Background: an optimization exercise with open tools, aiming at small area, a short achievable clock period and few clock cycles. Do not read the settings as production practice. At most, simulation tests tie the RTL to the original design; equivalence was not proved. The series may have gaps, and a smaller design here may also do less where the tests do not look. No functional check of the RTL was part of run 2. Power figures rest on the tool's default switching activity, not on a simulated workload.

Run 1, cell classes on the final placement:
Bar = 200 um.
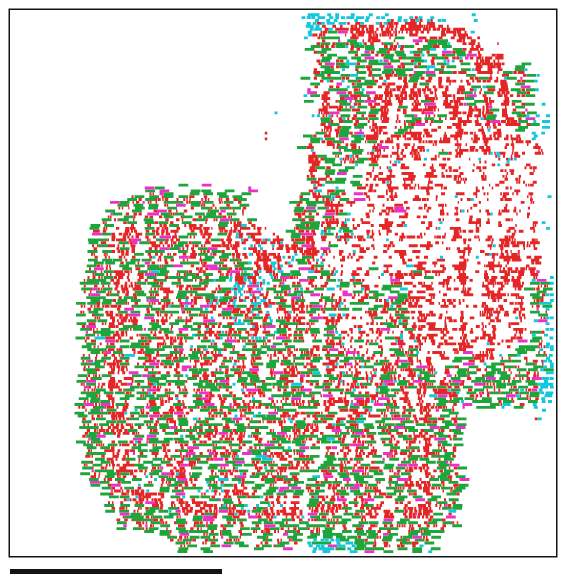
Run 1, the whole layout, all layers:
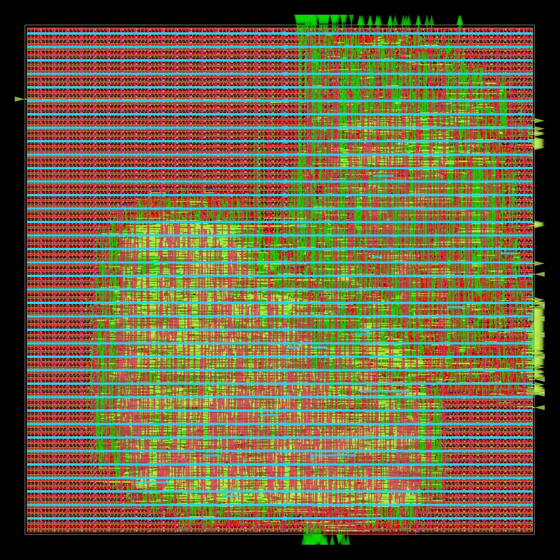
Run 1, metal 3:
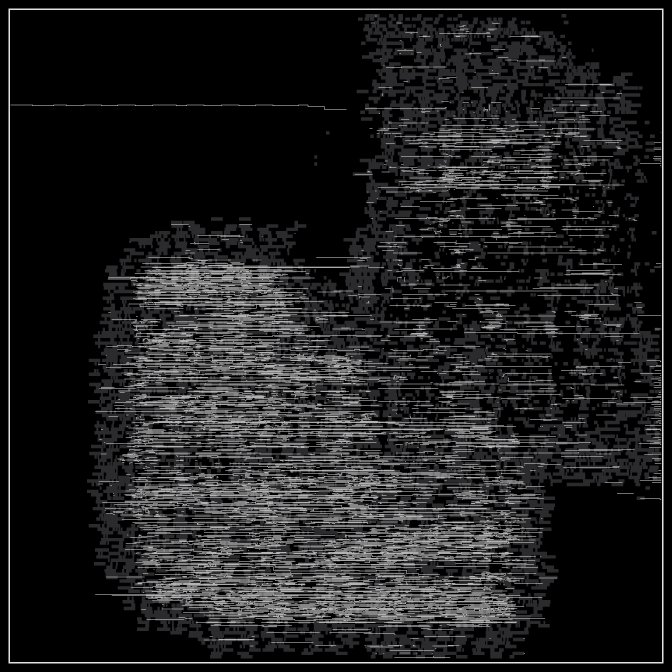
## run.sh

```bash
#!/bin/bash
# synth_recipe.tcl (not shown) runs the flow's synth.tcl, then flattens the netlist and writes it again
# the make line also repeats each setting of config.mk as NAME=value (left out here)
make -C /OpenROAD-flow-scripts/flow DESIGN_CONFIG=/design/flow/config.mk WORK_HOME=/design/flow/orfs CLKGATE_MAP_FILE= SYNTH_SCRIPT=/design/flow/synth_recipe.tcl finish
```

## config.mk

```make
export PLATFORM = sky130hd
export DESIGN_NAME = minicpu
export DESIGN_NICKNAME = minicpu
export VERILOG_FILES = /design/flow/design.v
export SDC_FILE = /design/flow/constraint.sdc
export NUM_CORES = 8
export LEC_CHECK = 0
export CAP_MARGIN = 20
export CORE_MARGIN = 2
export CORE_UTILIZATION = 30
export SLEW_MARGIN = 20
```

## constraint.sdc

```tcl
create_clock -name core_clock -period 12.0 [get_ports {clk}]
set_input_delay 2.4000 -clock core_clock [delete_from_list [all_inputs] [get_ports {clk}]]
set_output_delay 2.4000 -clock core_clock [all_outputs]
set_load 0.01 [all_outputs]
```

## design.v

```verilog
module gen_regs (
    input  clk,
    input  reset,
    input  wen,
    input  [4:0] regRAddr1, regRAddr2, regWAddr,
    input  [31:0] regWData,
    output [31:0] regRData1,
    output [31:0] regRData2
);
    integer ii;
    reg [31:0] regs[31:0];
    always @(posedge clk or posedge reset) begin
        if(reset) begin
            for(ii=0; ii<32; ii=ii+1)
                regs[ii] <= 32'b0;
        end
        else if(wen & (|regWAddr)) 
                regs[regWAddr] <= regWData;
    end
    assign regRData1 = wen & (regWAddr == regRAddr1) ? regWData
                    : ((regRAddr1 != 5'b0) ? regs[regRAddr1] : 32'b0);
    assign regRData2 = wen & (regWAddr == regRAddr2) ? regWData
                    : ((regRAddr2 != 5'b0) ? regs[regRAddr2] : 32'b0);
endmodule
module alu_ctrl (
    input [2:0]  funct3,
    input [6:0]  funct7,
    input [1:0]  aluCtrlOp,
    input        itype,
    output reg [3:0] aluOp
);
    always @(*) begin
      case(aluCtrlOp)
        2'b00:  aluOp <= 4'b0000;            
        2'b01:  begin
          if(itype & funct3[1:0] != 2'b01)
            aluOp <= {1'b0, funct3};
          else
            aluOp <= {funct7[5], funct3};    
        end
        2'b10:  begin
          case(funct3)                     
            3'b000:  aluOp <= 4'b1001;
            3'b001:  aluOp <= 4'b1010;
            3'b100:  aluOp <= 4'b0010;
            3'b101:  aluOp <= 4'b1100;
            3'b110: aluOp <= 4'b0011;
            3'b111: aluOp <= 4'b1011;
            default:      aluOp <= 4'b1111;
          endcase
          end
        default: aluOp <= 4'b1111;
      endcase
    end
endmodule
module alu (
  input  [31:0] alu_data1_i, 
  input  [31:0] alu_data2_i, 
  input  [ 3:0] alu_op_i, 
  output [31:0] alu_result_o 
);
  reg  [31:0] result;
  wire [31:0] sum    = alu_data1_i + ((alu_op_i[3] | alu_op_i[1]) ? -alu_data2_i : alu_data2_i);
  wire        neq    = |sum;
  wire        cmp    = (alu_data1_i[31] == alu_data2_i[31]) ? sum[31]
                     : alu_op_i[0] ? alu_data2_i[31] : alu_data1_i[31];
  wire [ 4:0] shamt  = alu_data2_i[4:0];
  wire [31:0] shin   = alu_op_i[2] ? alu_data1_i : reverse(alu_data1_i);
  wire [32:0] shift  = {alu_op_i[3] & shin[31], shin};
  wire [32:0] shiftt = ($signed(shift) >>> shamt);
  wire [31:0] shiftr = shiftt[31:0];
  wire [31:0] shiftl = reverse(shiftr);
  always @(*) begin
    case(alu_op_i)
      4'b0000:    result <= sum;
      4'b1000:    result <= sum;
      4'b0001:    result <= shiftl;
      4'b0010:    result <= cmp;
      4'b0011:   result <= cmp;
      4'b0100:    result <= (alu_data1_i ^ alu_data2_i);
      4'b0101:    result <= shiftr;
      4'b1101:    result <= shiftr;
      4'b0110:     result <= (alu_data1_i | alu_data2_i);
      4'b0111:    result <= (alu_data1_i & alu_data2_i);
      4'b1001:     result <= {31'b0, ~neq};
      4'b1010:    result <= {31'b0, neq};
      4'b1100:     result <= {31'b0, ~cmp};
      4'b1011:    result <= {31'b0, ~cmp};
      default:        begin 
                      result <= 32'b0; 
        end
    endcase
  end
  function [31:0] reverse;
    input [31:0] in;
    integer i;
    for(i=0; i<32; i=i+1) begin
      reverse[i] = in[31-i];
    end
  endfunction  
  assign alu_result_o = result;
endmodule
module forwarding (
  input [4:0] rs1,
  input [4:0] rs2,
  input [4:0] exMemRd, 
  input       exMemRw, 
  input [4:0] memWBRd, 
  input       memWBRw, 
  input        mem_wb_ctrl_data_toReg,
  input [31:0] mem_wb_readData,
  input [31:0] mem_wb_data_result,
  input [31:0] id_ex_data_regRData1,
  input [31:0] id_ex_data_regRData2,
  input [31:0] ex_mem_data_result,
  output [31:0] forward_rs1_data,
  output [31:0] forward_rs2_data
);
  wire [1:0] forward_rs1_sel = (exMemRw & (rs1 == exMemRd) & (exMemRd != 5'b0)) ? 2'b01
                              :(memWBRw & (rs1 == memWBRd) & (memWBRd != 5'b0)) ? 2'b10
                              : 2'b00;
  wire [1:0] forward_rs2_sel = (exMemRw & (rs2 == exMemRd) & (exMemRd != 5'b0)) ? 2'b01
                              :(memWBRw & (rs2 == memWBRd) & (memWBRd != 5'b0)) ? 2'b10
                              : 2'b00;
  wire [31:0] regWData = mem_wb_ctrl_data_toReg ? mem_wb_readData : mem_wb_data_result; 
  assign forward_rs1_data = (forward_rs1_sel == 2'b00) ? id_ex_data_regRData1 :
                            (forward_rs1_sel == 2'b01) ? ex_mem_data_result   :
                            (forward_rs1_sel == 2'b10) ? regWData : 32'h0; 
  assign forward_rs2_data = (forward_rs2_sel == 2'b00) ? id_ex_data_regRData2 :
                            (forward_rs2_sel == 2'b01) ? ex_mem_data_result   :
                            (forward_rs2_sel == 2'b10) ? regWData : 32'h0; 
endmodule
module hazard (
  input  [4:0]  rs1,
  input  [4:0]  rs2,
  input         alu_result_0,
  input  [1:0]  id_ex_jump,
  input         id_ex_branch,
  input         id_ex_imm_31,
  input         id_ex_memRead,
  input         id_ex_memWrite,
  input  [4:0]  id_ex_rd,
  input  [1:0]  ex_mem_maskMode,
  input         ex_mem_memWrite,
  output reg    pcFromTaken, 
  output reg    pcStall, 
  output reg    IF_ID_stall, 
  output reg    ID_EX_stall, 
  output reg    ID_EX_flush,
  output reg    EX_MEM_flush,
  output reg    IF_ID_flush
);
  wire branch_do = ((alu_result_0 & ~id_ex_imm_31) | (~alu_result_0 & id_ex_imm_31));
  wire ex_mem_taken = id_ex_jump[0] | (id_ex_branch & branch_do);
  wire id_ex_memAccess = id_ex_memRead | id_ex_memWrite; 
  wire ex_mem_need_stall = ex_mem_memWrite & (ex_mem_maskMode == 2'h0 | ex_mem_maskMode == 2'h1); 
  always @(*) begin
    pcFromTaken  <= 0;
    pcStall      <= 0;
    IF_ID_stall  <= 0;
    ID_EX_stall  <= 0;
    ID_EX_flush  <= 0;
    EX_MEM_flush <= 0;
    IF_ID_flush  <= 0;
    if(id_ex_memAccess && ex_mem_need_stall) begin
      pcFromTaken  <= 0;
      pcStall      <= 1;
      IF_ID_stall  <= 1;
      IF_ID_flush  <= 0;
      ID_EX_stall  <= 1;
      ID_EX_flush  <= 0;
      EX_MEM_flush <= 1;
    end
    else if(ex_mem_taken) begin 
      pcFromTaken  <= 1;
      pcStall      <= 0; 
      IF_ID_flush  <= 1;
      ID_EX_flush  <= 1;
      EX_MEM_flush <= 0;
    end
    else if(id_ex_memRead & (id_ex_rd == rs1 || id_ex_rd == rs2)) begin
      pcFromTaken <= 0;
      pcStall     <= 1;
      IF_ID_stall <= 1;
      ID_EX_flush <= 1;
    end
    else begin
      pcFromTaken    <= 0;  
      pcStall        <= 0; 
      IF_ID_stall    <= 0;
      ID_EX_stall    <= 0;
      ID_EX_flush    <= 0;
      EX_MEM_flush   <= 0;  
      IF_ID_flush    <= 0;
    end
  end
endmodule
module pre_if (
    input  [31:0] instr,
    input  [31:0] pc,
    output [31:0] pre_pc
);
  wire is_bxx = (instr[6:0] == 7'b11_000_11);   
  wire is_jal = (instr[6:0] == 7'b11_011_11);   
  wire [31:0] bimm = {{20{instr[31]}}, instr[7], instr[30:25], instr[11:8], 1'b0};
  wire [31:0] jimm = {{12{instr[31]}}, instr[19:12], instr[20], instr[30:21], 1'b0};
  wire [31:0] adder = is_jal ? jimm : (is_bxx & bimm[31]) ? bimm : 4;
  assign pre_pc = pc + adder;
endmodule
module if_id(           
  input         clk,
  input         reset,
  input  [31:0] in_instr,
  input  [31:0] in_pc,
  input         flush,
  input         valid,
  output [31:0] out_instr,
  output [31:0] out_pc,
  output        out_noflush
);
  reg [31:0] reg_instr; 
  reg [31:0] reg_pc; 
  reg [31:0] reg_pc_next; 
  reg        reg_noflush; 
  assign out_instr = reg_instr; 
  assign out_pc = reg_pc; 
  assign out_noflush = reg_noflush; 
  always @(posedge clk or posedge reset) begin
    if (reset) begin 
      reg_instr <= 32'h0; 
    end else if (flush) begin 
      reg_instr <= 32'h0; 
    end else if (valid) begin 
      reg_instr <= in_instr; 
    end
  end
  always @(posedge clk or posedge reset) begin
    if (reset) begin 
      reg_pc <= 32'h0; 
    end else if (flush) begin 
      reg_pc <= 32'h0; 
    end else if (valid) begin 
      reg_pc <= in_pc; 
    end
  end
  always @(posedge clk or posedge reset) begin  
    if (reset) begin 
      reg_noflush <= 1'h0; 
    end else if (flush) begin 
      reg_noflush <= 1'h0; 
    end else if (valid) begin 
      reg_noflush <= 1'h1; 
    end
  end
endmodule
module decode (
  input  [31:0] instr,   
  output  [4:0] rs1_addr, 
  output  [4:0] rs2_addr, 
  output  [4:0] rd_addr,  
  output  [2:0] funct3,
  output  [6:0] funct7,
  output        branch,
  output [1:0]  jump,
  output        mem_read,
  output        mem_write,
  output        reg_write,
  output        to_reg,
  output [1:0]  result_sel,
  output        alu_src,
  output        pc_add,
  output [6:0]  types,
  output [1:0]  alu_ctrlop,
  output        valid_inst,
  output [31:0] imm
);
localparam DEC_INVALID = 21'b0;
reg [20:0] dec_array;
assign rs1_addr = instr[19:15]; 
assign rs2_addr = instr[24:20];
assign rd_addr = instr[11:7]; 
assign funct7 = instr[31:25]; 
assign funct3 = instr[14:12]; 
localparam DEC_LUI     = {1'b0,  2'b00, 1'b0,    1'b0,     1'b1,     1'b0,  2'b01,     1'b0,   1'b0,  7'b0000100, 2'b00,     1'b1};
localparam DEC_AUIPC   = {1'b0,  2'b00, 1'b0,    1'b0,     1'b1,     1'b0,  2'b00,     1'b1,   1'b1,  7'b0000100, 2'b00,     1'b1};
localparam DEC_JAL     = {1'b0,  2'b00, 1'b0,    1'b0,     1'b1,     1'b0,  2'b10,     1'b0,   1'b0,  7'b0000010, 2'b00,     1'b1};
localparam DEC_JALR    = {1'b0,  2'b11, 1'b0,    1'b0,     1'b1,     1'b0,  2'b10,     1'b1,   1'b0,  7'b0100000, 2'b00,     1'b1};
localparam DEC_BRANCH  = {1'b1,  2'b00, 1'b0,    1'b0,     1'b0,     1'b0,  2'b00,     1'b0,   1'b0,  7'b0001000, 2'b10,     1'b1};
localparam DEC_LOAD    = {1'b0,  2'b00, 1'b1,    1'b0,     1'b1,     1'b1,  2'b00,     1'b1,   1'b0,  7'b0100000, 2'b00,     1'b1};
localparam DEC_STORE   = {1'b0,  2'b00, 1'b0,    1'b1,     1'b0,     1'b0,  2'b00,     1'b1,   1'b0,  7'b0010000, 2'b00,     1'b1};
localparam DEC_ALUI    = {1'b0,  2'b00, 1'b0,    1'b0,     1'b1,     1'b0,  2'b00,     1'b1,   1'b0,  7'b0100000, 2'b01,     1'b1};
localparam DEC_ALUR    = {1'b0,  2'b00, 1'b0,    1'b0,     1'b1,     1'b0,  2'b00,     1'b0,   1'b0,  7'b1000000, 2'b01,     1'b1};
assign  {branch, jump, mem_read, mem_write, reg_write, to_reg, result_sel, alu_src, pc_add, types, alu_ctrlop, valid_inst} = dec_array;
always @(*) begin
  case(instr[6:0])
    7'b01_101_11    :   dec_array <= DEC_LUI;   
    7'b00_101_11  :   dec_array <= DEC_AUIPC; 
    7'b11_011_11    :   dec_array <= DEC_JAL; 
    7'b11_001_11   :   dec_array <= DEC_JALR;   
    7'b11_000_11 :   dec_array <= DEC_BRANCH; 
    7'b00_000_11   :   dec_array <= DEC_LOAD;   
    7'b01_000_11  :   dec_array <= DEC_STORE;  
    7'b00_100_11   :   dec_array <= DEC_ALUI;  
    7'b01_100_11   :   dec_array <= DEC_ALUR;  
    default        :  begin
                 dec_array <= DEC_INVALID;
    end
  endcase
end
wire [31:0] Iimm = {{21{instr[31]}}, instr[30:20]};
wire [31:0] Simm = {{21{instr[31]}}, instr[30:25], instr[11:7]};
wire [31:0] Bimm = {{20{instr[31]}}, instr[7], instr[30:25], instr[11:8], 1'b0};
wire [31:0] Uimm = {instr[31:12], 12'b0};
wire [31:0] Jimm = {{12{instr[31]}}, instr[19:12], instr[20], instr[30:21], 1'b0};   
assign imm = {32{types[5]}} & Iimm
           | {32{types[4]}} & Simm
           | {32{types[3]}} & Bimm
           | {32{types[2]}} & Uimm
           | {32{types[1]}} & Jimm;
endmodule
module id_ex(
  input         clk,
  input         reset,
  input  [4:0]  in_rd_addr,
  input  [6:0]  in_funct7,
  input  [2:0]  in_funct3,
  input  [31:0] in_imm,
  input  [31:0] in_rs2_data,
  input  [31:0] in_rs1_data,
  input  [31:0] hold_rs2_data,   
  input  [31:0] hold_rs1_data,
  input  [31:0] in_pc,
  input  [4:0]  in_rs1_addr,
  input  [4:0]  in_rs2_addr,
  input         flush,
  input         valid,
  output [4:0]  out_rd_addr,
  output [6:0]  out_funct7,
  output [2:0]  out_funct3,
  output [31:0] out_imm,
  output [31:0] out_rs2_data,
  output [31:0] out_rs1_data,
  output [31:0] out_pc,
  output [4:0]  out_rs1_addr,
  output [4:0]  out_rs2_addr
);
  reg [4:0] reg_rd_addr; 
  reg [6:0] reg_funct7; 
  reg [2:0] reg_funct3; 
  reg [31:0] reg_imm; 
  reg [31:0] reg_rs2_data; 
  reg [31:0] reg_rs1_data; 
  reg [31:0] reg_pc; 
  reg [4:0] reg_rs1_addr; 
  reg [4:0] reg_rs2_addr; 
  assign out_rd_addr = reg_rd_addr; 
  assign out_funct7 = reg_funct7; 
  assign out_funct3 = reg_funct3; 
  assign out_imm = reg_imm; 
  assign out_rs2_data = reg_rs2_data; 
  assign out_rs1_data = reg_rs1_data; 
  assign out_pc = reg_pc; 
  assign out_rs1_addr = reg_rs1_addr; 
  assign out_rs2_addr = reg_rs2_addr; 
  always @(posedge clk or posedge reset) begin
    if (reset) begin 
      reg_rd_addr <= 5'h0; 
    end else if (flush) begin 
      reg_rd_addr <= 5'h0; 
    end else if (valid) begin 
      reg_rd_addr <= in_rd_addr; 
    end
  end
  always @(posedge clk or posedge reset) begin
    if (reset) begin 
      reg_funct7 <= 7'h0; 
    end else if (flush) begin 
      reg_funct7 <= 7'h0; 
    end else if (valid) begin 
      reg_funct7 <= in_funct7; 
    end
  end
  always @(posedge clk or posedge reset) begin
    if (reset) begin 
      reg_funct3 <= 3'h0; 
    end else if (flush) begin 
      reg_funct3 <= 3'h0; 
    end else if (valid) begin 
      reg_funct3 <= in_funct3; 
    end
  end
  always @(posedge clk or posedge reset) begin
    if (reset) begin 
      reg_imm <= 32'h0; 
    end else if (flush) begin 
      reg_imm <= 32'h0; 
    end else if (valid) begin 
      reg_imm <= in_imm; 
    end
  end
  always @(posedge clk or posedge reset) begin
    if (reset) begin 
      reg_rs2_data <= 32'h0; 
    end else if (flush) begin 
      reg_rs2_data <= 32'h0; 
    end else if (valid) begin 
      reg_rs2_data <= in_rs2_data; 
    end else begin
      reg_rs2_data <= hold_rs2_data; 
    end
  end
  always @(posedge clk or posedge reset) begin
    if (reset) begin 
      reg_rs1_data <= 32'h0; 
    end else if (flush) begin 
      reg_rs1_data <= 32'h0; 
    end else if (valid) begin 
      reg_rs1_data <= in_rs1_data; 
    end else begin
      reg_rs1_data <= hold_rs1_data; 
    end
  end
  always @(posedge clk or posedge reset) begin
    if (reset) begin 
      reg_pc <= 32'h0; 
    end else if (flush) begin 
      reg_pc <= 32'h0; 
    end else if (valid) begin 
      reg_pc <= in_pc; 
    end
  end
  always @(posedge clk or posedge reset) begin
    if (reset) begin 
      reg_rs1_addr <= 5'h0; 
    end else if (flush) begin 
      reg_rs1_addr <= 5'h0; 
    end else if (valid) begin 
      reg_rs1_addr <= in_rs1_addr; 
    end
  end
  always @(posedge clk or posedge reset) begin
    if (reset) begin 
      reg_rs2_addr <= 5'h0; 
    end else if (flush) begin 
      reg_rs2_addr <= 5'h0; 
    end else if (valid) begin 
      reg_rs2_addr <= in_rs2_addr; 
    end
  end
endmodule
module id_ex_ctrl(
  input        clk,
  input        reset,
  input        in_ex_ctrl_itype,
  input  [1:0] in_ex_ctrl_alu_ctrlop,
  input  [1:0] in_ex_ctrl_result_sel,
  input        in_ex_ctrl_alu_src,
  input        in_ex_ctrl_pc_add,
  input        in_ex_ctrl_branch,
  input  [1:0] in_ex_ctrl_jump,
  input        in_mem_ctrl_mem_read,
  input        in_mem_ctrl_mem_write,
  input  [1:0] in_mem_ctrl_mask_mode,
  input        in_mem_ctrl_sext,
  input        in_wb_ctrl_to_reg,
  input        in_wb_ctrl_reg_write,
  input        in_noflush,
  input        flush,
  input        valid,
  output       out_ex_ctrl_itype,
  output [1:0] out_ex_ctrl_alu_ctrlop,
  output [1:0] out_ex_ctrl_result_sel,
  output       out_ex_ctrl_alu_src,
  output       out_ex_ctrl_pc_add,
  output       out_ex_ctrl_branch,
  output [1:0] out_ex_ctrl_jump,
  output       out_mem_ctrl_mem_read,
  output       out_mem_ctrl_mem_write,
  output [1:0] out_mem_ctrl_mask_mode,
  output       out_mem_ctrl_sext,
  output       out_wb_ctrl_to_reg,
  output       out_wb_ctrl_reg_write,
  output       out_noflush
);
  reg  reg_ex_ctrl_itype; 
  reg [1:0] reg_ex_ctrl_alu_ctrlop; 
  reg [1:0] reg_ex_ctrl_result_sel; 
  reg  reg_ex_ctrl_alu_src; 
  reg  reg_ex_ctrl_pc_add; 
  reg  reg_ex_ctrl_branch; 
  reg [1:0] reg_ex_ctrl_jump; 
  reg  reg_mem_ctrl_mem_read; 
  reg  reg_mem_ctrl_mem_write; 
  reg [1:0] reg_mem_ctrl_mask_mode; 
  reg  reg_mem_ctrl_sext; 
  reg  reg_wb_ctrl_to_reg; 
  reg  reg_wb_ctrl_reg_write; 
  reg  reg_noflush; 
  assign out_ex_ctrl_itype = reg_ex_ctrl_itype; 
  assign out_ex_ctrl_alu_ctrlop = reg_ex_ctrl_alu_ctrlop; 
  assign out_ex_ctrl_result_sel = reg_ex_ctrl_result_sel; 
  assign out_ex_ctrl_alu_src = reg_ex_ctrl_alu_src; 
  assign out_ex_ctrl_pc_add = reg_ex_ctrl_pc_add; 
  assign out_ex_ctrl_branch = reg_ex_ctrl_branch; 
  assign out_ex_ctrl_jump = reg_ex_ctrl_jump; 
  assign out_mem_ctrl_mem_read = reg_mem_ctrl_mem_read; 
  assign out_mem_ctrl_mem_write = reg_mem_ctrl_mem_write; 
  assign out_mem_ctrl_mask_mode = reg_mem_ctrl_mask_mode; 
  assign out_mem_ctrl_sext = reg_mem_ctrl_sext; 
  assign out_wb_ctrl_to_reg = reg_wb_ctrl_to_reg; 
  assign out_wb_ctrl_reg_write = reg_wb_ctrl_reg_write; 
  assign out_noflush = reg_noflush; 
  always @(posedge clk or posedge reset) begin
    if (reset) begin 
      reg_ex_ctrl_itype <= 1'h0; 
    end else if (flush) begin 
      reg_ex_ctrl_itype <= 1'h0; 
    end else if (valid) begin 
      reg_ex_ctrl_itype <= in_ex_ctrl_itype; 
    end
  end
  always @(posedge clk or posedge reset) begin
    if (reset) begin 
      reg_ex_ctrl_alu_ctrlop <= 2'h0; 
    end else if (flush) begin 
      reg_ex_ctrl_alu_ctrlop <= 2'h0; 
    end else if (valid) begin 
      reg_ex_ctrl_alu_ctrlop <= in_ex_ctrl_alu_ctrlop; 
    end
  end
  always @(posedge clk or posedge reset) begin
    if (reset) begin 
      reg_ex_ctrl_result_sel <= 2'h0; 
    end else if (flush) begin 
      reg_ex_ctrl_result_sel <= 2'h0; 
    end else if (valid) begin 
      reg_ex_ctrl_result_sel <= in_ex_ctrl_result_sel; 
    end
  end
  always @(posedge clk or posedge reset) begin
    if (reset) begin 
      reg_ex_ctrl_alu_src <= 1'h0; 
    end else if (flush) begin 
      reg_ex_ctrl_alu_src <= 1'h0; 
    end else if (valid) begin 
      reg_ex_ctrl_alu_src <= in_ex_ctrl_alu_src; 
    end
  end
  always @(posedge clk or posedge reset) begin
    if (reset) begin 
      reg_ex_ctrl_pc_add <= 1'h0; 
    end else if (flush) begin 
      reg_ex_ctrl_pc_add <= 1'h0; 
    end else if (valid) begin 
      reg_ex_ctrl_pc_add <= in_ex_ctrl_pc_add; 
    end
  end
  always @(posedge clk or posedge reset) begin
    if (reset) begin 
      reg_ex_ctrl_branch <= 1'h0; 
    end else if (flush) begin 
      reg_ex_ctrl_branch <= 1'h0; 
    end else if (valid) begin 
      reg_ex_ctrl_branch <= in_ex_ctrl_branch; 
    end
  end
  always @(posedge clk or posedge reset) begin
    if (reset) begin 
      reg_ex_ctrl_jump <= 2'h0; 
    end else if (flush) begin 
      reg_ex_ctrl_jump <= 2'h0; 
    end else if (valid) begin 
      reg_ex_ctrl_jump <= in_ex_ctrl_jump; 
    end
  end
  always @(posedge clk or posedge reset) begin
    if (reset) begin 
      reg_mem_ctrl_mem_read <= 1'h0; 
    end else if (flush) begin 
      reg_mem_ctrl_mem_read <= 1'h0; 
    end else if (valid) begin 
      reg_mem_ctrl_mem_read <= in_mem_ctrl_mem_read; 
    end
  end
  always @(posedge clk or posedge reset) begin
    if (reset) begin 
      reg_mem_ctrl_mem_write <= 1'h0; 
    end else if (flush) begin 
      reg_mem_ctrl_mem_write <= 1'h0; 
    end else if (valid) begin 
      reg_mem_ctrl_mem_write <= in_mem_ctrl_mem_write; 
    end
  end
  always @(posedge clk or posedge reset) begin
    if (reset) begin 
      reg_mem_ctrl_mask_mode <= 2'h0; 
    end else if (flush) begin 
      reg_mem_ctrl_mask_mode <= 2'h0; 
    end else if (valid) begin 
      reg_mem_ctrl_mask_mode <= in_mem_ctrl_mask_mode; 
    end
  end
  always @(posedge clk or posedge reset) begin
    if (reset) begin 
      reg_mem_ctrl_sext <= 1'h0; 
    end else if (flush) begin 
      reg_mem_ctrl_sext <= 1'h0; 
    end else if (valid) begin 
      reg_mem_ctrl_sext <= in_mem_ctrl_sext; 
    end
  end
  always @(posedge clk or posedge reset) begin
    if (reset) begin 
      reg_wb_ctrl_to_reg <= 1'h0; 
    end else if (flush) begin 
      reg_wb_ctrl_to_reg <= 1'h0; 
    end else if (valid) begin 
      reg_wb_ctrl_to_reg <= in_wb_ctrl_to_reg; 
    end
  end
  always @(posedge clk or posedge reset) begin
    if (reset) begin 
      reg_wb_ctrl_reg_write <= 1'h0; 
    end else if (flush) begin 
      reg_wb_ctrl_reg_write <= 1'h0; 
    end else if (valid) begin 
      reg_wb_ctrl_reg_write <= in_wb_ctrl_reg_write; 
    end
  end
  always @(posedge clk or posedge reset) begin
    if (reset) begin 
      reg_noflush <= 1'h0; 
    end else if (flush) begin 
      reg_noflush <= 1'h0; 
    end else if (valid) begin 
      reg_noflush <= in_noflush; 
    end
  end
endmodule
module ex_mem(
  input         clk,
  input         reset,
  input  [4:0]  in_regWAddr,     
  input  [31:0] in_regRData2,    
  input  [1:0]  ex_result_sel,   
  input  [31:0] id_ex_data_imm,  
  input  [31:0] alu_result,      
  input  [31:0] in_pc,           
  input         flush,           
  output [4:0]  data_regWAddr,
  output [31:0] data_regRData2,
  output [31:0] data_result,
  output [31:0] data_pc
);
  reg [4:0] reg_regWAddr; 
  reg [31:0] reg_regRData2; 
  reg [31:0] reg_result; 
  reg [31:0] reg_pc; 
  wire [31:0] resulet_w = (ex_result_sel == 2'h0) ? alu_result :
                          (ex_result_sel == 2'h1) ? id_ex_data_imm :
                          (ex_result_sel == 2'h2) ? (in_pc + 32'h4): 32'h0;
  assign data_regWAddr = reg_regWAddr; 
  assign data_regRData2 = reg_regRData2; 
  assign data_result = reg_result; 
  assign data_pc = reg_pc; 
  always @(posedge clk or posedge reset) begin
    if (reset) begin 
      reg_regWAddr <= 5'h0; 
    end else if (flush) begin 
      reg_regWAddr <= 5'h0; 
    end else begin 
      reg_regWAddr <= in_regWAddr; 
    end
  end
  always @(posedge clk or posedge reset) begin
    if (reset) begin 
      reg_regRData2 <= 32'h0; 
    end else if (flush) begin 
      reg_regRData2 <= 32'h0; 
    end else begin 
      reg_regRData2 <= in_regRData2; 
    end
  end
  always @(posedge clk or posedge reset) begin
    if (reset) begin 
      reg_result <= 32'h0; 
    end else if (flush) begin 
      reg_result <= 32'h0; 
    end else begin 
      reg_result <= resulet_w; 
    end
  end
  always @(posedge clk or posedge reset) begin
    if (reset) begin 
      reg_pc <= 32'h0; 
    end else if (flush) begin 
      reg_pc <= 32'h0; 
    end else begin 
      reg_pc <= in_pc; 
    end
  end
endmodule
module ex_mem_ctrl(
  input        clk,
  input        reset,
  input        in_mem_ctrl_memRead,    
  input        in_mem_ctrl_memWrite,   
  input  [1:0] in_mem_ctrl_maskMode,   
  input        in_mem_ctrl_sext,       
  input        in_wb_ctrl_toReg,       
  input        in_wb_ctrl_regWrite,    
  input        flush,                  
  output       out_mem_ctrl_memRead,
  output       out_mem_ctrl_memWrite,
  output [1:0] out_mem_ctrl_maskMode,
  output       out_mem_ctrl_sext,
  output       out_wb_ctrl_toReg,
  output       out_wb_ctrl_regWrite
);
  reg  reg_mem_ctrl_memRead; 
  reg  reg_mem_ctrl_memWrite; 
  reg [1:0] reg_mem_ctrl_maskMode; 
  reg  reg_mem_ctrl_sext; 
  reg  reg_wb_ctrl_toReg; 
  reg  reg_wb_ctrl_regWrite; 
  assign out_mem_ctrl_memRead = reg_mem_ctrl_memRead; 
  assign out_mem_ctrl_memWrite = reg_mem_ctrl_memWrite; 
  assign out_mem_ctrl_maskMode = reg_mem_ctrl_maskMode; 
  assign out_mem_ctrl_sext = reg_mem_ctrl_sext; 
  assign out_wb_ctrl_toReg = reg_wb_ctrl_toReg; 
  assign out_wb_ctrl_regWrite = reg_wb_ctrl_regWrite; 
  always @(posedge clk or posedge reset) begin
    if (reset) begin 
      reg_mem_ctrl_memRead <= 1'h0; 
    end else if (flush) begin 
      reg_mem_ctrl_memRead <= 1'h0; 
    end else begin 
      reg_mem_ctrl_memRead <= in_mem_ctrl_memRead; 
    end
  end
  always @(posedge clk or posedge reset) begin
    if (reset) begin 
      reg_mem_ctrl_memWrite <= 1'h0; 
    end else if (flush) begin 
      reg_mem_ctrl_memWrite <= 1'h0; 
    end else begin 
      reg_mem_ctrl_memWrite <= in_mem_ctrl_memWrite; 
    end
  end
  always @(posedge clk or posedge reset) begin
    if (reset) begin 
      reg_mem_ctrl_maskMode <= 2'h0; 
    end else if (flush) begin 
      reg_mem_ctrl_maskMode <= 2'h0; 
    end else begin 
      reg_mem_ctrl_maskMode <= in_mem_ctrl_maskMode; 
    end
  end
  always @(posedge clk or posedge reset) begin
    if (reset) begin 
      reg_mem_ctrl_sext <= 1'h0; 
    end else if (flush) begin 
      reg_mem_ctrl_sext <= 1'h0; 
    end else begin 
      reg_mem_ctrl_sext <= in_mem_ctrl_sext; 
    end
  end
  always @(posedge clk or posedge reset) begin
    if (reset) begin 
      reg_wb_ctrl_toReg <= 1'h0; 
    end else if (flush) begin 
      reg_wb_ctrl_toReg <= 1'h0; 
    end else begin 
      reg_wb_ctrl_toReg <= in_wb_ctrl_toReg; 
    end
  end
  always @(posedge clk or posedge reset) begin
    if (reset) begin 
      reg_wb_ctrl_regWrite <= 1'h0; 
    end else if (flush) begin 
      reg_wb_ctrl_regWrite <= 1'h0; 
    end else begin 
      reg_wb_ctrl_regWrite <= in_wb_ctrl_regWrite; 
    end
  end
endmodule
module dmem_rw(
      input       reset,
      input       clk,
      input       ex_mem_ctrl_data_mem_ctrl_memWrite,
      input [1:0] ex_mem_ctrl_data_mem_ctrl_maskMode,
      input [31:0] ex_mem_data_result,
      input [31:0] ex_mem_data_regRData2,
      input       ex_mem_ctrl_data_mem_ctrl_memRead,
      input       ex_mem_ctrl_data_mem_ctrl_sext,
    output [31:0] dmem_addr,
    output        dmem_valid,
    output [31:0] dmem_writeData,
    output        dmem_memRead,
    output        dmem_memWrite,
    output [1:0]  dmem_maskMode,
    output        dmem_sext,
    input  [31:0] dmem_readData,
    output [31:0] dmem_readBack
  );
  wire  dmem_sb_sh = ex_mem_ctrl_data_mem_ctrl_memWrite & (ex_mem_ctrl_data_mem_ctrl_maskMode == 2'h0 |
                     ex_mem_ctrl_data_mem_ctrl_maskMode == 2'h1); 
  wire [31:0] dmem_writeData_w = dmem_sb_sh ? 32'h0 : ex_mem_data_regRData2; 
  wire        dmem_memWrite_w = dmem_sb_sh ? 1'h0 : ex_mem_ctrl_data_mem_ctrl_memWrite; 
  wire [1:0]  dmem_maskMode_w = dmem_sb_sh ? 2'h2 : ex_mem_ctrl_data_mem_ctrl_maskMode; 
  reg        dmem_sb_sh_tmp; 
  reg [31:0] dmem_addr_tmp; 
  reg [31:0] dmem_writeData_tmp; 
  reg        dmem_memWrite_tmp; 
  reg [1:0]  dmem_maskMode_tmp;
  reg        dmem_sext_tmp; 
  reg [31:0] dmem_readData_tmp; 
  always @(posedge clk or posedge reset) begin
    if (reset) begin 
      dmem_sb_sh_tmp <= 1'h0; 
    end else begin
      dmem_sb_sh_tmp <= dmem_sb_sh; 
    end
  end
  always @(posedge clk or posedge reset) begin
    if (reset) begin 
      dmem_addr_tmp      <= 32'h0; 
      dmem_writeData_tmp <= 32'h0; 
      dmem_memWrite_tmp <= 1'b0; 
      dmem_maskMode_tmp <= 2'b0;
      dmem_sext_tmp     <= 1'b0; 
      dmem_readData_tmp <= 32'h0; 
    end else begin
      dmem_addr_tmp <= ex_mem_data_result; 
      dmem_writeData_tmp <= ex_mem_data_regRData2; 
      dmem_memWrite_tmp <= ex_mem_ctrl_data_mem_ctrl_memWrite; 
      dmem_maskMode_tmp <= ex_mem_ctrl_data_mem_ctrl_maskMode;
      dmem_sext_tmp <= ex_mem_ctrl_data_mem_ctrl_sext; 
      dmem_readData_tmp <= dmem_readData; 
    end
  end
  assign dmem_addr = dmem_sb_sh_tmp ? dmem_addr_tmp : ex_mem_data_result;
  assign dmem_valid = dmem_sb_sh_tmp | (dmem_memRead | dmem_memWrite);
  assign dmem_writeData = dmem_sb_sh_tmp ? dmem_writeData_tmp : dmem_writeData_w; 
  assign dmem_memRead = dmem_sb_sh_tmp ? 1'h0 : dmem_sb_sh | ex_mem_ctrl_data_mem_ctrl_memRead; 
  assign dmem_memWrite = dmem_sb_sh_tmp ? dmem_memWrite_tmp : dmem_memWrite_w;
  assign dmem_maskMode = dmem_sb_sh_tmp ? dmem_maskMode_tmp : dmem_maskMode_w; 
  assign dmem_sext = dmem_sb_sh_tmp ? dmem_sext_tmp : dmem_sb_sh | ex_mem_ctrl_data_mem_ctrl_sext; 
  assign dmem_readBack = dmem_sb_sh_tmp ? dmem_readData_tmp : 32'hffffffff; 
endmodule
module mem_wb (
    input clk,
    input reset,
    input [4:0] in_regWAddr,
    input [31:0] in_result,
    input [31:0] in_readData,
    input [31:0] in_pc,
    output [4:0] data_regWAddr,
    output [31:0] data_result,
    output [31:0] data_readData,
    output [31:0] data_pc
);
  reg [ 4:0] reg_regWAddr;
  reg [31:0] reg_result;
  reg [31:0] reg_readData;
  reg [31:0] reg_pc;
  always @(posedge clk or posedge reset) begin
    if (reset) begin
      reg_regWAddr <= 5'h0;
    end else begin
      reg_regWAddr <= in_regWAddr;
    end
  end
  always @(posedge clk or posedge reset) begin
    if (reset) begin
      reg_result <= 32'h0;
    end else begin
      reg_result <= in_result;
    end
  end
  always @(posedge clk or posedge reset) begin
    if (reset) begin
      reg_readData <= 32'h0;
    end else begin
      reg_readData <= in_readData;
    end
  end
  always @(posedge clk or posedge reset) begin
    if (reset) begin
      reg_pc <= 32'h0;
    end else begin
      reg_pc <= in_pc;
    end
  end
  assign data_regWAddr = reg_regWAddr;
  assign data_result   = reg_result;
  assign data_readData = reg_readData;
  assign data_pc       = reg_pc;
endmodule
module mem_wb_ctrl(
  input   clk,
  input   reset,
  input   in_wb_ctrl_toReg,
  input   in_wb_ctrl_regWrite,
  output  data_wb_ctrl_toReg, 
  output  data_wb_ctrl_regWrite
);
  reg  reg_wb_ctrl_toReg; 
  reg  reg_wb_ctrl_regWrite; 
  assign data_wb_ctrl_toReg = reg_wb_ctrl_toReg; 
  assign data_wb_ctrl_regWrite = reg_wb_ctrl_regWrite; 
  always @(posedge clk or posedge reset) begin
    if (reset) begin 
      reg_wb_ctrl_toReg <= 1'h0; 
    end else begin 
      reg_wb_ctrl_toReg <= in_wb_ctrl_toReg; 
    end
  end
  always @(posedge clk or posedge reset) begin
    if (reset) begin 
      reg_wb_ctrl_regWrite <= 1'h0; 
    end else begin 
      reg_wb_ctrl_regWrite <= in_wb_ctrl_regWrite; 
    end
  end
endmodule
module pc_gen (reset,
               clk,
               alu_result,
               branch_add,
               hazard_pcStall,
               hazard_pcFromTaken,
               id_ex_ctrl_data_ex_ctrl_jump,
               pre_pc,
               id_ex_pc,
               pc_o);
    input reset;
    input clk;
    input [31:0] alu_result;
    input [31:0] branch_add;
    input hazard_pcStall;
    input hazard_pcFromTaken;
    input [1:0] id_ex_ctrl_data_ex_ctrl_jump;
    input [31:0] pre_pc;
    input [31:0] id_ex_pc;
    output [31:0] pc_o;
    reg [31:0] pc;
    wire [31:0] next_pc = alu_result[0] ? branch_add : id_ex_pc + 32'h4;
    always @(posedge clk or posedge reset) begin
        if (reset) begin
            pc <= 32'h0;
            end else if (!(hazard_pcStall)) begin
            if (hazard_pcFromTaken) begin
                if (id_ex_ctrl_data_ex_ctrl_jump[1]) begin
                    pc <= alu_result;
                    end else begin
                    pc <= next_pc;
                end
                end else begin
                pc <= pre_pc;
            end
        end
    end
    assign pc_o = pc;
endmodule
module cpu(
  input         clk,
  input         reset,
  output [31:0] imem_addr,
  output        imem_valid,
  input         imem_good,
  input  [31:0] imem_instr,
  output [31:0] dmem_addr,
  output        dmem_valid,
  input         dmem_good,
  output [31:0] dmem_writeData,
  output        dmem_memRead,
  output        dmem_memWrite,
  output [1:0]  dmem_maskMode,
  output        dmem_sext,
  input  [31:0] dmem_readData,
  output [31:0] dmem_readBack
);
  wire [4:0] decode_rs1_addr; 
  wire [4:0] decode_rs2_addr; 
  wire [4:0] decode_rd_addr; 
  wire [6:0] decode_funct7; 
  wire [2:0] decode_funct3; 
  wire  decode_branch; 
  wire [1:0] decode_jump; 
  wire  decode_memRead; 
  wire  decode_memWrite; 
  wire  decode_regWrite; 
  wire  decode_toReg; 
  wire [1:0] decode_resultSel; 
  wire  decode_aluSrc; 
  wire  decode_pcAdd; 
  wire [6:0] decode_types; 
  wire [1:0] decode_aluCtrlOp; 
  wire  decode_validInst; 
  wire [31:0] decode_imm; 
  wire  regs_wen; 
  wire [4:0] regs_regWAddr; 
  wire [31:0] regs_regWData; 
  wire [31:0] regs_regRData1; 
  wire [31:0] regs_regRData2; 
  wire [2:0] aluControl_funct3; 
  wire [6:0] aluControl_funct7; 
  wire       aluControl_itype; 
  wire [1:0] aluControl_aluCtrlOp; 
  wire [3:0] aluControl_aluOp; 
  wire [31:0] alu_aluIn1; 
  wire [31:0] alu_aluIn2; 
  wire [3:0] alu_aluOp; 
  wire [31:0] alu_aluOut; 
  wire [31:0] branch_add;
  wire [4:0] forwarding_rs1; 
  wire [4:0] forwarding_rs2; 
  wire [4:0] forwarding_exMemRd; 
  wire  forwarding_exMemRw; 
  wire [4:0] forwarding_memWBRd; 
  wire  forwarding_memWBRw; 
  wire [1:0] forwarding_forwardA; 
  wire [1:0] forwarding_forwardB; 
  wire  hazard_ID_EX_memRead; 
  wire [4:0] hazard_ID_EX_rd; 
  wire  hazard_EX_MEM_taken; 
  wire  hazard_ID_EX_memAccess; 
  wire  hazard_EX_MEM_need_stall; 
  wire  hazard_pcFromTaken; 
  wire  hazard_pcStall; 
  wire  hazard_IF_ID_stall; 
  wire  hazard_ID_EX_stall; 
  wire  hazard_ID_EX_flush; 
  wire  hazard_EX_MEM_flush; 
  wire  hazard_IF_ID_flush; 
  wire [31:0] pre_pc; 
  wire [31:0] if_id_in_instr; 
  wire  if_id_in_noflush; 
  wire  if_id_flush; 
  wire  if_id_valid; 
  wire [31:0] if_id_instr; 
  wire [31:0] if_id_pc; 
  wire  if_id_noflush; 
  wire [31:0] id_ex_in_regRData2; 
  wire [31:0] id_ex_in_regRData1; 
  wire  id_ex_flush; 
  wire  id_ex_valid; 
  wire [4:0] id_ex_rd_addr; 
  wire [6:0] id_ex_data_funct7; 
  wire [2:0] id_ex_data_funct3; 
  wire [31:0] id_ex_data_imm; 
  wire [31:0] id_ex_data_regRData2; 
  wire [31:0] id_ex_data_regRData1; 
  wire [31:0] id_ex_data_pc; 
  wire [4:0] id_ex_data_rs1; 
  wire [4:0] id_ex_data_rs2; 
  wire  id_ex_ctrl_in_ex_ctrl_itype; 
  wire [1:0] id_ex_ctrl_in_ex_ctrl_aluCtrlOp; 
  wire [1:0] id_ex_ctrl_in_ex_ctrl_resultSel; 
  wire  id_ex_ctrl_in_ex_ctrl_aluSrc; 
  wire  id_ex_ctrl_in_ex_ctrl_pcAdd; 
  wire  id_ex_ctrl_in_ex_ctrl_branch; 
  wire [1:0] id_ex_ctrl_in_ex_ctrl_jump; 
  wire  id_ex_ctrl_in_mem_ctrl_memRead; 
  wire  id_ex_ctrl_in_mem_ctrl_memWrite; 
  wire [1:0] id_ex_ctrl_in_mem_ctrl_maskMode; 
  wire  id_ex_ctrl_in_mem_ctrl_sext; 
  wire  id_ex_ctrl_in_wb_ctrl_toReg; 
  wire  id_ex_ctrl_in_wb_ctrl_regWrite; 
  wire  id_ex_ctrl_in_noflush; 
  wire  id_ex_ctrl_flush; 
  wire  id_ex_ctrl_valid; 
  wire  id_ex_ctrl_data_ex_ctrl_itype; 
  wire [1:0] id_ex_ctrl_data_ex_ctrl_aluCtrlOp; 
  wire [1:0] id_ex_ctrl_data_ex_ctrl_resultSel; 
  wire  id_ex_ctrl_data_ex_ctrl_aluSrc; 
  wire  id_ex_ctrl_data_ex_ctrl_pcAdd; 
  wire  id_ex_ctrl_data_ex_ctrl_branch; 
  wire [1:0] id_ex_ctrl_data_ex_ctrl_jump; 
  wire  id_ex_ctrl_data_mem_ctrl_memRead; 
  wire  id_ex_ctrl_data_mem_ctrl_memWrite; 
  wire [1:0] id_ex_ctrl_data_mem_ctrl_maskMode; 
  wire  id_ex_ctrl_data_mem_ctrl_sext; 
  wire  id_ex_ctrl_data_wb_ctrl_toReg; 
  wire  id_ex_ctrl_data_wb_ctrl_regWrite; 
  wire  id_ex_ctrl_data_noflush; 
  wire [4:0] ex_mem_in_regWAddr; 
  wire [31:0] ex_mem_in_regRData2; 
  wire [31:0] ex_mem_in_pc; 
  wire  ex_mem_flush; 
  wire [4:0] ex_mem_data_regWAddr; 
  wire [31:0] ex_mem_data_regRData2; 
  wire [31:0] ex_mem_data_result; 
  wire [31:0] ex_mem_data_pc; 
  wire  ex_mem_ctrl_in_mem_ctrl_memRead; 
  wire  ex_mem_ctrl_in_mem_ctrl_memWrite; 
  wire [1:0] ex_mem_ctrl_in_mem_ctrl_maskMode; 
  wire  ex_mem_ctrl_in_mem_ctrl_sext; 
  wire  ex_mem_ctrl_in_wb_ctrl_toReg; 
  wire  ex_mem_ctrl_in_wb_ctrl_regWrite; 
  wire  ex_mem_ctrl_flush; 
  wire  ex_mem_ctrl_data_mem_ctrl_memRead; 
  wire  ex_mem_ctrl_data_mem_ctrl_memWrite; 
  wire [1:0] ex_mem_ctrl_data_mem_ctrl_maskMode; 
  wire  ex_mem_ctrl_data_mem_ctrl_sext; 
  wire  ex_mem_ctrl_data_wb_ctrl_toReg; 
  wire  ex_mem_ctrl_data_wb_ctrl_regWrite; 
  wire [4:0] mem_wb_in_regWAddr; 
  wire [31:0] mem_wb_in_result; 
  wire [31:0] mem_wb_in_readData; 
  wire [31:0] mem_wb_in_pc; 
  wire [4:0] mem_wb_data_regWAddr; 
  wire [31:0] mem_wb_data_result; 
  wire [31:0] mem_wb_data_readData; 
  wire [31:0] mem_wb_data_pc; 
  wire  mem_wb_ctrl_in_wb_ctrl_toReg; 
  wire  mem_wb_ctrl_in_wb_ctrl_regWrite; 
  wire  mem_wb_ctrl_data_wb_ctrl_toReg; 
  wire  mem_wb_ctrl_data_wb_ctrl_regWrite; 
  wire [31:0] forward_rs1_data;
  wire [31:0] forward_rs2_data;
  wire [31:0] pc; 
  gen_regs u_gen_regs ( 
    .clk(clk),
    .reset(reset),
    .wen(regs_wen),
    .regRAddr1(decode_rs1_addr),
    .regRAddr2(decode_rs2_addr),
    .regWAddr(regs_regWAddr),
    .regWData(regs_regWData),
    .regRData1(regs_regRData1),
    .regRData2(regs_regRData2)
  );
  alu_ctrl u_alu_ctrl( 
    .funct3(aluControl_funct3),
    .funct7(aluControl_funct7),
    .itype(aluControl_itype),
    .aluCtrlOp(aluControl_aluCtrlOp),
    .aluOp(aluControl_aluOp)
  );
  alu u_alu ( 
    .alu_data1_i(alu_aluIn1),
    .alu_data2_i(alu_aluIn2),
    .alu_op_i(alu_aluOp),
    .alu_result_o(alu_aluOut)
  );
  forwarding u_forwarding ( 
    .rs1(forwarding_rs1),
    .rs2(forwarding_rs2),
    .exMemRd(forwarding_exMemRd),
    .exMemRw(forwarding_exMemRw),
    .memWBRd(forwarding_memWBRd),
    .memWBRw(forwarding_memWBRw),
    .mem_wb_ctrl_data_toReg(mem_wb_ctrl_data_wb_ctrl_toReg  ),
    .mem_wb_readData(mem_wb_data_readData  ),
    .mem_wb_data_result(mem_wb_data_result  ),
    .id_ex_data_regRData1(id_ex_data_regRData1  ),
    .id_ex_data_regRData2(id_ex_data_regRData2  ),
    .ex_mem_data_result(ex_mem_data_result  ),
    .forward_rs1_data(forward_rs1_data),
    .forward_rs2_data(forward_rs2_data)
  );
  hazard u_hazard ( 
    .rs1(decode_rs1_addr),
    .rs2(decode_rs2_addr),
    .alu_result_0(alu_aluOut[0] ),
    .id_ex_jump(id_ex_ctrl_data_ex_ctrl_jump ),
    .id_ex_branch(id_ex_ctrl_data_ex_ctrl_branch ),
    .id_ex_imm_31(id_ex_data_imm[31] ),
    .id_ex_memRead(id_ex_ctrl_data_mem_ctrl_memRead ),
    .id_ex_memWrite(id_ex_ctrl_data_mem_ctrl_memWrite ),
    .id_ex_rd(id_ex_rd_addr ),
    .ex_mem_maskMode(ex_mem_ctrl_data_mem_ctrl_maskMode ),
    .ex_mem_memWrite(ex_mem_ctrl_data_mem_ctrl_memWrite ),
    .pcFromTaken(hazard_pcFromTaken),
    .pcStall(hazard_pcStall),
    .IF_ID_stall(hazard_IF_ID_stall),
    .ID_EX_stall(hazard_ID_EX_stall),
    .ID_EX_flush(hazard_ID_EX_flush),
    .EX_MEM_flush(hazard_EX_MEM_flush),
    .IF_ID_flush(hazard_IF_ID_flush)
  );
  pre_if u_pre_if ( 
    .instr(imem_instr),
    .pc(pc),
    .pre_pc(pre_pc)
  );
  if_id u_if_id ( 
    .clk(clk),
    .reset(reset),
    .in_instr(if_id_in_instr),
    .in_pc(pc),
    .flush(if_id_flush),
    .valid(if_id_valid),
    .out_instr(if_id_instr),
    .out_pc(if_id_pc),
    .out_noflush(if_id_noflush)
  );
  decode u_decode ( 
    .instr(if_id_instr),
    .rs1_addr(decode_rs1_addr),
    .rs2_addr(decode_rs2_addr),
    .rd_addr(decode_rd_addr),
    .funct3(decode_funct3),
    .funct7(decode_funct7),
    .branch(decode_branch),
    .jump(decode_jump),
    .mem_read(decode_memRead),
    .mem_write(decode_memWrite),
    .reg_write(decode_regWrite),
    .to_reg(decode_toReg),
    .result_sel(decode_resultSel),
    .alu_src(decode_aluSrc),
    .pc_add(decode_pcAdd),
    .types(decode_types),
    .alu_ctrlop(decode_aluCtrlOp),
    .valid_inst(decode_validInst),
    .imm(decode_imm)
  );
  id_ex u_id_ex ( 
    .clk(clk),
    .reset(reset),
    .in_rd_addr(decode_rd_addr),
    .in_funct7(decode_funct7),
    .in_funct3(decode_funct3),
    .in_imm(decode_imm),
    .in_rs2_data(id_ex_in_regRData2),
    .in_rs1_data(id_ex_in_regRData1),
    .hold_rs2_data(forward_rs2_data),
    .hold_rs1_data(forward_rs1_data),
    .in_pc(if_id_pc),
    .in_rs1_addr(decode_rs1_addr),
    .in_rs2_addr(decode_rs2_addr),
    .flush(id_ex_flush),
    .valid(id_ex_valid),
    .out_rd_addr(id_ex_rd_addr),
    .out_funct7(id_ex_data_funct7),
    .out_funct3(id_ex_data_funct3),
    .out_imm(id_ex_data_imm),
    .out_rs2_data(id_ex_data_regRData2),
    .out_rs1_data(id_ex_data_regRData1),
    .out_pc(id_ex_data_pc),
    .out_rs1_addr(id_ex_data_rs1),
    .out_rs2_addr(id_ex_data_rs2)
  );
  id_ex_ctrl u_id_ex_ctrl ( 
    .clk(clk),
    .reset(reset),
    .in_ex_ctrl_itype(id_ex_ctrl_in_ex_ctrl_itype),
    .in_ex_ctrl_alu_ctrlop(id_ex_ctrl_in_ex_ctrl_aluCtrlOp),
    .in_ex_ctrl_result_sel(id_ex_ctrl_in_ex_ctrl_resultSel),
    .in_ex_ctrl_alu_src(id_ex_ctrl_in_ex_ctrl_aluSrc),
    .in_ex_ctrl_pc_add(id_ex_ctrl_in_ex_ctrl_pcAdd),
    .in_ex_ctrl_branch(id_ex_ctrl_in_ex_ctrl_branch),
    .in_ex_ctrl_jump(id_ex_ctrl_in_ex_ctrl_jump),
    .in_mem_ctrl_mem_read(id_ex_ctrl_in_mem_ctrl_memRead),
    .in_mem_ctrl_mem_write(id_ex_ctrl_in_mem_ctrl_memWrite),
    .in_mem_ctrl_mask_mode(id_ex_ctrl_in_mem_ctrl_maskMode),
    .in_mem_ctrl_sext(id_ex_ctrl_in_mem_ctrl_sext),
    .in_wb_ctrl_to_reg(id_ex_ctrl_in_wb_ctrl_toReg),
    .in_wb_ctrl_reg_write(id_ex_ctrl_in_wb_ctrl_regWrite),
    .in_noflush(id_ex_ctrl_in_noflush),
    .flush(id_ex_ctrl_flush),
    .valid(id_ex_ctrl_valid),
    .out_ex_ctrl_itype(id_ex_ctrl_data_ex_ctrl_itype),
    .out_ex_ctrl_alu_ctrlop(id_ex_ctrl_data_ex_ctrl_aluCtrlOp),
    .out_ex_ctrl_result_sel(id_ex_ctrl_data_ex_ctrl_resultSel),
    .out_ex_ctrl_alu_src(id_ex_ctrl_data_ex_ctrl_aluSrc),
    .out_ex_ctrl_pc_add(id_ex_ctrl_data_ex_ctrl_pcAdd),
    .out_ex_ctrl_branch(id_ex_ctrl_data_ex_ctrl_branch),
    .out_ex_ctrl_jump(id_ex_ctrl_data_ex_ctrl_jump),
    .out_mem_ctrl_mem_read(id_ex_ctrl_data_mem_ctrl_memRead),
    .out_mem_ctrl_mem_write(id_ex_ctrl_data_mem_ctrl_memWrite),
    .out_mem_ctrl_mask_mode(id_ex_ctrl_data_mem_ctrl_maskMode),
    .out_mem_ctrl_sext(id_ex_ctrl_data_mem_ctrl_sext),
    .out_wb_ctrl_to_reg(id_ex_ctrl_data_wb_ctrl_toReg),
    .out_wb_ctrl_reg_write(id_ex_ctrl_data_wb_ctrl_regWrite),
    .out_noflush(id_ex_ctrl_data_noflush)
  );
  ex_mem u_ex_mem ( 
    .clk(clk),
    .reset(reset),
    .in_regWAddr(ex_mem_in_regWAddr),
    .in_regRData2(ex_mem_in_regRData2),
    .ex_result_sel(id_ex_ctrl_data_ex_ctrl_resultSel),
    .id_ex_data_imm(id_ex_data_imm),
    .in_pc(ex_mem_in_pc),
    .alu_result(alu_aluOut),
    .flush(ex_mem_flush),
    .data_regWAddr(ex_mem_data_regWAddr),
    .data_regRData2(ex_mem_data_regRData2),
    .data_result(ex_mem_data_result),
    .data_pc(ex_mem_data_pc)
  );
  ex_mem_ctrl u_ex_mem_ctrl ( 
    .clk(clk),
    .reset(reset),
    .in_mem_ctrl_memRead(ex_mem_ctrl_in_mem_ctrl_memRead),
    .in_mem_ctrl_memWrite(ex_mem_ctrl_in_mem_ctrl_memWrite),
    .in_mem_ctrl_maskMode(ex_mem_ctrl_in_mem_ctrl_maskMode),
    .in_mem_ctrl_sext(ex_mem_ctrl_in_mem_ctrl_sext),
    .in_wb_ctrl_toReg(ex_mem_ctrl_in_wb_ctrl_toReg),
    .in_wb_ctrl_regWrite(ex_mem_ctrl_in_wb_ctrl_regWrite),
    .flush(ex_mem_ctrl_flush),
    .out_mem_ctrl_memRead(ex_mem_ctrl_data_mem_ctrl_memRead),
    .out_mem_ctrl_memWrite(ex_mem_ctrl_data_mem_ctrl_memWrite),
    .out_mem_ctrl_maskMode(ex_mem_ctrl_data_mem_ctrl_maskMode),
    .out_mem_ctrl_sext(ex_mem_ctrl_data_mem_ctrl_sext),
    .out_wb_ctrl_toReg(ex_mem_ctrl_data_wb_ctrl_toReg),
    .out_wb_ctrl_regWrite(ex_mem_ctrl_data_wb_ctrl_regWrite)
  );
  dmem_rw u_dmem_rw(
    .reset(reset),
    .clk(clk),
    .ex_mem_ctrl_data_mem_ctrl_memWrite(ex_mem_ctrl_data_mem_ctrl_memWrite ),
    .ex_mem_ctrl_data_mem_ctrl_maskMode(ex_mem_ctrl_data_mem_ctrl_maskMode ),
    .ex_mem_data_result(ex_mem_data_result ),
    .ex_mem_data_regRData2(ex_mem_data_regRData2 ),
    .ex_mem_ctrl_data_mem_ctrl_memRead(ex_mem_ctrl_data_mem_ctrl_memRead ),
    .ex_mem_ctrl_data_mem_ctrl_sext(ex_mem_ctrl_data_mem_ctrl_sext ),
    .dmem_addr(dmem_addr ),
    .dmem_valid(dmem_valid ),
    .dmem_writeData(dmem_writeData ),
    .dmem_memRead(dmem_memRead ),
    .dmem_memWrite(dmem_memWrite ),
    .dmem_maskMode(dmem_maskMode ),
    .dmem_sext(dmem_sext ),
    .dmem_readData(dmem_readData ),
    .dmem_readBack(dmem_readBack)
  );
  mem_wb u_mem_wb ( 
    .clk(clk),
    .reset(reset),
    .in_regWAddr(mem_wb_in_regWAddr),
    .in_result(mem_wb_in_result),
    .in_readData(mem_wb_in_readData),
    .in_pc(mem_wb_in_pc),
    .data_regWAddr(mem_wb_data_regWAddr),
    .data_result(mem_wb_data_result),
    .data_readData(mem_wb_data_readData),
    .data_pc(mem_wb_data_pc)
  );
  mem_wb_ctrl u_mem_wb_ctrl ( 
    .clk(clk),
    .reset(reset),
    .in_wb_ctrl_toReg(mem_wb_ctrl_in_wb_ctrl_toReg),
    .in_wb_ctrl_regWrite(mem_wb_ctrl_in_wb_ctrl_regWrite),
    .data_wb_ctrl_toReg(mem_wb_ctrl_data_wb_ctrl_toReg),
    .data_wb_ctrl_regWrite(mem_wb_ctrl_data_wb_ctrl_regWrite)
  );
  pc_gen u_pc_gen(
    .reset(reset  ),
    .clk(clk  ),
    .alu_result(alu_aluOut  ),
    .branch_add(branch_add  ),
    .hazard_pcStall(hazard_pcStall  ),
    .hazard_pcFromTaken(hazard_pcFromTaken  ),
    .id_ex_ctrl_data_ex_ctrl_jump(id_ex_ctrl_data_ex_ctrl_jump  ),
    .pre_pc(pre_pc  ),
    .id_ex_pc(id_ex_data_pc  ),
    .pc_o(pc)
  );
  assign regs_wen = mem_wb_ctrl_data_wb_ctrl_regWrite & mem_wb_data_regWAddr != 5'h0; 
  assign regs_regWAddr = mem_wb_data_regWAddr;
  assign regs_regWData = mem_wb_ctrl_data_wb_ctrl_toReg ? mem_wb_data_readData : mem_wb_data_result;  
  assign aluControl_funct3 = id_ex_data_funct3; 
  assign aluControl_funct7 = id_ex_data_funct7; 
  assign aluControl_itype = id_ex_ctrl_data_ex_ctrl_itype; 
  assign aluControl_aluCtrlOp = id_ex_ctrl_data_ex_ctrl_aluCtrlOp; 
  assign alu_aluIn1 = id_ex_ctrl_data_ex_ctrl_pcAdd ? id_ex_data_pc : forward_rs1_data;
  assign alu_aluIn2 = id_ex_ctrl_data_ex_ctrl_aluSrc ? id_ex_data_imm : forward_rs2_data; 
  assign alu_aluOp = aluControl_aluOp; 
  assign branch_add = id_ex_data_pc + id_ex_data_imm;
  assign forwarding_rs1 = id_ex_data_rs1; 
  assign forwarding_rs2 = id_ex_data_rs2;
  assign forwarding_exMemRd = ex_mem_data_regWAddr; 
  assign forwarding_exMemRw = ex_mem_ctrl_data_wb_ctrl_regWrite; 
  assign forwarding_memWBRd = mem_wb_data_regWAddr; 
  assign forwarding_memWBRw = mem_wb_ctrl_data_wb_ctrl_regWrite; 
  assign if_id_in_instr = imem_instr;  
  assign if_id_flush = hazard_IF_ID_flush; 
  assign if_id_valid = ~hazard_IF_ID_stall; 
  assign id_ex_in_regRData2 = regs_regRData2; 
  assign id_ex_in_regRData1 = regs_regRData1; 
  assign id_ex_flush = hazard_ID_EX_flush; 
  assign id_ex_valid = ~hazard_ID_EX_stall; 
  assign id_ex_ctrl_in_ex_ctrl_itype = decode_types[5]; 
  assign id_ex_ctrl_in_ex_ctrl_aluCtrlOp = decode_aluCtrlOp; 
  assign id_ex_ctrl_in_ex_ctrl_resultSel = decode_resultSel;
  assign id_ex_ctrl_in_ex_ctrl_aluSrc = decode_aluSrc; 
  assign id_ex_ctrl_in_ex_ctrl_pcAdd = decode_pcAdd;
  assign id_ex_ctrl_in_ex_ctrl_branch = decode_branch; 
  assign id_ex_ctrl_in_ex_ctrl_jump = decode_jump; 
  assign id_ex_ctrl_in_mem_ctrl_memRead = decode_memRead; 
  assign id_ex_ctrl_in_mem_ctrl_memWrite = decode_memWrite; 
  assign id_ex_ctrl_in_mem_ctrl_maskMode = if_id_instr[13:12]; 
  assign id_ex_ctrl_in_mem_ctrl_sext = ~if_id_instr[14];
  assign id_ex_ctrl_in_wb_ctrl_toReg = decode_toReg; 
  assign id_ex_ctrl_in_wb_ctrl_regWrite = decode_regWrite; 
  assign id_ex_ctrl_in_noflush = 1'h1; 
  assign id_ex_ctrl_flush = hazard_ID_EX_flush; 
  assign id_ex_ctrl_valid = ~hazard_ID_EX_stall; 
  assign ex_mem_in_regWAddr = id_ex_rd_addr;
  assign ex_mem_in_regRData2 = forward_rs2_data; 
  assign ex_mem_in_pc = id_ex_data_pc; 
  assign ex_mem_flush = hazard_EX_MEM_flush; 
  assign ex_mem_ctrl_in_mem_ctrl_memRead = id_ex_ctrl_data_mem_ctrl_memRead; 
  assign ex_mem_ctrl_in_mem_ctrl_memWrite = id_ex_ctrl_data_mem_ctrl_memWrite; 
  assign ex_mem_ctrl_in_mem_ctrl_maskMode = id_ex_ctrl_data_mem_ctrl_maskMode; 
  assign ex_mem_ctrl_in_mem_ctrl_sext = id_ex_ctrl_data_mem_ctrl_sext; 
  assign ex_mem_ctrl_in_wb_ctrl_toReg = id_ex_ctrl_data_wb_ctrl_toReg;
  assign ex_mem_ctrl_in_wb_ctrl_regWrite = id_ex_ctrl_data_wb_ctrl_regWrite;
  assign ex_mem_ctrl_flush = hazard_EX_MEM_flush;
  assign mem_wb_in_regWAddr = ex_mem_data_regWAddr; 
  assign mem_wb_in_result = ex_mem_data_result; 
  assign mem_wb_in_readData = dmem_readData; 
  assign mem_wb_in_pc = ex_mem_data_pc; 
  assign mem_wb_ctrl_in_wb_ctrl_toReg = ex_mem_ctrl_data_wb_ctrl_toReg; 
  assign mem_wb_ctrl_in_wb_ctrl_regWrite = ex_mem_ctrl_data_wb_ctrl_regWrite; 
  assign imem_addr = pc; 
  assign imem_valid = ~hazard_IF_ID_stall;
endmodule
module minicpu (
    input         clk,
    input         reset,
    output [31:0] imem_addr,
    input  [31:0] imem_instr,
    output [31:0] dmem_addr,
    output [31:0] dmem_writeData,
    output        dmem_memWrite,
    output [ 1:0] dmem_maskMode,
    output        dmem_sext,
    input  [31:0] dmem_readData
);
  cpu u_cpu (
      .clk           (clk),
      .reset         (reset),
      .imem_addr     (imem_addr),
      .imem_valid    (),
      .imem_good     (1'b1),
      .imem_instr    (imem_instr),
      .dmem_addr     (dmem_addr),
      .dmem_valid    (),
      .dmem_good     (1'b1),
      .dmem_writeData(dmem_writeData),
      .dmem_memRead  (),
      .dmem_memWrite (dmem_memWrite),
      .dmem_maskMode (dmem_maskMode),
      .dmem_sext     (dmem_sext),
      .dmem_readData (dmem_readData),
      .dmem_readBack ()
  );
endmodule
```

==> results.cfg, run 1 <==
[outcome]
outcome = timing/DRC/antenna clean

[synth]
syn_inst = 8481
synth_warnings = 15
synth_top_family_by_area = compound AO/OA/AOI/OAI gates
yosysSeqAreaShare_pct = 45.8
avgSynthCellArea_um2 = 9.22
ys.flop_type = dfrtp_1
syn_nets = 8707
yosys-top-cells-count = 1430 x dfrtp_1, 1018 x nor2_1, 856 x a21oi_1, 674 x nand2_1, 622 x clkbuf_1
syn-cell-area_um2 = 78200
ys_seq_elements = 1430

[global_route]
met2_usage_pct = 44.1
grt_max_degree = 165
grt_usage_pct = 31.1
grtUsageMet1_pct = 37.7
met3_usage_pct = 12.1

[sta]
whs_ps = 323
rsz0062_at_grt = false
min_period_ps = 9960
maxSlewHeadroom_pct = 13.5
setup_viol = 0
clock.fmax_mhz = 100
min_period_over_period_pct = 83.0
tns_ps = 0

[clock_tree]
path_clk_slew_ps = 60
cts-root-buf = clkbuf_16
postCtsHoldBufs = 0
ctsResizeCount = 0
h-tree-depth = 4
clockBufferDepth = 3
cts_setup_buffers = 0
cts_tree = done

[worst_setup_path]
r2r_slack_ps = 2040
path_class = reg -> reg
endpoint_kind = register
r2r_end = u_cpu.u_id_ex.reg_pc[7]
crit_path_start = u_cpu.u_mem_wb.reg_regWAddr[0]
r2r-start = u_cpu.u_mem_wb.reg_regWAddr[0]

[placement]
port-buffer-count = 165
place.gp.congestion = 1.02
post-dp-hpwl_um = 277000
dpl_cell_area_um2 = 84700

[floorplan]
start_util_pct = 30.1

[run]
cap_violations = 0

[route]
drc = 0
drtIter0Drc = 14400
postRouteAntennaNets = 0
via_per_inst = 6.56
wl_per_cell_um = 35.6

[power_and_ir_drop]
ir_drop_v = 0.000174
powerDensity_nw_per_um2 = 142

[cells_and_area]
drive_gt1_share_pct = 11.1
multi_input_area_um2 = 40000
Testbench counts for the RTL of run 1, summed over its fixed seeds: cycles 21,444.
-- 'cell classes on the final placement' (at the start) --
[red] all other logic | cells: 6298 | share of their area: 47%
[green] flops | cells: 1430 | share of their area: 41%
[magenta] clock drivers and dummy loads | cells: 290 | share of their area: 6.4%
[cyan] other buffers and delay cells | cells: 498 | share of their area: 5.2%

-- 'the whole layout, all layers' (at the start) --
Post-Route WL: 425000 um
die area: 265000 um2
die height: 514 um
I/O pin cnt: 166
Die X: 514 um

-- 'metal 3' (at the start) --
longest straight run: 196 um
nets with wire on the layer: 1367
wire length on this layer: 58.1 mm
share of all routed wire: 14%

## run 1: flip-flops by register name (all words and copies together) (netlist names), 5 cells and up
name / count
u_cpu.u_id_ex.reg_rs1_addr: 5
u_cpu.u_ex_mem.reg_regWAddr: 5
u_cpu.u_ex_mem.reg_result: 32
u_cpu.u_id_ex.reg_rd_addr: 5
u_cpu.u_id_ex.reg_pc: 32
u_cpu.u_ex_mem.reg_regRData2: 32
u_cpu.u_id_ex.reg_rs2_data: 32
u_cpu.u_dmem_rw.dmem_writeData_tmp: 32
u_cpu.u_if_id.reg_instr: 32
u_cpu.u_mem_wb.reg_readData: 32
u_cpu.u_if_id.reg_pc: 32
u_cpu.u_id_ex.reg_imm: 32
u_cpu.u_dmem_rw.dmem_addr_tmp: 32
u_cpu.u_mem_wb.reg_regWAddr: 5
u_cpu.u_gen_regs.regs: 992
u_cpu.u_id_ex.reg_rs1_data: 32
u_cpu.u_pc_gen.pc: 32
u_cpu.u_id_ex.reg_rs2_addr: 5
## run 1: area by class of cell
cell class                 count  share of cell area (%)
tap                         3402                    4.70
timing repair buffer         498                    4.98
antenna                       32                  0.0884
clock inverter                66                    1.08
sequential                  1430                    39.5
inverter                     118                   0.493
clock buffer                 224                    5.02
multi-input combinational   6180                    44.2
## run 1: per-layer routing
layer  routed length (um)  up-vias
met4                41800       30
met3                58100     2258
li1                     -    31300
met1               153000    38100
met2               172000     6675
met5                  273        -
## run 1: report_power, final
| part | switching (W) | internal [W] | leakage (nW) |
|---|---|---|---|
| Sequential | 0.000375 | 0.00508 | 19.5 |
| Clock | 0.00227 | 0.00294 | 2.68 |
| Combinational | 0.00144 | 0.000789 | 17.3 |
## run 1: layout by cell type (no fill, tap or decap), types with 137 or more instances in the layout
| cell | n |
|---|---|
| dfrtp_1 | 1428 |
| nor2_1 | 943 |
| a21oi_1 | 856 |
| nand2_1 | 665 |
| o21ai_0 | 558 |
| a22o_1 | 437 |
| a221oi_1 | 343 |
| buf_4 | 308 |
| a22oi_1 | 301 |
| nand3_1 | 202 |
| clkdlybuf4s50_1 | 165 |
| clkbuf_16 | 160 |
| ha_1 | 157 |
| nor3_1 | 149 |
| mux2i_1 | 147 |
| nand4_1 | 137 |
## run 1: worst max-delay path, stage by stage (launching register included)
cell and delay (ps):
dfrtp_1 620, or4_4 680, o211ai_4 550, nor3_1 110
o31ai_1 670, mux2i_2 330, inv_1 120, buf_4 310
nor2_1 150, a21oi_1 340, xnor2_1 160, ha_1 290
or3_1 380, a21oi_1 240, a211o_1 220, o211ai_1 220
o311a_1 360, or3_1 370, a2111oi_0 580, nand4_1 190
nor4_1 310, nand4b_1 340, or4_4 610, o211ai_4 140
mux2_4 460, nor2_4 490, buf_4 360, a22o_1 170
## run 1: how the worst min path moves through the flow
stage                                                 startpoint                                    end  slack [ps]  cells past startpoint
CTS                 u_cpu.u_ex_mem_ctrl.reg_mem_ctrl_maskMode[0]   u_cpu.u_dmem_rw.dmem_maskMode_tmp[0]         310                      0
floorplan                  u_cpu.u_ex_mem_ctrl.reg_wb_ctrl_toReg  u_cpu.u_mem_wb_ctrl.reg_wb_ctrl_toReg         330                      0
global placement           u_cpu.u_ex_mem_ctrl.reg_wb_ctrl_toReg  u_cpu.u_mem_wb_ctrl.reg_wb_ctrl_toReg         340                      0
finish              u_cpu.u_ex_mem_ctrl.reg_mem_ctrl_maskMode[0]   u_cpu.u_dmem_rw.dmem_maskMode_tmp[0]         320                      0
global route        u_cpu.u_ex_mem_ctrl.reg_mem_ctrl_maskMode[0]   u_cpu.u_dmem_rw.dmem_maskMode_tmp[0]         330                      0
detailed placement         u_cpu.u_ex_mem_ctrl.reg_wb_ctrl_toReg  u_cpu.u_mem_wb_ctrl.reg_wb_ctrl_toReg         340                      0
## run 1: metrics by stage
stage | cells | util [%] | worst slack, ps | total power [W]
2_1_floorplan | 8481 | - | -10190 | 0.00658
6_report | 12000 | 34.9 | 2040 | 0.0129
3_3_place_gp | 11600 | 32.6 | 2320 | 0.00765
4_1_cts | 11900 | 34.8 | 2190 | 0.0128
5_1_grt | 11900 | 34.9 | 1590 | 0.0132
3_5_place_dp | 11600 | 32.7 | 2270 | 0.00767
==> run 2: a larger rewrite; changed files in full <==
==> design.v <==
module gen_regs (
    input         clk,
    input         reset,
    input         wen,           
    input  [ 4:0] waddr,
    input  [31:0] wdata,
    input  [ 4:0] raddr1,
    input  [ 4:0] raddr2,
    output [31:0] rdata1,
    output [31:0] rdata2
);
  reg  [31:0] regs [1:31];
  reg  [31:0] valid;
  wire [31:0] rf   [0:31];
  assign rf[0] = 32'h0;
  genvar i;
  generate
    for (i = 1; i < 32; i = i + 1) begin : g_reg
      always @(posedge clk) begin
        if (wen && waddr == i) regs[i] <= wdata;
      end
      assign rf[i] = regs[i];
    end
  endgenerate
  always @(posedge clk or posedge reset) begin
    if (reset) valid <= 32'h0;
    else if (wen) valid[waddr] <= 1'b1;
  end
  assign rdata1 = valid[raddr1] ? rf[raddr1] : 32'h0;
  assign rdata2 = valid[raddr2] ? rf[raddr2] : 32'h0;
endmodule
module alu (
    input  [31:0] a,
    input  [31:0] b,
    input  [ 2:0] f3,
    input         sub,
    input         sra,
    output [31:0] sum,       
    output        eq,
    output        lt,
    output        ltu,
    output reg [31:0] result
);
  wire [32:0] diff = {1'b0, a} - {1'b0, b};
  assign sum = a + b;
  assign eq  = (a == b);
  assign ltu = diff[32];
  assign lt  = (a[31] ^ b[31]) ? a[31] : diff[32];
  function [31:0] reverse;
    input [31:0] in;
    integer k;
    for (k = 0; k < 32; k = k + 1) reverse[k] = in[31-k];
  endfunction
  wire        left  = ~f3[2];
  wire [31:0] shin  = left ? reverse(a) : a;
  wire [32:0] shext = {sra & shin[31], shin};
  wire [32:0] shres = $signed(shext) >>> b[4:0];
  wire [31:0] shr   = shres[31:0];
  always @(*) begin
    case (f3)
      3'b000:  result = sub ? diff[31:0] : sum;
      3'b001:  result = reverse(shr);
      3'b010:  result = {31'b0, lt};
      3'b011:  result = {31'b0, ltu};
      3'b100:  result = a ^ b;
      3'b101:  result = shr;
      3'b110:  result = a | b;
      default: result = a & b;
    endcase
  end
endmodule
module cpu (
    input         clk,
    input         reset,
    output [31:0] imem_addr,
    input  [31:0] imem_instr,
    output [31:0] dmem_addr,
    output [31:0] dmem_writeData,
    output        dmem_memWrite,
    output [ 1:0] dmem_maskMode,
    output        dmem_sext,
    input  [31:0] dmem_readData
);
  reg  [31:0] x_pc;      
  reg  [31:0] x_a;       
  reg  [31:0] x_b;       
  reg  [31:0] x_s;       
  reg  [ 4:0] x_rd;
  reg         x_we;      
  reg         x_st;
  reg         x_ld;
  reg         x_jal;
  reg         x_jalr;
  reg         x_br;
  reg  [ 2:0] x_f3;
  reg         x_sub;
  reg         x_sra;
  reg  [ 1:0] x_rsel;    
  wire [31:0] sum, alu_res;
  wire        eq, lt, ltu;
  alu u_alu (
      .a     (x_a),
      .b     (x_b),
      .f3    (x_f3),
      .sub   (x_sub),
      .sra   (x_sra),
      .sum   (sum),
      .eq    (eq),
      .lt    (lt),
      .ltu   (ltu),
      .result(alu_res)
  );
  wire [31:0] pc4 = x_pc + 32'd4;
  wire [31:0] tgt = x_pc + x_s;
  wire cond  = x_f3[2] ? (x_f3[1] ? ltu : lt) : eq;
  wire taken = x_jal | (x_br & (cond ^ x_f3[0]));
  wire [31:0] npc = x_jalr ? sum : taken ? tgt : pc4;
  reg [31:0] x_res;
  always @(*) begin
    case (x_rsel)
      2'd0:    x_res = alu_res;
      2'd1:    x_res = x_s;
      2'd2:    x_res = tgt;
      default: x_res = pc4;
    endcase
  end
  wire [31:0] wdata = x_ld ? dmem_readData : x_res;
  assign imem_addr      = npc;
  assign dmem_addr      = sum;
  assign dmem_writeData = x_s;
  assign dmem_memWrite  = x_st;
  assign dmem_maskMode  = x_f3[1:0];
  assign dmem_sext      = ~x_f3[2];
  wire [31:0] ins = imem_instr;
  wire [ 4:0] op  = ins[6:2];
  wire [ 2:0] f3  = ins[14:12];
  wire [ 4:0] rs1 = ins[19:15];
  wire [ 4:0] rs2 = ins[24:20];
  wire [ 4:0] rd  = ins[11:7];
  wire is_lui   = (op == 5'b01101);
  wire is_auipc = (op == 5'b00101);
  wire is_jal   = (op == 5'b11011);
  wire is_jalr  = (op == 5'b11001);
  wire is_br    = (op == 5'b11000);
  wire is_ld    = (op == 5'b00000);
  wire is_st    = (op == 5'b01000);
  wire is_alui  = (op == 5'b00100);
  wire is_alur  = (op == 5'b01100);
  wire [31:0] imm_i = {{20{ins[31]}}, ins[31:20]};
  wire [31:0] imm_s = {{20{ins[31]}}, ins[31:25], ins[11:7]};
  wire [31:0] imm_b = {{19{ins[31]}}, ins[31], ins[7], ins[30:25], ins[11:8], 1'b0};
  wire [31:0] imm_u = {ins[31:12], 12'b0};
  wire [31:0] imm_j = {{11{ins[31]}}, ins[31], ins[19:12], ins[20], ins[30:21], 1'b0};
  wire writes = is_lui | is_auipc | is_jal | is_jalr | is_ld | is_alui | is_alur;
  wire [31:0] rf1, rf2;
  gen_regs u_regs (
      .clk   (clk),
      .reset (reset),
      .wen   (x_we),
      .waddr (x_rd),
      .wdata (wdata),
      .raddr1(rs1),
      .raddr2(rs2),
      .rdata1(rf1),
      .rdata2(rf2)
  );
  wire [31:0] rs1v = (x_we && x_rd == rs1) ? wdata : rf1;
  wire [31:0] rs2v = (x_we && x_rd == rs2) ? wdata : rf2;
  always @(posedge clk) begin
    x_a    <= rs1v;
    x_b    <= (is_alur | is_br) ? rs2v : (is_st ? imm_s : imm_i);
    x_s    <= is_st ? rs2v : (is_br ? imm_b : (is_jal ? imm_j : imm_u));
    x_rd   <= rd;
    x_ld   <= is_ld;
    x_f3   <= f3;
    x_sub  <= is_alur & ins[30];
    x_sra  <= ins[30];
    x_rsel <= is_lui ? 2'd1 : is_auipc ? 2'd2 : (is_jal | is_jalr) ? 2'd3 : 2'd0;
  end
  always @(posedge clk or posedge reset) begin
    if (reset) begin
      x_pc   <= 32'hFFFF_FFFC;
      x_we   <= 1'b0;
      x_st   <= 1'b0;
      x_jal  <= 1'b0;
      x_jalr <= 1'b0;
      x_br   <= 1'b0;
    end else begin
      x_pc   <= npc;
      x_we   <= writes & (rd != 5'd0);
      x_st   <= is_st;
      x_jal  <= is_jal;
      x_jalr <= is_jalr;
      x_br   <= is_br;
    end
  end
endmodule
module minicpu (
    input         clk,
    input         reset,
    output [31:0] imem_addr,
    input  [31:0] imem_instr,
    output [31:0] dmem_addr,
    output [31:0] dmem_writeData,
    output        dmem_memWrite,
    output [ 1:0] dmem_maskMode,
    output        dmem_sext,
    input  [31:0] dmem_readData
);
  cpu u_cpu (
      .clk           (clk),
      .reset         (reset),
      .imem_addr     (imem_addr),
      .imem_instr    (imem_instr),
      .dmem_addr     (dmem_addr),
      .dmem_writeData(dmem_writeData),
      .dmem_memWrite (dmem_memWrite),
      .dmem_maskMode (dmem_maskMode),
      .dmem_sext     (dmem_sext),
      .dmem_readData (dmem_readData)
  );
endmodule
Run 2, nets reached from selected ports:
Bar = 100 um.
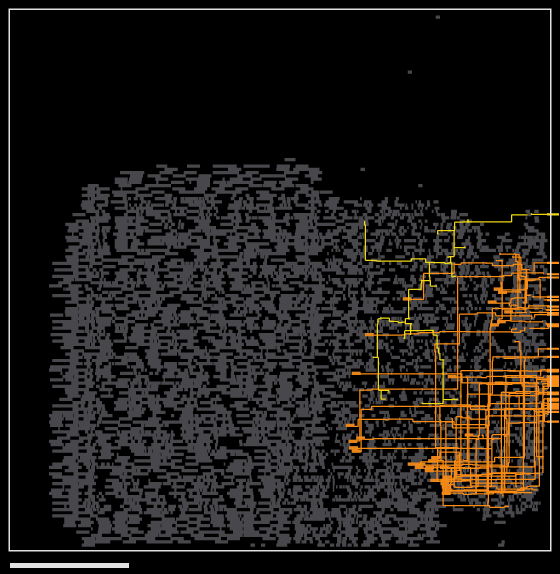
[orange] dmem_writeData | bits: 32 | direction: output | edge: right | end cells: 32 | buffers: 32 | wire: 6140 um
[yellow] dmem_sext | bits: 1 | direction: output | edge: right | end cells: 1 | buffers: 2 | wire: 632 um

==> results.cfg, run 2 <==
[power_and_ir_drop]
seq_power_share_pct = 42.4
ir_drop_v = 0.000139
comb_power_share_pct = 24.6
p_int_w = 0.00784
swShare_pct = 33.2
clock_power_share_pct = 33.0
p_switching_w = 0.00390
powerDensity_nw_per_um2 = 167

[synth]
yosysSeqAreaShare_pct = 55.7
synth_warnings = 4
syn-cell-area_um2 = 60600
ys.flop_type = edfxtp_1
yosys-top-cells-count = 992 x edfxtp_1, 373 x a221oi_1, 368 x a22o_1, 327 x nor2_1, 295 x clkbuf_1
syn_nets = 5291
ys_seq_elements = 1170
syn_inst = 5089
avgSynthCellArea_um2 = 11.9

[floorplan]
start_util_pct = 30.3
die_h_um = 453
pin_count = 166
dieArea_um2 = 206000
die_x_um = 453

[route]
via_per_inst = 7.05
wl_per_cell_um = 40.8
wl_um = 325000
drtIter0Drc = 13700

[worst_setup_path]
path_class = reg -> out
endpoint_kind = output pin
r2r_slack_ps = 5570
r2r-start = u_cpu.x_b[2]

[clock_tree]
cts_tree = done
ctsResizeCount = 0
postCtsHoldBufs = 0
path_clk_slew_ps = 60
cts_setup_buffers = 0
h-tree-depth = 3
cts-root-buf = clkbuf_16

[sta]
clock.fmax_mhz = 110
setup_viol = 0
min_period_over_period_pct = 76.0
maxSlewHeadroom_pct = 12.1
tns_ps = 0
min_period_ps = 9120

[cells_and_area]
drive_gt1_share_pct = 13.0
fin_cells = 7953
largest_reg_flops = 992
final_cell_mix = 992 x edfxtp_1, 373 x a221oi_1, 368 x a22o_1
regMostFlops = u_cpu.u_regs.regs

[global_route]
met3_usage_pct = 14.7
met2_usage_pct = 42.8
grt_max_degree = 70

[outcome]
outcome = timing/DRC/antenna clean

[placement]
place.gp.congestion = 1.04
dpl_cell_area_um2 = 66100
post-dp-hpwl_um = 198000

[worst_hold_path]
worstHoldStart = u_cpu.u_regs.valid[18]
Run 2, metal 3:
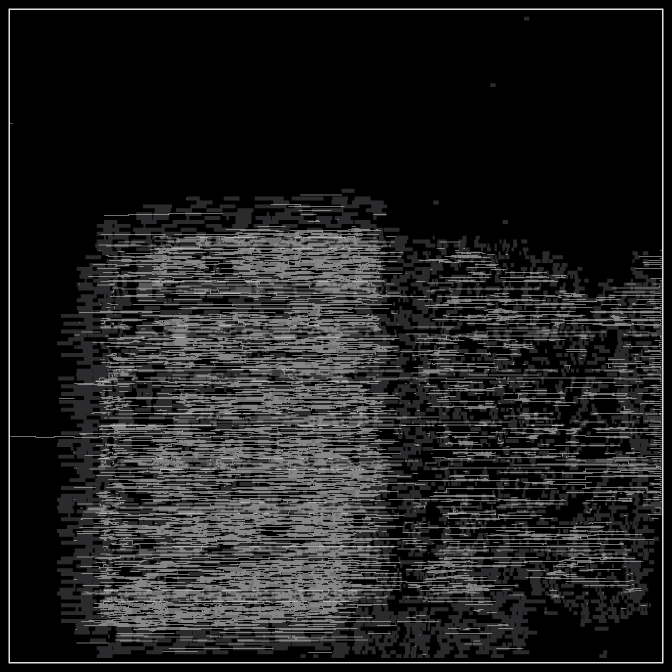
nets with wire on the layer: 1197
longest straight run: 196 um
wire length on this layer: 54.7 mm
share of all routed wire: 17%
main direction: horizontal

==> run 2: changes by cell type after synthesis, sizes merged, moves of 326 or more <==
cell	before	now
dfrtp	1430	39
edfxtp	0	992
nor2	1022	329
a21oi	860	190
nand2	675	269
o21ai	587	241
clkbuf	622	296
==> run 2: power by group through the flow <==
stage | clock, W | combinational (W) | sequential, W
detailed placement | 0 | 0.00273 | 0.00505
finish | 0.00387 | 0.00289 | 0.00498
global route | 0.00401 | 0.00298 | 0.00498
CTS | 0.00386 | 0.00274 | 0.00496
floorplan | 0 | 0.00155 | 0.00495
global placement | 0 | 0.00272 | 0.00505
==> run 2: through the flow <==
step | hold WS (ps) | utilization [%]
floorplan | 439 | -
global placement | 449 | 33.0
detailed placement | 458 | 33.0
CTS | 472 | 35.0
global route | 496 | 35.0
finish | 476 | 35.0
==> run 2: area by class of cell <==
cell class                      count  area, um2  share of cell area, %
Timing Repair Buffer              351       3040                   4.33
Clock buffer                      138       3000                   4.28
Clock inverter                     78        945                   1.35
Multi-Input combinational cell   3392      25500                   36.4
Inverter                          141        529                  0.754
Sequential cell                  1170      33700                   48.1
Tap cell                         2656       3320                   4.73
Antenna cell                       27       67.6                 0.0963
==> run 2: layer usage <==
metal | vias up | share of wire [%]
li1 | 20900 | -
met1 | 27400 | 34
met2 | 6083 | 40
met3 | 1719 | 17
met4 | 26 | 8.6
met5 | - | 0.18
==> run 2: worst min path at each step <==
stage          depth (start not counted)  slack [ps]                     end
6_report                               1         480  u_cpu.u_regs.valid[18]
5_1_grt                                1         500  u_cpu.u_regs.valid[30]
4_1_cts                                1         470  u_cpu.u_regs.valid[18]
3_5_place_dp                           1         460  u_cpu.u_regs.valid[18]
3_3_place_gp                           1         450  u_cpu.u_regs.valid[18]
2_1_floorplan                          1         440  u_cpu.u_regs.valid[10]
==> run 2: kinds of logic (layout without fill, tap and decap cells) <==
logic type               Yosys count  in the layout
AND/OR/NAND/NOR                 1130           1130
AO/OA/AOI/OAI                   1836           1836
flip-flops                      1170           1170
adder cells (fa/ha/maj)          136            136
multiplexers                     166            166
other                              0             27
buffers and inverters            527            708
XOR/XNOR                         124            124
==> run 2: critical path: stages, from the launching register on <==
cell and delay, ps:
dfxtp_2 310, buf_4 570, inv_2 330, ha_1 560
nor3_1 140, o311ai_0 530, nand3_1 240, nand4_1 270
a211oi_1 150, or3_1 350, o211ai_2 380, a21o_1 650
mux2_2 410, o21ai_1 350, clkdlybuf4s50_1 640
--- run 3 (changed files replaced; the others as in run 2) ---
removed: run.sh
==> design.v <==
module gen_regs (
    input         clk,
    input         reset,
    input         wen,           
    input  [ 4:0] waddr,
    input  [31:0] wdata,
    input  [ 4:0] raddr1,
    input  [ 4:0] raddr2,
    output [31:0] rdata1,
    output [31:0] rdata2
);
  reg  [31:0] regs [1:31];
  reg  [31:1] valid;
  wire [31:0] dec1 = 32'd1 << raddr1;
  wire [31:0] dec2 = 32'd1 << raddr2;
  reg [31:0] r1, r2;
  integer k;
  always @(*) begin
    r1 = 32'h0;
    r2 = 32'h0;
    for (k = 1; k < 32; k = k + 1) begin
      r1 = r1 | ({32{dec1[k] & valid[k]}} & regs[k]);
      r2 = r2 | ({32{dec2[k] & valid[k]}} & regs[k]);
    end
  end
  assign rdata1 = r1;
  assign rdata2 = r2;
  genvar i;
  generate
    for (i = 1; i < 32; i = i + 1) begin : g_reg
      always @(posedge clk) begin
        if (wen && waddr == i) regs[i] <= wdata;
      end
      always @(posedge clk or posedge reset) begin
        if (reset) valid[i] <= 1'b0;
        else if (wen && waddr == i) valid[i] <= 1'b1;
      end
    end
  endgenerate
endmodule
module alu (
    input  [31:0] a,
    input  [31:0] b,
    input         cin,
    input         sra,
    input  [ 7:0] sel,
    output [31:0] result
);
  wire [32:0] sum = {1'b0, a} + {1'b0, b} + {32'b0, cin};
  wire        ltu = ~sum[32];
  wire        lt  = (a[31] ^ ~b[31]) ? a[31] : sum[31];
  function [31:0] reverse;
    input [31:0] in;
    integer k;
    for (k = 0; k < 32; k = k + 1) reverse[k] = in[31-k];
  endfunction
  wire        left  = sel[1];
  wire [31:0] shin  = left ? reverse(a) : a;
  wire [32:0] shext = {sra & shin[31], shin};
  wire [32:0] shres = $signed(shext) >>> b[4:0];
  wire [31:0] shr   = shres[31:0];
  assign result = ({32{sel[0]}} & sum[31:0])
                | ({32{sel[1]}} & reverse(shr))
                | {31'b0, sel[2] & lt}
                | {31'b0, sel[3] & ltu}
                | ({32{sel[4]}} & (a ^ b))
                | ({32{sel[5]}} & shr)
                | ({32{sel[6]}} & (a | b))
                | ({32{sel[7]}} & (a & b));
endmodule
module brcmp (
    input  [31:0] a,
    input  [31:0] b,
    output        eq,
    output        lt
);
  wire [31:0] l0 = ~a & b;
  wire [31:0] g0 = a & ~b;
  wire [15:0] l1, g1;
  wire [ 7:0] l2, g2;
  wire [ 3:0] l3, g3;
  wire [ 1:0] l4, g4;
  genvar i;
  generate
    for (i = 0; i < 16; i = i + 1) begin : g_1
      assign l1[i] = l0[2*i+1] | (~g0[2*i+1] & l0[2*i]);
      assign g1[i] = g0[2*i+1] | (~l0[2*i+1] & g0[2*i]);
    end
    for (i = 0; i < 8; i = i + 1) begin : g_2
      assign l2[i] = l1[2*i+1] | (~g1[2*i+1] & l1[2*i]);
      assign g2[i] = g1[2*i+1] | (~l1[2*i+1] & g1[2*i]);
    end
    for (i = 0; i < 4; i = i + 1) begin : g_3
      assign l3[i] = l2[2*i+1] | (~g2[2*i+1] & l2[2*i]);
      assign g3[i] = g2[2*i+1] | (~l2[2*i+1] & g2[2*i]);
    end
    for (i = 0; i < 2; i = i + 1) begin : g_4
      assign l4[i] = l3[2*i+1] | (~g3[2*i+1] & l3[2*i]);
      assign g4[i] = g3[2*i+1] | (~l3[2*i+1] & g3[2*i]);
    end
  endgenerate
  wire gt = g4[1] | (~l4[1] & g4[0]);
  assign lt = l4[1] | (~g4[1] & l4[0]);
  assign eq = ~lt & ~gt;
endmodule
module cpu (
    input         clk,
    input         reset,
    output [31:0] imem_addr,
    input  [31:0] imem_instr,
    output [31:0] dmem_addr,
    output [31:0] dmem_writeData,
    output        dmem_memWrite,
    output [ 1:0] dmem_maskMode,
    output        dmem_sext,
    input  [31:0] dmem_readData
);
  reg  [31:0] x_pc4;     
  reg  [31:0] x_tgt;     
  reg  [31:0] x_addr;    
  reg  [31:0] x_a;       
  reg  [31:0] x_b;       
  reg  [31:0] x_s;       
  reg  [ 4:0] x_rd;
  reg         x_we;      
  reg         x_st;
  reg         x_ld;
  reg         x_seq;     
  reg         x_take;    
  reg         x_jalr;    
  reg  [ 1:0] x_mask;    
  reg         x_sext;
  reg         x_cin;     
  reg         x_sra;
  reg  [ 7:0] x_op;      
  reg  [ 3:0] x_rsel;    
  wire [31:0] alu_res;
  alu u_alu (
      .a     (x_a),
      .b     (x_b),
      .cin   (x_cin),
      .sra   (x_sra),
      .sel   (x_op),
      .result(alu_res)
  );
  wire [31:0] npc = ({32{x_seq}} & x_pc4) | ({32{x_take}} & x_tgt) | ({32{x_jalr}} & x_addr);
  wire [31:0] wdata = alu_res | ({32{x_rsel[1]}} & x_s) | ({32{x_rsel[2]}} & x_tgt) |
                      ({32{x_rsel[3]}} & x_pc4) | ({32{x_ld}} & dmem_readData);
  assign imem_addr      = npc;
  assign dmem_addr      = x_addr;
  assign dmem_writeData = x_s;
  assign dmem_memWrite  = x_st;
  assign dmem_maskMode  = x_mask;
  assign dmem_sext      = x_sext;
  wire [31:0] ins = imem_instr;
  wire [ 4:0] op  = ins[6:2];
  wire [ 2:0] f3  = ins[14:12];
  wire [ 4:0] rs1 = ins[19:15];
  wire [ 4:0] rs2 = ins[24:20];
  wire [ 4:0] rd  = ins[11:7];
  wire is_lui   = (op == 5'b01101);
  wire is_auipc = (op == 5'b00101);
  wire is_jal   = (op == 5'b11011);
  wire is_jalr  = (op == 5'b11001);
  wire is_br    = (op == 5'b11000);
  wire is_ld    = (op == 5'b00000);
  wire is_st    = (op == 5'b01000);
  wire is_alui  = (op == 5'b00100);
  wire is_alur  = (op == 5'b01100);
  wire [31:0] imm_i = {{20{ins[31]}}, ins[31:20]};
  wire [31:0] imm_s = {{20{ins[31]}}, ins[31:25], ins[11:7]};
  wire [31:0] imm_b = {{19{ins[31]}}, ins[31], ins[7], ins[30:25], ins[11:8], 1'b0};
  wire [31:0] imm_u = {ins[31:12], 12'b0};
  wire [31:0] imm_j = {{11{ins[31]}}, ins[31], ins[19:12], ins[20], ins[30:21], 1'b0};
  wire writes = is_lui | is_auipc | is_jal | is_jalr | is_ld | is_alui | is_alur;
  wire [31:0] rf1, rf2;
  gen_regs u_regs (
      .clk   (clk),
      .reset (reset),
      .wen   (x_we),
      .waddr (x_rd),
      .wdata (wdata),
      .raddr1(rs1),
      .raddr2(rs2),
      .rdata1(rf1),
      .rdata2(rf2)
  );
  wire [31:0] rs1v = (x_we && x_rd == rs1) ? wdata : rf1;
  wire [31:0] rs2v = (x_we && x_rd == rs2) ? wdata : rf2;
  wire d_eq, d_lt;
  brcmp u_brcmp (
      .a (({rs1v[31] ^ ~f3[1], rs1v[30:0]})),
      .b (({rs2v[31] ^ ~f3[1], rs2v[30:0]})),
      .eq(d_eq),
      .lt(d_lt)
  );
  wire d_cond = (f3[2] ? d_lt : d_eq) ^ f3[0];
  wire d_take = is_jal | (is_br & d_cond);
  wire d_neg = (is_alur & ins[30] & (f3 == 3'b000)) | ((is_alui | is_alur) & (f3[2:1] == 2'b01));
  wire [31:0] d_addr = rs1v + (is_st ? imm_s : imm_i);
  wire [31:0] d_tgt  = npc + (is_jal ? imm_j : is_br ? imm_b : imm_u);
  wire [31:0] d_pc4  = npc + 32'd4;
  always @(posedge clk) begin
    x_tgt  <= d_tgt;
    x_addr <= d_addr;
    x_a    <= rs1v;
    x_b    <= (is_alur ? rs2v : imm_i) ^ {32{d_neg}};
    x_s    <= is_st ? rs2v : imm_u;
    x_rd   <= rd;
    x_ld   <= is_ld;
    x_mask <= f3[1:0];
    x_sext <= ~f3[2];
    x_cin  <= d_neg;
    x_sra  <= ins[30];
    x_op   <= {8{is_alui | is_alur}} & (8'd1 << f3);
    x_rsel <= {is_jal | is_jalr, is_auipc, is_lui, 1'b0};
  end
  always @(posedge clk or posedge reset) begin
    if (reset) begin
      x_pc4  <= 32'h0;
      x_we   <= 1'b0;
      x_st   <= 1'b0;
      x_seq  <= 1'b1;
      x_take <= 1'b0;
      x_jalr <= 1'b0;
    end else begin
      x_pc4  <= d_pc4;
      x_we   <= writes & (rd != 5'd0);
      x_st   <= is_st;
      x_seq  <= ~d_take & ~is_jalr;
      x_take <= d_take;
      x_jalr <= is_jalr;
    end
  end
endmodule
module minicpu (
    input         clk,
    input         reset,
    output [31:0] imem_addr,
    input  [31:0] imem_instr,
    output [31:0] dmem_addr,
    output [31:0] dmem_writeData,
    output        dmem_memWrite,
    output [ 1:0] dmem_maskMode,
    output        dmem_sext,
    input  [31:0] dmem_readData
);
  cpu u_cpu (
      .clk           (clk),
      .reset         (reset),
      .imem_addr     (imem_addr),
      .imem_instr    (imem_instr),
      .dmem_addr     (dmem_addr),
      .dmem_writeData(dmem_writeData),
      .dmem_memWrite (dmem_memWrite),
      .dmem_maskMode (dmem_maskMode),
      .dmem_sext     (dmem_sext),
      .dmem_readData (dmem_readData)
  );
endmodule
==> flow/run.sh <==
#!/bin/bash
set -euo pipefail
bash standard.sh ADDER_MAP_FILE= SETUP_SLACK_MARGIN=6.5 finish > layout.log 2>&1
test -s out/final.def
==> standard.sh <==
#!/bin/bash
# synth_recipe.tcl (not shown) runs the flow's synth.tcl, then flattens the netlist and writes it again
# the make line also repeats each setting of config.mk as NAME=value (left out here)
make -C /OpenROAD-flow-scripts/flow DESIGN_CONFIG=/design/flow/config.mk WORK_HOME=/design/flow/orfs CLKGATE_MAP_FILE= SYNTH_SCRIPT=/design/flow/synth_recipe.tcl "${@:-finish}"
==> config.mk <==
export PLATFORM = sky130hd
export DESIGN_NAME = minicpu
export DESIGN_NICKNAME = minicpu
export VERILOG_FILES = /design/flow/design.v
export SDC_FILE = /design/flow/constraint.sdc
export NUM_CORES = 8
export LEC_CHECK = 0
export ABC_AREA = 1
export CAP_MARGIN = 20
export CORE_MARGIN = 2
export CORE_UTILIZATION = 45
export SLEW_MARGIN = 20
export TNS_END_PERCENT = 100
Run 3, the whole layout, all layers:
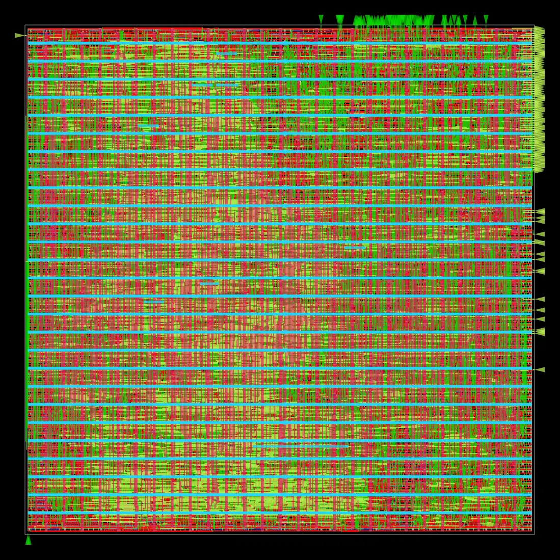
Non-Filler Instances: 9953
site row count: 139

==> results.cfg, run 3 <==
[clock_tree]
cts-root-buf = clkbuf_16
clockBufferDepth = 3
path_clk_slew_ps = 70
postCtsHoldBufs = 0
cts_tree = done
h-tree-depth = 4

[cells_and_area]
regMostFlops = u_cpu.u_regs.regs
final_cell_mix = 1998 x nand2_1, 992 x edfxtp_1, 791 x inv_1
layout_commonest_cell = nand2_1
drive_gt1_share_pct = 15.6

[synth]
synth_top_family_by_area = simple AND/OR/NAND/NOR gates
synth_warnings = 4
syn_nets = 7603
syn_inst = 7537
avgSynthCellArea_um2 = 8.60
ys.flop_type = edfxtp_1
ys_seq_elements = 1242
syn-cell-area_um2 = 64800
yosysSeqAreaShare_pct = 54.2

[placement]
port-buffer-count = 163
post-dp-hpwl_um = 257000
place.gp.congestion = 1.06

[route]
route.layer.met1.wl_um = 122000
dr_wl_met2_um = 157000
wl_um = 382000
drtIter0Drc = 11100
drc = 0
postRouteAntennaNets = 0
via_per_inst = 6.54
met3WireLength_um = 55700
vias = 65100
top_layer = met5
wl_per_cell_um = 38.4

[floorplan]
start_util_pct = 45.2
die_h_um = 384
dieArea_um2 = 147000
pin_count = 166
die_x_um = 384

[outcome]
outcome = timing/DRC/antenna clean

[worst_setup_path]
cp_slowest_stage_delay_ps = 680
endpoint_kind = register
crit_path_top_delay_cell = a211oi_1
path_delay_family = simple AND/OR/NAND/NOR gates
path_class = in -> reg
cp_cell_sequence = dlygate4sd2_1 -> buf_12 -> nand3_2 -> inv_1 -> nand2_4 -> buf_12 -> nor2_1 -> a211oi_1 -> nand4_1 -> nor2_1 -> nand2_1 -> nand2_2 -> inv_2 -> nand2_2 -> nand2_1 -> nor2_1 -> nand2_1 -> inv_2 -> nand4_1 -> nand2_2 -> a21oi_4 -> o21ai_2 -> xor2_1

[sta]
rsz0062_at_grt = true
clock.fmax_mhz = 179
min_period_over_period_pct = 46.5
tns_ps = 0
maxSlewHeadroom_pct = 15.0

[global_route]
grt_usage_pct = 50.7
grt_max_degree = 50

[power_and_ir_drop]
p_total_w = 0.0119
powerDensity_nw_per_um2 = 152
ir_drop_v = 0.000139

[run]
cap_violations = 0
Testbench counts for the RTL of run 3, summed over its fixed seeds: cycles 18,749.
Run 3, nets reached from selected ports:
Bar = 100 um.
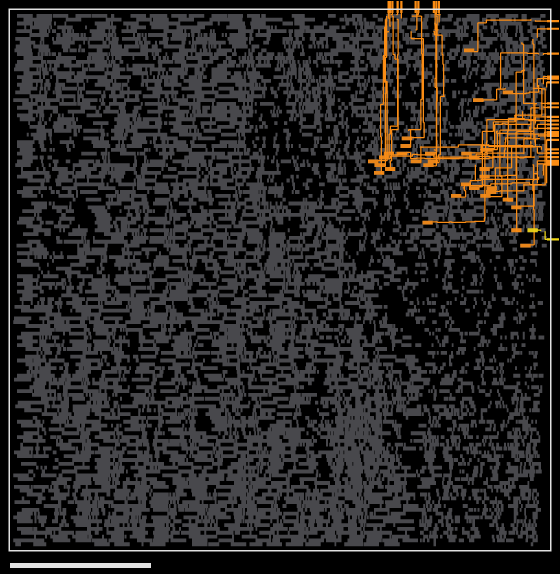
[yellow] dmem_sext | bits: 1 | direction: output | edge: right | end cells: 1 | buffers: 1 | wire: 11.6 um
[orange] dmem_writeData | bits: 32 | direction: output | edge: 22 right, 10 top | end cells: 32 | buffers: 32 | wire: 3320 um

[run 3: cell types whose count changed in the layout (fill, tap and decap cells not counted), moves of 68 or more]
cell,previous run,this run
nand2_1,269,1998
inv_1,134,791
nand3_1,143,586
nor2_1,231,593
a22o_1,368,28
a221oi_1,373,44
o22ai_1,20,200
ha_1,133,0
nand2_2,0,123
a22oi_1,197,82
dfxtp_1,104,181
mux2i_1,72,0
nor2_2,5,73
[run 3: logic make-up (layout without fill, tap and decap cells)]
family          after synthesis  after routing
compound gates             1116           1116
xor+xnor                    115            115
buf+inv                    1204           1701
flops                      1242           1242
other cells                   0             16
simple gates               3860           3860
[run 3: report_power, final]
group          internal, W  total (W)  switching (W)
Clock              0.00248    0.00445        0.00197
Combinational     0.000708    0.00233        0.00162
Sequential         0.00490    0.00516       0.000263
[run 3: worst paths after layout]
check                                  startpoint                      to  slack, ps  cells past startpoint
setup / recovery                   imem_instr[17]        u_cpu.x_addr[20]       6420                     23
hold / removal             u_cpu.u_regs.valid[14]  u_cpu.u_regs.valid[14]        470                      2
setup reg to reg                    u_cpu.x_a[26]             u_cpu.x_seq       6700                     25
hold reg to reg            u_cpu.u_regs.valid[14]  u_cpu.u_regs.valid[14]        470                      2
max in group asynchronous                   reset  u_cpu.u_regs.valid[15]       8820                      3
min in group asynchronous                   reset         u_cpu.x_pc4[19]       1900                      2
[run 3: repair_timing]
item                                    CTS  global route
pin swaps                                74           101
gates resized for setup                 546           313
cloned                                    5             7
buffers inserted                         92            62
endpoints found under the setup margin  131            37
[run 3: per-layer routing]
metal | vias to the layer above | GRT usage [%]
li1 | 26400 | -
met1 | 31000 | 57.2
met2 | 5974 | 73.5
met3 | 1724 | 19.2
met4 | 16 | 48.0
met5 | - | 0
[run 3: through the flow]
stage               std cells  cell area, um2  setup WS (ps)  hold WS, ps
floorplan                7537           64800           7110          433
global placement         9508           69100           3600          450
detailed placement       9511           69100           3600          456
CTS                      9867           76700           6500          472
global route             9938           78700           6410          508
finish                   9953           78700           6420          473
[run 3: cell type report]
class	count	area (um2)
antenna	16	40.0
clock buffer	176	3770
clock inverter	83	930
fill	13200	64600
inverter	921	3800
multi-input combinational	5091	27100
sequential	1242	35100
tap	1903	2380
timing repair buffer	519	5570
timing repair inverter	2	13.8
[run 3: tightest hold or removal path, stage by stage, from the launching register on]
cell and delay [ps]:
dfrtp_1 320, inv_1 60, nand2_1 60
--- run 4 (changed files replaced; the others as in run 3) ---
==> design.v <==
module gen_regs (
    input         clk,
    input         reset,
    input         wen,           
    input  [ 4:0] waddr,
    input  [31:0] wdata,
    input  [ 4:0] raddr1,
    input  [ 4:0] raddr2,
    input         byp1,
    input         byp2,
    input  [31:0] bdata,
    output [31:0] rdata1,
    output [31:0] rdata2
);
  reg  [31:0] regs [1:31];
  reg  [31:1] valid;
  wire [31:0] wr  = {32{wen}} & (32'd1 << waddr);
  wire [31:0] rv  = {valid, 1'b0} & ~wr;        
  wire [31:0] sel1 = rv & (32'd1 << raddr1);
  wire [31:0] sel2 = rv & (32'd1 << raddr2);
  genvar i, b, g;
  generate
    for (i = 1; i < 32; i = i + 1) begin : g_reg
      always @(posedge clk) begin
        if (wr[i]) regs[i] <= wdata;
      end
      always @(posedge clk or posedge reset) begin
        if (reset) valid[i] <= 1'b0;
        else if (wr[i]) valid[i] <= 1'b1;
      end
    end
    for (b = 0; b < 32; b = b + 1) begin : g_bit
      wire [10:0] n1, n2;
      for (g = 0; g < 10; g = g + 1) begin : g_grp
        rf_aoi3 u1 (
            .s  (sel1[3*g+3:3*g+1]),
            .d  ({regs[3*g+3][b], regs[3*g+2][b], regs[3*g+1][b]}),
            .y_n(n1[g])
        );
        rf_aoi3 u2 (
            .s  (sel2[3*g+3:3*g+1]),
            .d  ({regs[3*g+3][b], regs[3*g+2][b], regs[3*g+1][b]}),
            .y_n(n2[g])
        );
      end
      assign n1[10] = ~(sel1[31] & regs[31][b]);
      assign n2[10] = ~(sel2[31] & regs[31][b]);
      rf_tree t1 (.n(n1), .byp(byp1), .bd(bdata[b]), .y(rdata1[b]));
      rf_tree t2 (.n(n2), .byp(byp2), .bd(bdata[b]), .y(rdata2[b]));
    end
  endgenerate
endmodule
module rf_aoi3 (
    input  [2:0] s,
    input  [2:0] d,
    output       y_n
);
  assign y_n = ~((s[0] & d[0]) | (s[1] & d[1]) | (s[2] & d[2]));
endmodule
module rf_tree (
    input  [10:0] n,
    input         byp,
    input         bd,
    output        y
);
  wire a, b, c, d, e, bw, f, g, h;
  rf_nand2 u_a (.a(n[0]), .b(n[1]), .y(a));
  rf_nand2 u_b (.a(n[2]), .b(n[3]), .y(b));
  rf_nand2 u_c (.a(n[4]), .b(n[5]), .y(c));
  rf_nand2 u_d (.a(n[6]), .b(n[7]), .y(d));
  rf_nand3 u_e (.a(n[8]), .b(n[9]), .c(n[10]), .y(e));
  rf_and2  u_w (.a(byp),  .b(bd),   .y(bw));
  rf_nor2  u_f (.a(a), .b(b),  .y(f));
  rf_nor2  u_g (.a(c), .b(d),  .y(g));
  rf_nor2  u_h (.a(e), .b(bw), .y(h));
  rf_nand3 u_y (.a(f), .b(g), .c(h), .y(y));
endmodule
module rf_nand2 (input a, input b, output y);
  assign y = ~(a & b);
endmodule
module rf_nand3 (input a, input b, input c, output y);
  assign y = ~(a & b & c);
endmodule
module rf_nor2 (input a, input b, output y);
  assign y = ~(a | b);
endmodule
module rf_and2 (input a, input b, output y);
  assign y = a & b;
endmodule
module alu (
    input  [31:0] a,
    input  [31:0] b,
    input         cin,
    input         sra,
    input  [ 8:0] sel,
    output [31:0] result
);
  wire [32:0] sum = {1'b0, a} + {1'b0, b} + {32'b0, cin};
  wire        ltu = ~sum[32];
  wire        lt  = (a[31] ^ ~b[31]) ? a[31] : sum[31];
  function [31:0] reverse;
    input [31:0] in;
    integer k;
    for (k = 0; k < 32; k = k + 1) reverse[k] = in[31-k];
  endfunction
  wire        left  = sel[1];
  wire [31:0] shin  = left ? reverse(a) : a;
  wire [32:0] shext = {sra & shin[31], shin};
  wire [32:0] shres = $signed(shext) >>> b[4:0];
  wire [31:0] shr   = shres[31:0];
  assign result = ({32{sel[0]}} & sum[31:0])
                | ({32{sel[1]}} & reverse(shr))
                | {31'b0, sel[2] & lt}
                | {31'b0, sel[3] & ltu}
                | ({32{sel[4]}} & (a ^ b))
                | ({32{sel[5]}} & shr)
                | ({32{sel[6]}} & (a | b))
                | ({32{sel[7]}} & (a & b))
                | ({32{sel[8]}} & b);
endmodule
module brcmp (
    input  [31:0] a,
    input  [31:0] b,
    output [ 1:0] lt,
    output [ 1:0] gt
);
  wire [31:0] l0 = ~a & b;
  wire [31:0] g0 = a & ~b;
  wire [15:0] l1, g1;
  wire [ 7:0] l2, g2;
  wire [ 3:0] l3, g3;
  genvar i;
  generate
    for (i = 0; i < 16; i = i + 1) begin : g_1
      assign l1[i] = l0[2*i+1] | (~g0[2*i+1] & l0[2*i]);
      assign g1[i] = g0[2*i+1] | (~l0[2*i+1] & g0[2*i]);
    end
    for (i = 0; i < 8; i = i + 1) begin : g_2
      assign l2[i] = l1[2*i+1] | (~g1[2*i+1] & l1[2*i]);
      assign g2[i] = g1[2*i+1] | (~l1[2*i+1] & g1[2*i]);
    end
    for (i = 0; i < 4; i = i + 1) begin : g_3
      assign l3[i] = l2[2*i+1] | (~g2[2*i+1] & l2[2*i]);
      assign g3[i] = g2[2*i+1] | (~l2[2*i+1] & g2[2*i]);
    end
    for (i = 0; i < 2; i = i + 1) begin : g_4
      assign lt[i] = l3[2*i+1] | (~g3[2*i+1] & l3[2*i]);
      assign gt[i] = g3[2*i+1] | (~l3[2*i+1] & g3[2*i]);
    end
  endgenerate
endmodule
module brcond (
    input  [1:0] lt,
    input  [1:0] gt,
    input        jump,
    input        branch,
    input        blt,
    input        neg,
    output       taken
);
  wire l  = lt[1] | (~gt[1] & lt[0]);
  wire g  = gt[1] | (~lt[1] & gt[0]);
  wire eq = ~l & ~g;
  assign taken = jump | (branch & ((blt ? l : eq) ^ neg));
endmodule
module cpu (
    input         clk,
    input         reset,
    output [31:0] imem_addr,
    input  [31:0] imem_instr,
    output [31:0] dmem_addr,
    output [31:0] dmem_writeData,
    output        dmem_memWrite,
    output [ 1:0] dmem_maskMode,
    output        dmem_sext,
    input  [31:0] dmem_readData
);
  reg  [31:0] x_pc4;     
  reg  [31:0] x_tgt;     
  reg  [31:0] x_addr;    
  reg  [31:0] x_b;       
  reg  [ 4:0] x_rd;
  reg         x_we;      
  reg         x_st;
  reg         x_ld;
  reg         x_jal;
  reg         x_br;
  reg         x_blt;     
  reg         x_bneg;    
  reg  [ 1:0] x_clt;     
  reg  [ 1:0] x_cgt;
  reg         x_jalr;    
  reg  [ 1:0] x_mask;    
  reg         x_sext;
  reg         x_cin;     
  reg         x_sra;
  reg  [ 8:0] x_op;      
  reg  [ 1:0] x_rsel;    
  wire [31:0] alu_res;
  alu u_alu (
      .a     (x_addr),
      .b     (x_b),
      .cin   (x_cin),
      .sra   (x_sra),
      .sel   (x_op),
      .result(alu_res)
  );
  wire x_take;           
  brcond u_brcond (
      .lt    (x_clt),
      .gt    (x_cgt),
      .jump  (x_jal),
      .branch(x_br),
      .blt   (x_blt),
      .neg   (x_bneg),
      .taken (x_take)
  );
  wire x_seq = ~x_take & ~x_jalr;    
  wire [31:0] npc = ({32{x_seq}} & x_pc4) | ({32{x_take}} & x_tgt) | ({32{x_jalr}} & x_addr);
  wire [31:0] wdata = alu_res | ({32{x_rsel[0]}} & x_tgt) | ({32{x_rsel[1]}} & x_pc4) |
                      ({32{x_ld}} & dmem_readData);
  assign imem_addr      = npc;
  assign dmem_addr      = x_addr;
  assign dmem_writeData = x_b;
  assign dmem_memWrite  = x_st;
  assign dmem_maskMode  = x_mask;
  assign dmem_sext      = x_sext;
  wire [31:0] ins = imem_instr;
  wire [ 4:0] op  = ins[6:2];
  wire [ 2:0] f3  = ins[14:12];
  wire [ 4:0] rs1 = ins[19:15];
  wire [ 4:0] rs2 = ins[24:20];
  wire [ 4:0] rd  = ins[11:7];
  wire is_lui   = (op == 5'b01101);
  wire is_auipc = (op == 5'b00101);
  wire is_jal   = (op == 5'b11011);
  wire is_jalr  = (op == 5'b11001);
  wire is_br    = (op == 5'b11000);
  wire is_ld    = (op == 5'b00000);
  wire is_st    = (op == 5'b01000);
  wire is_alui  = (op == 5'b00100);
  wire is_alur  = (op == 5'b01100);
  wire [31:0] imm_i = {{20{ins[31]}}, ins[31:20]};
  wire [31:0] imm_s = {{20{ins[31]}}, ins[31:25], ins[11:7]};
  wire [31:0] imm_b = {{19{ins[31]}}, ins[31], ins[7], ins[30:25], ins[11:8], 1'b0};
  wire [31:0] imm_u = {ins[31:12], 12'b0};
  wire [31:0] imm_j = {{11{ins[31]}}, ins[31], ins[19:12], ins[20], ins[30:21], 1'b0};
  wire writes = is_lui | is_auipc | is_jal | is_jalr | is_ld | is_alui | is_alur;
  wire [31:0] rs1v, rs2v;    
  gen_regs u_regs (
      .clk   (clk),
      .reset (reset),
      .wen   (x_we),
      .waddr (x_rd),
      .wdata (wdata),
      .raddr1(rs1),
      .raddr2(rs2),
      .byp1  (x_we && x_rd == rs1),
      .byp2  (x_we && x_rd == rs2),
      .bdata (wdata),
      .rdata1(rs1v),
      .rdata2(rs2v)
  );
  wire [1:0] d_clt, d_cgt;
  brcmp u_brcmp (
      .a ({rs1v[31] ^ ~f3[1], rs1v[30:0]}),
      .b ({rs2v[31] ^ ~f3[1], rs2v[30:0]}),
      .lt(d_clt),
      .gt(d_cgt)
  );
  wire d_neg = (is_alur & ins[30] & (f3 == 3'b000)) | ((is_alui | is_alur) & (f3[2:1] == 2'b01));
  wire [31:0] d_addr = rs1v + (is_st ? imm_s : (is_ld | is_jalr) ? imm_i : 32'h0);
  wire [31:0] d_tgt  = npc + (is_jal ? imm_j : is_br ? imm_b : imm_u);
  wire [31:0] d_pc4  = npc + 32'd4;
  always @(posedge clk) begin
    x_tgt  <= d_tgt;
    x_addr <= d_addr;
    x_b    <= ((is_alur | is_st) ? rs2v : (is_lui ? imm_u : imm_i)) ^ {32{d_neg}};
    x_rd   <= rd;
    x_blt  <= f3[2];
    x_bneg <= f3[0];
    x_clt  <= d_clt;
    x_cgt  <= d_cgt;
    x_ld   <= is_ld;
    x_mask <= f3[1:0];
    x_sext <= ~f3[2];
    x_cin  <= d_neg;
    x_sra  <= ins[30];
    x_op   <= {is_lui, {8{is_alui | is_alur}} & (8'd1 << f3)};
    x_rsel <= {is_jal | is_jalr, is_auipc};
  end
  always @(posedge clk or posedge reset) begin
    if (reset) begin
      x_pc4  <= 32'h0;
      x_we   <= 1'b0;
      x_st   <= 1'b0;
      x_jal  <= 1'b0;
      x_br   <= 1'b0;
      x_jalr <= 1'b0;
    end else begin
      x_pc4  <= d_pc4;
      x_we   <= writes & (rd != 5'd0);
      x_st   <= is_st;
      x_jal  <= is_jal;
      x_br   <= is_br;
      x_jalr <= is_jalr;
    end
  end
endmodule
module minicpu (
    input         clk,
    input         reset,
    output [31:0] imem_addr,
    input  [31:0] imem_instr,
    output [31:0] dmem_addr,
    output [31:0] dmem_writeData,
    output        dmem_memWrite,
    output [ 1:0] dmem_maskMode,
    output        dmem_sext,
    input  [31:0] dmem_readData
);
  cpu u_cpu (
      .clk           (clk),
      .reset         (reset),
      .imem_addr     (imem_addr),
      .imem_instr    (imem_instr),
      .dmem_addr     (dmem_addr),
      .dmem_writeData(dmem_writeData),
      .dmem_memWrite (dmem_memWrite),
      .dmem_maskMode (dmem_maskMode),
      .dmem_sext     (dmem_sext),
      .dmem_readData (dmem_readData)
  );
endmodule
==> flow/run.sh <==
#!/bin/bash
set -euo pipefail
bash standard.sh \
  SYNTH_SCRIPT="$PWD/flow/synth.tcl" \
  ADDER_MAP_FILE= \
  BUFFER_PORTS_ARGS="-buffer_cell sky130_fd_sc_hd__buf_2" \
  SETUP_SLACK_MARGIN=7 \
  finish > layout.log 2>&1
test -s out/final.def
==> flow/synth.tcl <==
# The standard synthesis script (synth_recipe.tcl) with one change: abc maps
# module rf_aoi3 (the and-or-invert cells of the register file's read ports)
# with ORFS's speed script, which maps it to one a222oi cell, and the other
# modules with the script the flow chose (ABC_AREA). Registers and their names
# are those of the standard synthesis.
proc synth {args} { yosys synth -nofsm -noshare {*}$args }
proc abc {args} {
  set i [lsearch -exact $args -script]
  set speed [lreplace $args $i [expr {$i + 1}] -script $::env(SCRIPTS_DIR)/abc_speed.script]
  yosys abc {*}$speed rf_aoi3
  yosys abc {*}$args {*}[lsearch -all -inline -not -exact [yosys tee -q -s result.string select -list-mod *] rf_aoi3]
}
source $::env(SCRIPTS_DIR)/synth.tcl
# left out here: clear keep_hierarchy, flatten, clean up, hide names made inside functions, write 1_2_yosys.v
==> config.mk <==
export PLATFORM = sky130hd
export DESIGN_NAME = minicpu
export DESIGN_NICKNAME = minicpu
export VERILOG_FILES = /design/flow/design.v
export SDC_FILE = /design/flow/constraint.sdc
export NUM_CORES = 8
export LEC_CHECK = 0
export ABC_AREA = 1
export CAP_MARGIN = 20
export CORE_MARGIN = 2
export CORE_UTILIZATION = 45
export SLEW_MARGIN = 20
export SYNTH_HIERARCHICAL = 1
export TNS_END_PERCENT = 100
Run 4, metal 3:
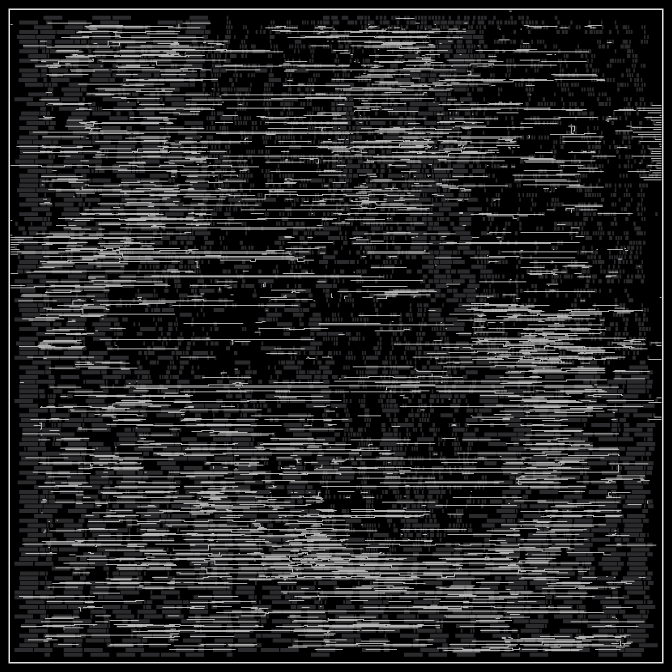
nets with wire on the layer: 1016
main direction: horizontal
share of all routed wire: 13%
longest straight run: 243 um

==> results.cfg, run 4 <==
[floorplan]
dieArea_um2 = 137000
die_x_um = 370
rows = 134
start_util_pct = 45.3
pin_count = 166

[cells_and_area]
final_cell_mix = 1625 x nand2_1, 992 x edfxtp_1, 640 x a222oi_1
fin_cells = 8575
n_fill_cell = 11800
regMostFlops = u_cpu.u_regs.regs
seq_area_um2 = 34000
drive_gt1_share_pct = 20.1
layout_commonest_cell = nand2_1
largest_reg_flops = 992
fin_util_pct = 54.7

[clock_tree]
clockBufferDepth = 3
cts-root-buf = clkbuf_16
postCtsHoldBufs = 0
h-tree-depth = 4
path_clk_slew_ps = 60
cts_tree = done

[synth]
yosysSeqAreaShare_pct = 56.3
avgSynthCellArea_um2 = 9.70
syn_nets = 6288
yosys-top-cells-count = 1680 x nand2_1, 992 x edfxtp_1, 661 x nand3_1, 640 x a222oi_1, 586 x nor2_1
synth_warnings = 10
ys.flop_type = edfxtp_1
syn-cell-area_um2 = 60400
ys_seq_elements = 1183

[global_route]
top_usage_layer = met2
grtUsageMet1_pct = 54.9
grt_usage_pct = 42.0
met2_usage_pct = 61.8

[power_and_ir_drop]
powerDensity_nw_per_um2 = 157
ir_drop_v = 0.000147

[route]
wl_per_cell_um = 34.6
drtIter0Drc = 11900
postRouteAntennaNets = 0
via_per_inst = 6.61
vias = 56700

[run]
cap_violations = 0

[placement]
place_ws_ps = 4890
post-dp-hpwl_um = 195000
port-buffer-count = 163

[worst_setup_path]
cp_slowest_stage_delay_ps = 360
path_class = reg -> out
crit_path_start = u_cpu.x_cgt[1]
crit_path_top_delay_cell = dfxtp_4
cp_cell_sequence = nor2_2 -> nand2_1 -> nand2_2 -> nand2_1 -> nand2_1 -> nand3_2 -> nand2_4 -> buf_12 -> nor2_4 -> buf_12 -> buf_4 -> a21oi_4 -> inv_2 -> buf_6

[outcome]
outcome = timing/DRC/antenna clean

[worst_hold_path]
worstHoldStart = u_cpu.u_regs.valid[28]

[sta]
clock.fmax_mhz = 197
setup_viol = 0
fin_ws_ps = 6930
Testbench counts for the RTL of run 4, summed over its fixed seeds: cycles 18,749.
Run 4, the whole layout, all layers:
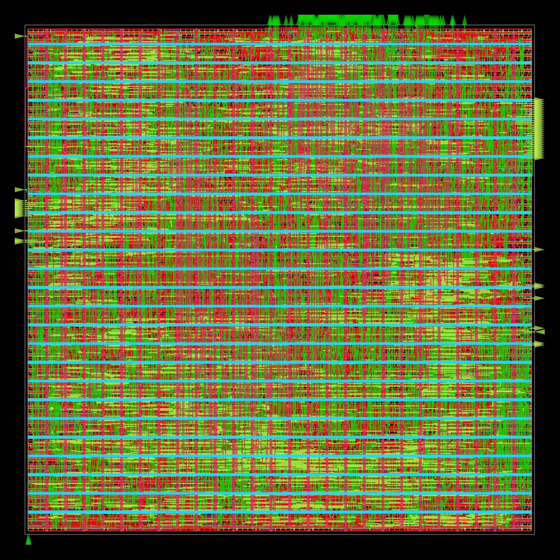
Post-Route WL: 296000 um
die height: 370 um

-- run 4: cell types whose count changed in the layout (fill, tap and decap cells not counted), moves of 189 or more --
cell      previous run  this run
o21ai_0            277        72
nor2_1             593       342
o22ai_1            200        11
a222oi_1             0       640
inv_1              791       481
nand2_1           1998      1625
-- run 4: modules after synthesis, one instance, submodules excluded, excerpt --
module | cells inside | flip-flops and latches
alu | 1315 | 0
rf_nor2 | 1 | 0
cpu | 1860 | 160
gen_regs | 1450 | 1023
rf_aoi3 | 1 | 0
brcmp | 236 | 0
brcond | 17 | 0
rf_nand3 | 1 | 0
rf_nand2 | 1 | 0
rf_and2 | 2 | 0
-- run 4: tightest hold or removal path, cell delays in order (launching register included) --
cell	delay (ps)
dfrtp_1	320
nand2_1	100
nand2_1	70
-- run 4: through the flow --
| stage | hold WS [ps] | cell area (um2) |
|---|---|---|
| 2_1_floorplan | 481 | 60800 |
| 6_report | 526 | 72900 |
| 5_1_grt | 560 | 72900 |
| 4_1_cts | 525 | 71000 |
| 3_5_place_dp | 512 | 64400 |
| 3_3_place_gp | 507 | 64400 |
-- run 4: timing repair --
item	CTS	global route
setup buffers	76	73
hold endpoints to repair	0	0
gates cloned	4	4
pin swaps	52	138
gates resized for setup	442	294
endpoints found under the setup margin	99	86
-- run 4: cell type report --
type / instances / area share, %
Timing Repair Buffer: 489 / 5.48
Clock inverter: 65 / 0.884
Tap cell: 1768 / 3.03
Multi-Input combinational cell: 4334 / 36.2
Sequential cell: 1183 / 46.6
Inverter: 560 / 2.97
Clock buffer: 166 / 4.82
Antenna cell: 9 / 0.0309
Timing Repair inverter: 1 / 0.0103
-- run 4: path summary, 6_finish.rpt --
| path | slack [ps] | depth (start not counted) | endpoint |
|---|---|---|---|
| max in group asynchronous | 9700 | 3 | u_cpu.x_pc4[5] |
| min in group asynchronous | 1570 | 2 | u_cpu.u_regs.valid[31] |
| min reg2reg | 530 | 2 | u_cpu.u_regs.valid[28] |
| max | 6930 | 14 | imem_addr[4] |
| min | 530 | 2 | u_cpu.u_regs.valid[28] |
| max reg2reg | 7080 | 28 | u_cpu.x_addr[28] |
-- run 4: metal layers --
metal	share of wire (%)	vias up
li1	-	24200
met1	37	27600
met2	43	4110
met3	13	708
met4	7.4	0
met5	0	-
-- run 4: power by group --
group / internal [W] / switching (W)
logic: 0.000831 / 0.00184
registers: 0.00467 / 0.000194
clock network: 0.00217 / 0.00173
total: 0.00767 / 0.00376
-- run 4: cell families (layout without fill, tap and decap cells) --
kind of cell,count (synthesis),in the layout,share of synthesized area [%]
compound gates,1007,1007,14.4
xor+xnor,102,102,1.52
buf+inv,708,1281,4.87
flops,1183,1183,56.3
other cells,0,9,0
simple gates,3222,3225,23.0
==> run 4 -> run 5 <==
--- a/config.mk
+++ b/config.mk
@@ -9,6 +9,8 @@
 export CAP_MARGIN = 20
 export CORE_MARGIN = 2
 export CORE_UTILIZATION = 45
+export CTS_CLUSTER_DIAMETER = 60
+export CTS_CLUSTER_SIZE = 20
 export SLEW_MARGIN = 20
 export SYNTH_HIERARCHICAL = 1
 export TNS_END_PERCENT = 100
Run 5, routed metal, one color a layer:
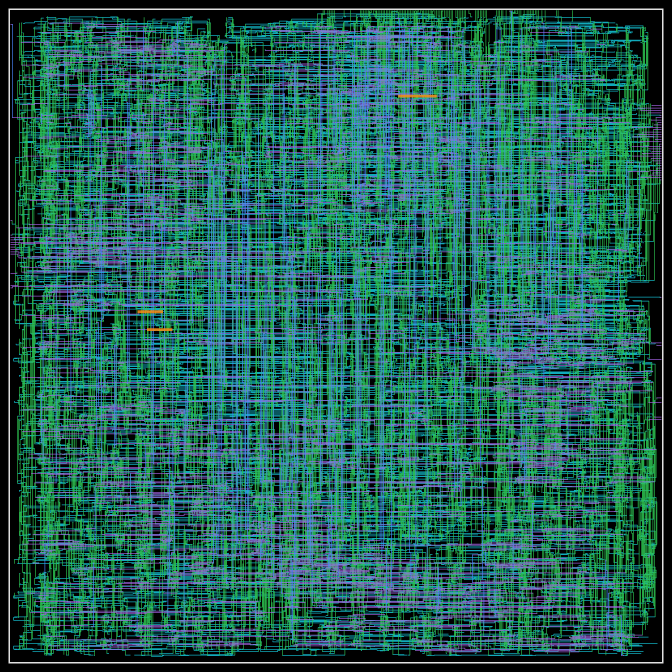
[purple] met3 | wire length: 37.4 mm
[orange] met5 | wire length: 46.0 um
[cyan] met1 | wire length: 109 mm
[green] met2 | wire length: 126 mm
[blue] met4 | wire length: 22.8 mm

==> results.cfg, run 5 <==
[synth]
yosysSeqAreaShare_pct = 56.3
ys_seq_elements = 1183
syn-cell-area_um2 = 60400
avgSynthCellArea_um2 = 9.70
syn_inst = 6222
yosys-top-cells-count = 1680 x nand2_1, 992 x edfxtp_1, 661 x nand3_1, 640 x a222oi_1, 586 x nor2_1
ys.flop_type = edfxtp_1
synth_warnings = 10

[sta]
setup_viol = 0
maxSlewHeadroom_pct = 30.5
rsz0062_at_grt = true
fin_ws_ps = 6920
min_period_ps = 5080

[power_and_ir_drop]
ir_drop_v = 0.000167
swShare_pct = 34.4
p_switching_w = 0.00378
powerDensity_nw_per_um2 = 152
comb_power_share_pct = 24.3
clock_power_share_pct = 31.6
seq_power_share_pct = 44.2
p_int_w = 0.00721

[floorplan]
die_x_um = 370
die_h_um = 370
dieArea_um2 = 137000
pin_count = 166

[cells_and_area]
layout_commonest_cell = nand2_1
regMostFlops = u_cpu.u_regs.regs
final_cell_mix = 1621 x nand2_1, 992 x edfxtp_1, 640 x a222oi_1
multi_input_area_um2 = 26400
n_fill_cell = 11900
drive_gt1_share_pct = 20.1
seq_area_um2 = 34000

[clock_tree]
cts-root-buf = clkbuf_16
postCtsHoldBufs = 0
path_clk_slew_ps = 70
clockBufferDepth = 3
h-tree-depth = 3
cts_tree = done

[worst_hold_path]
worstHoldStart = u_cpu.u_regs.valid[28]
min_path_cells = 2

[global_route]
grt_usage_pct = 41.8
grt_max_degree = 66

[placement]
place.gp.congestion = 1.03
post-dp-hpwl_um = 195000
port-buffer-count = 163
dpl.cell_count = 8177

[worst_setup_path]
crit_path_start = u_cpu.x_cgt[1]
path_class = reg -> out
endpoint_kind = output pin
reg2regPathDepth = 26

[route]
drc = 0
via_per_inst = 6.62
wl_um = 296000
drtIter0Drc = 11600
wl_per_cell_um = 34.7
vias = 56500

[run]
cap_violations = 0

[outcome]
outcome = timing/DRC/antenna clean
Run 5, cell classes on the final placement:
Bar = 100 um.
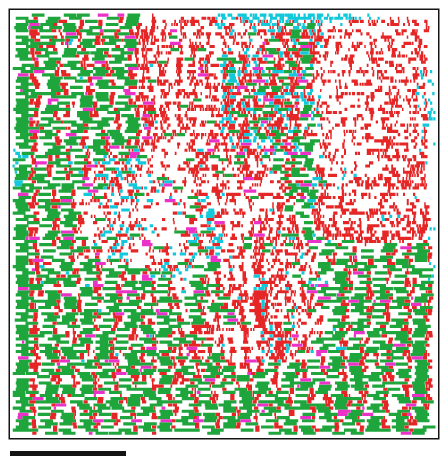
[red] all other logic | cells: 4895 | share of their area: 41%
[cyan] other buffers and delay cells | cells: 492 | share of their area: 5.8%
[green] flops | cells: 1183 | share of their area: 48%
[magenta] clock drivers and dummy loads | cells: 182 | share of their area: 4.9%

## run 5: changes by cell type in the layout (fill, tap and decap cells not counted), sizes merged
cell	previous run	this run
clkbuf	172	110
clkinv	61	35
inv	552	577
clkinvlp	10	20
buf	483	489
diode	9	12
bufinv	3	4
## run 5: kinds of logic after synthesis
family	synth area share, %
AOI/OAI and AO/OA	14.4
xor gates and xnor gates	1.52
buffers and inverters	4.87
DFF	56.3
and+or+nand+nor	23.0
## run 5: repair_timing
action,in CTS,in global routing
buffers inserted,73,80
pin swaps,55,178
gates resized for setup,448,320
setup endpoints to repair,99,89
gates cloned,5,2
## run 5: per-module statistics from Yosys (local to each module, per instance), a selection
module / copies in the design / flip-flops and latches / cells inside / cell area [um2]
rf_and2: 64 / 0 / 2 / 7.51
cpu: 1 / 160 / 1860 / 11400
brcond: 1 / 0 / 17 / 73.8
brcmp: 1 / 0 / 236 / 973
rf_nand2: 256 / 0 / 1 / 3.75
rf_aoi3: 640 / 0 / 1 / 10.0
rf_nor2: 192 / 0 / 1 / 3.75
rf_nand3: 128 / 0 / 1 / 5.00
gen_regs: 1 / 1023 / 1450 / 32500
alu: 1 / 0 / 1315 / 6200
## run 5: stage by stage
step           utilization [%]  cell area, um2  hold WS, ps  total power, W
2_1_floorplan                -           60800          481         0.00611
3_3_place_gp              48.3           64400          507         0.00703
3_5_place_dp              48.3           64400          512         0.00704
4_1_cts                   52.7           70300          529          0.0107
5_1_grt                   54.3           72300          564          0.0113
6_report                  54.3           72300          530          0.0110
## run 5: cell type report
cell class	instances	area share, %
diodes	12	0.0415
clock buffers	107	3.51
clock inverters	75	1.28
inverters	560	3.00
multi-input cells	4334	36.5
flip-flops and latches	1183	47.0
well taps	1768	3.06
repair buffers	492	5.64
repair inverters	1	0.0104
## run 5: path summary, 6_finish.rpt
check / to / slack, ps
worst max register to register: u_cpu.x_addr[27] / 7130
worst max-delay path: imem_addr[13] / 6920
max in group asynchronous: u_cpu.x_pc4[0] / 9660
worst min-delay path: u_cpu.u_regs.valid[28] / 530
min in group asynchronous: u_cpu.u_regs.valid[31] / 1560
worst min register to register: u_cpu.u_regs.valid[28] / 530
## run 5: power by group through the flow
| stage | sequential (W) | combinational [W] | clock (W) |
|---|---|---|---|
| 3_3_place_gp | 0.00491 | 0.00212 | 0 |
| 6_report | 0.00485 | 0.00267 | 0.00347 |
| 3_5_place_dp | 0.00492 | 0.00212 | 0 |
| 4_1_cts | 0.00483 | 0.00239 | 0.00349 |
| 2_1_floorplan | 0.00485 | 0.00125 | 0 |
| 5_1_grt | 0.00485 | 0.00280 | 0.00364 |
## run 5: worst max-delay path, cell delays in order (launching register included)
cell,delay (ps)
dfxtp_4,380
inv_2,40
nand2_1,50
nand2_1,60
nand2_2,100
nand2_1,60
nand2_1,70
nand3_2,80
nand2_4,80
buf_12,130
clkinvlp_4,200
nand2_8,210
buf_12,120
nor2_4,30
nor2_4,110
inv_2,70
buf_6,120
## run 5: per-layer routing
| layer | global-route usage (%) | routed length [um] | vias to the layer above |
|---|---|---|---|
| li1 | - | - | 24200 |
| met3 | 10.3 | 37400 | 705 |
| met2 | 61.3 | 126000 | 4185 |
| met1 | 54.7 | 109000 | 27400 |
| met5 | 0 | 46 | - |
| met4 | 27.9 | 22800 | 6 |

separate check: timing with driven ports:
Ports are ideal in the flow. The routed layouts listed here were re-timed in OpenROAD.
Step 1: set_driving_cell puts a clkbuf_16 on clk and a buf_2 on each other input, an assumption about the parent block.
Step 2 times the ports against the registers' clock, not the clock port: input delays grow and output delays shrink by t, the midpoint of the rising clock arrivals with the driver on.
Three values: no drivers, after step 1, after step 2; two values: the first two.
run	t, ns	setup slack, ns	worst setup path after step 2
run 1	0.940	2.041 / 2.041 / 2.041	register to register
run 2	0.871	2.879 / 2.788 / 3.658	register to output
run 3	0.903	6.416 / 6.476 / 5.573	input to register
run 4	0.840	6.931 / 6.848 / 6.108	input to register
run 5	0.824	6.919 / 6.833 / 6.144	input to register
After both steps setup and hold are still met in every run listed. The setup slack of run 3, which loses most, moves by +0.060 ns with the drivers and by -0.843 ns with both steps.
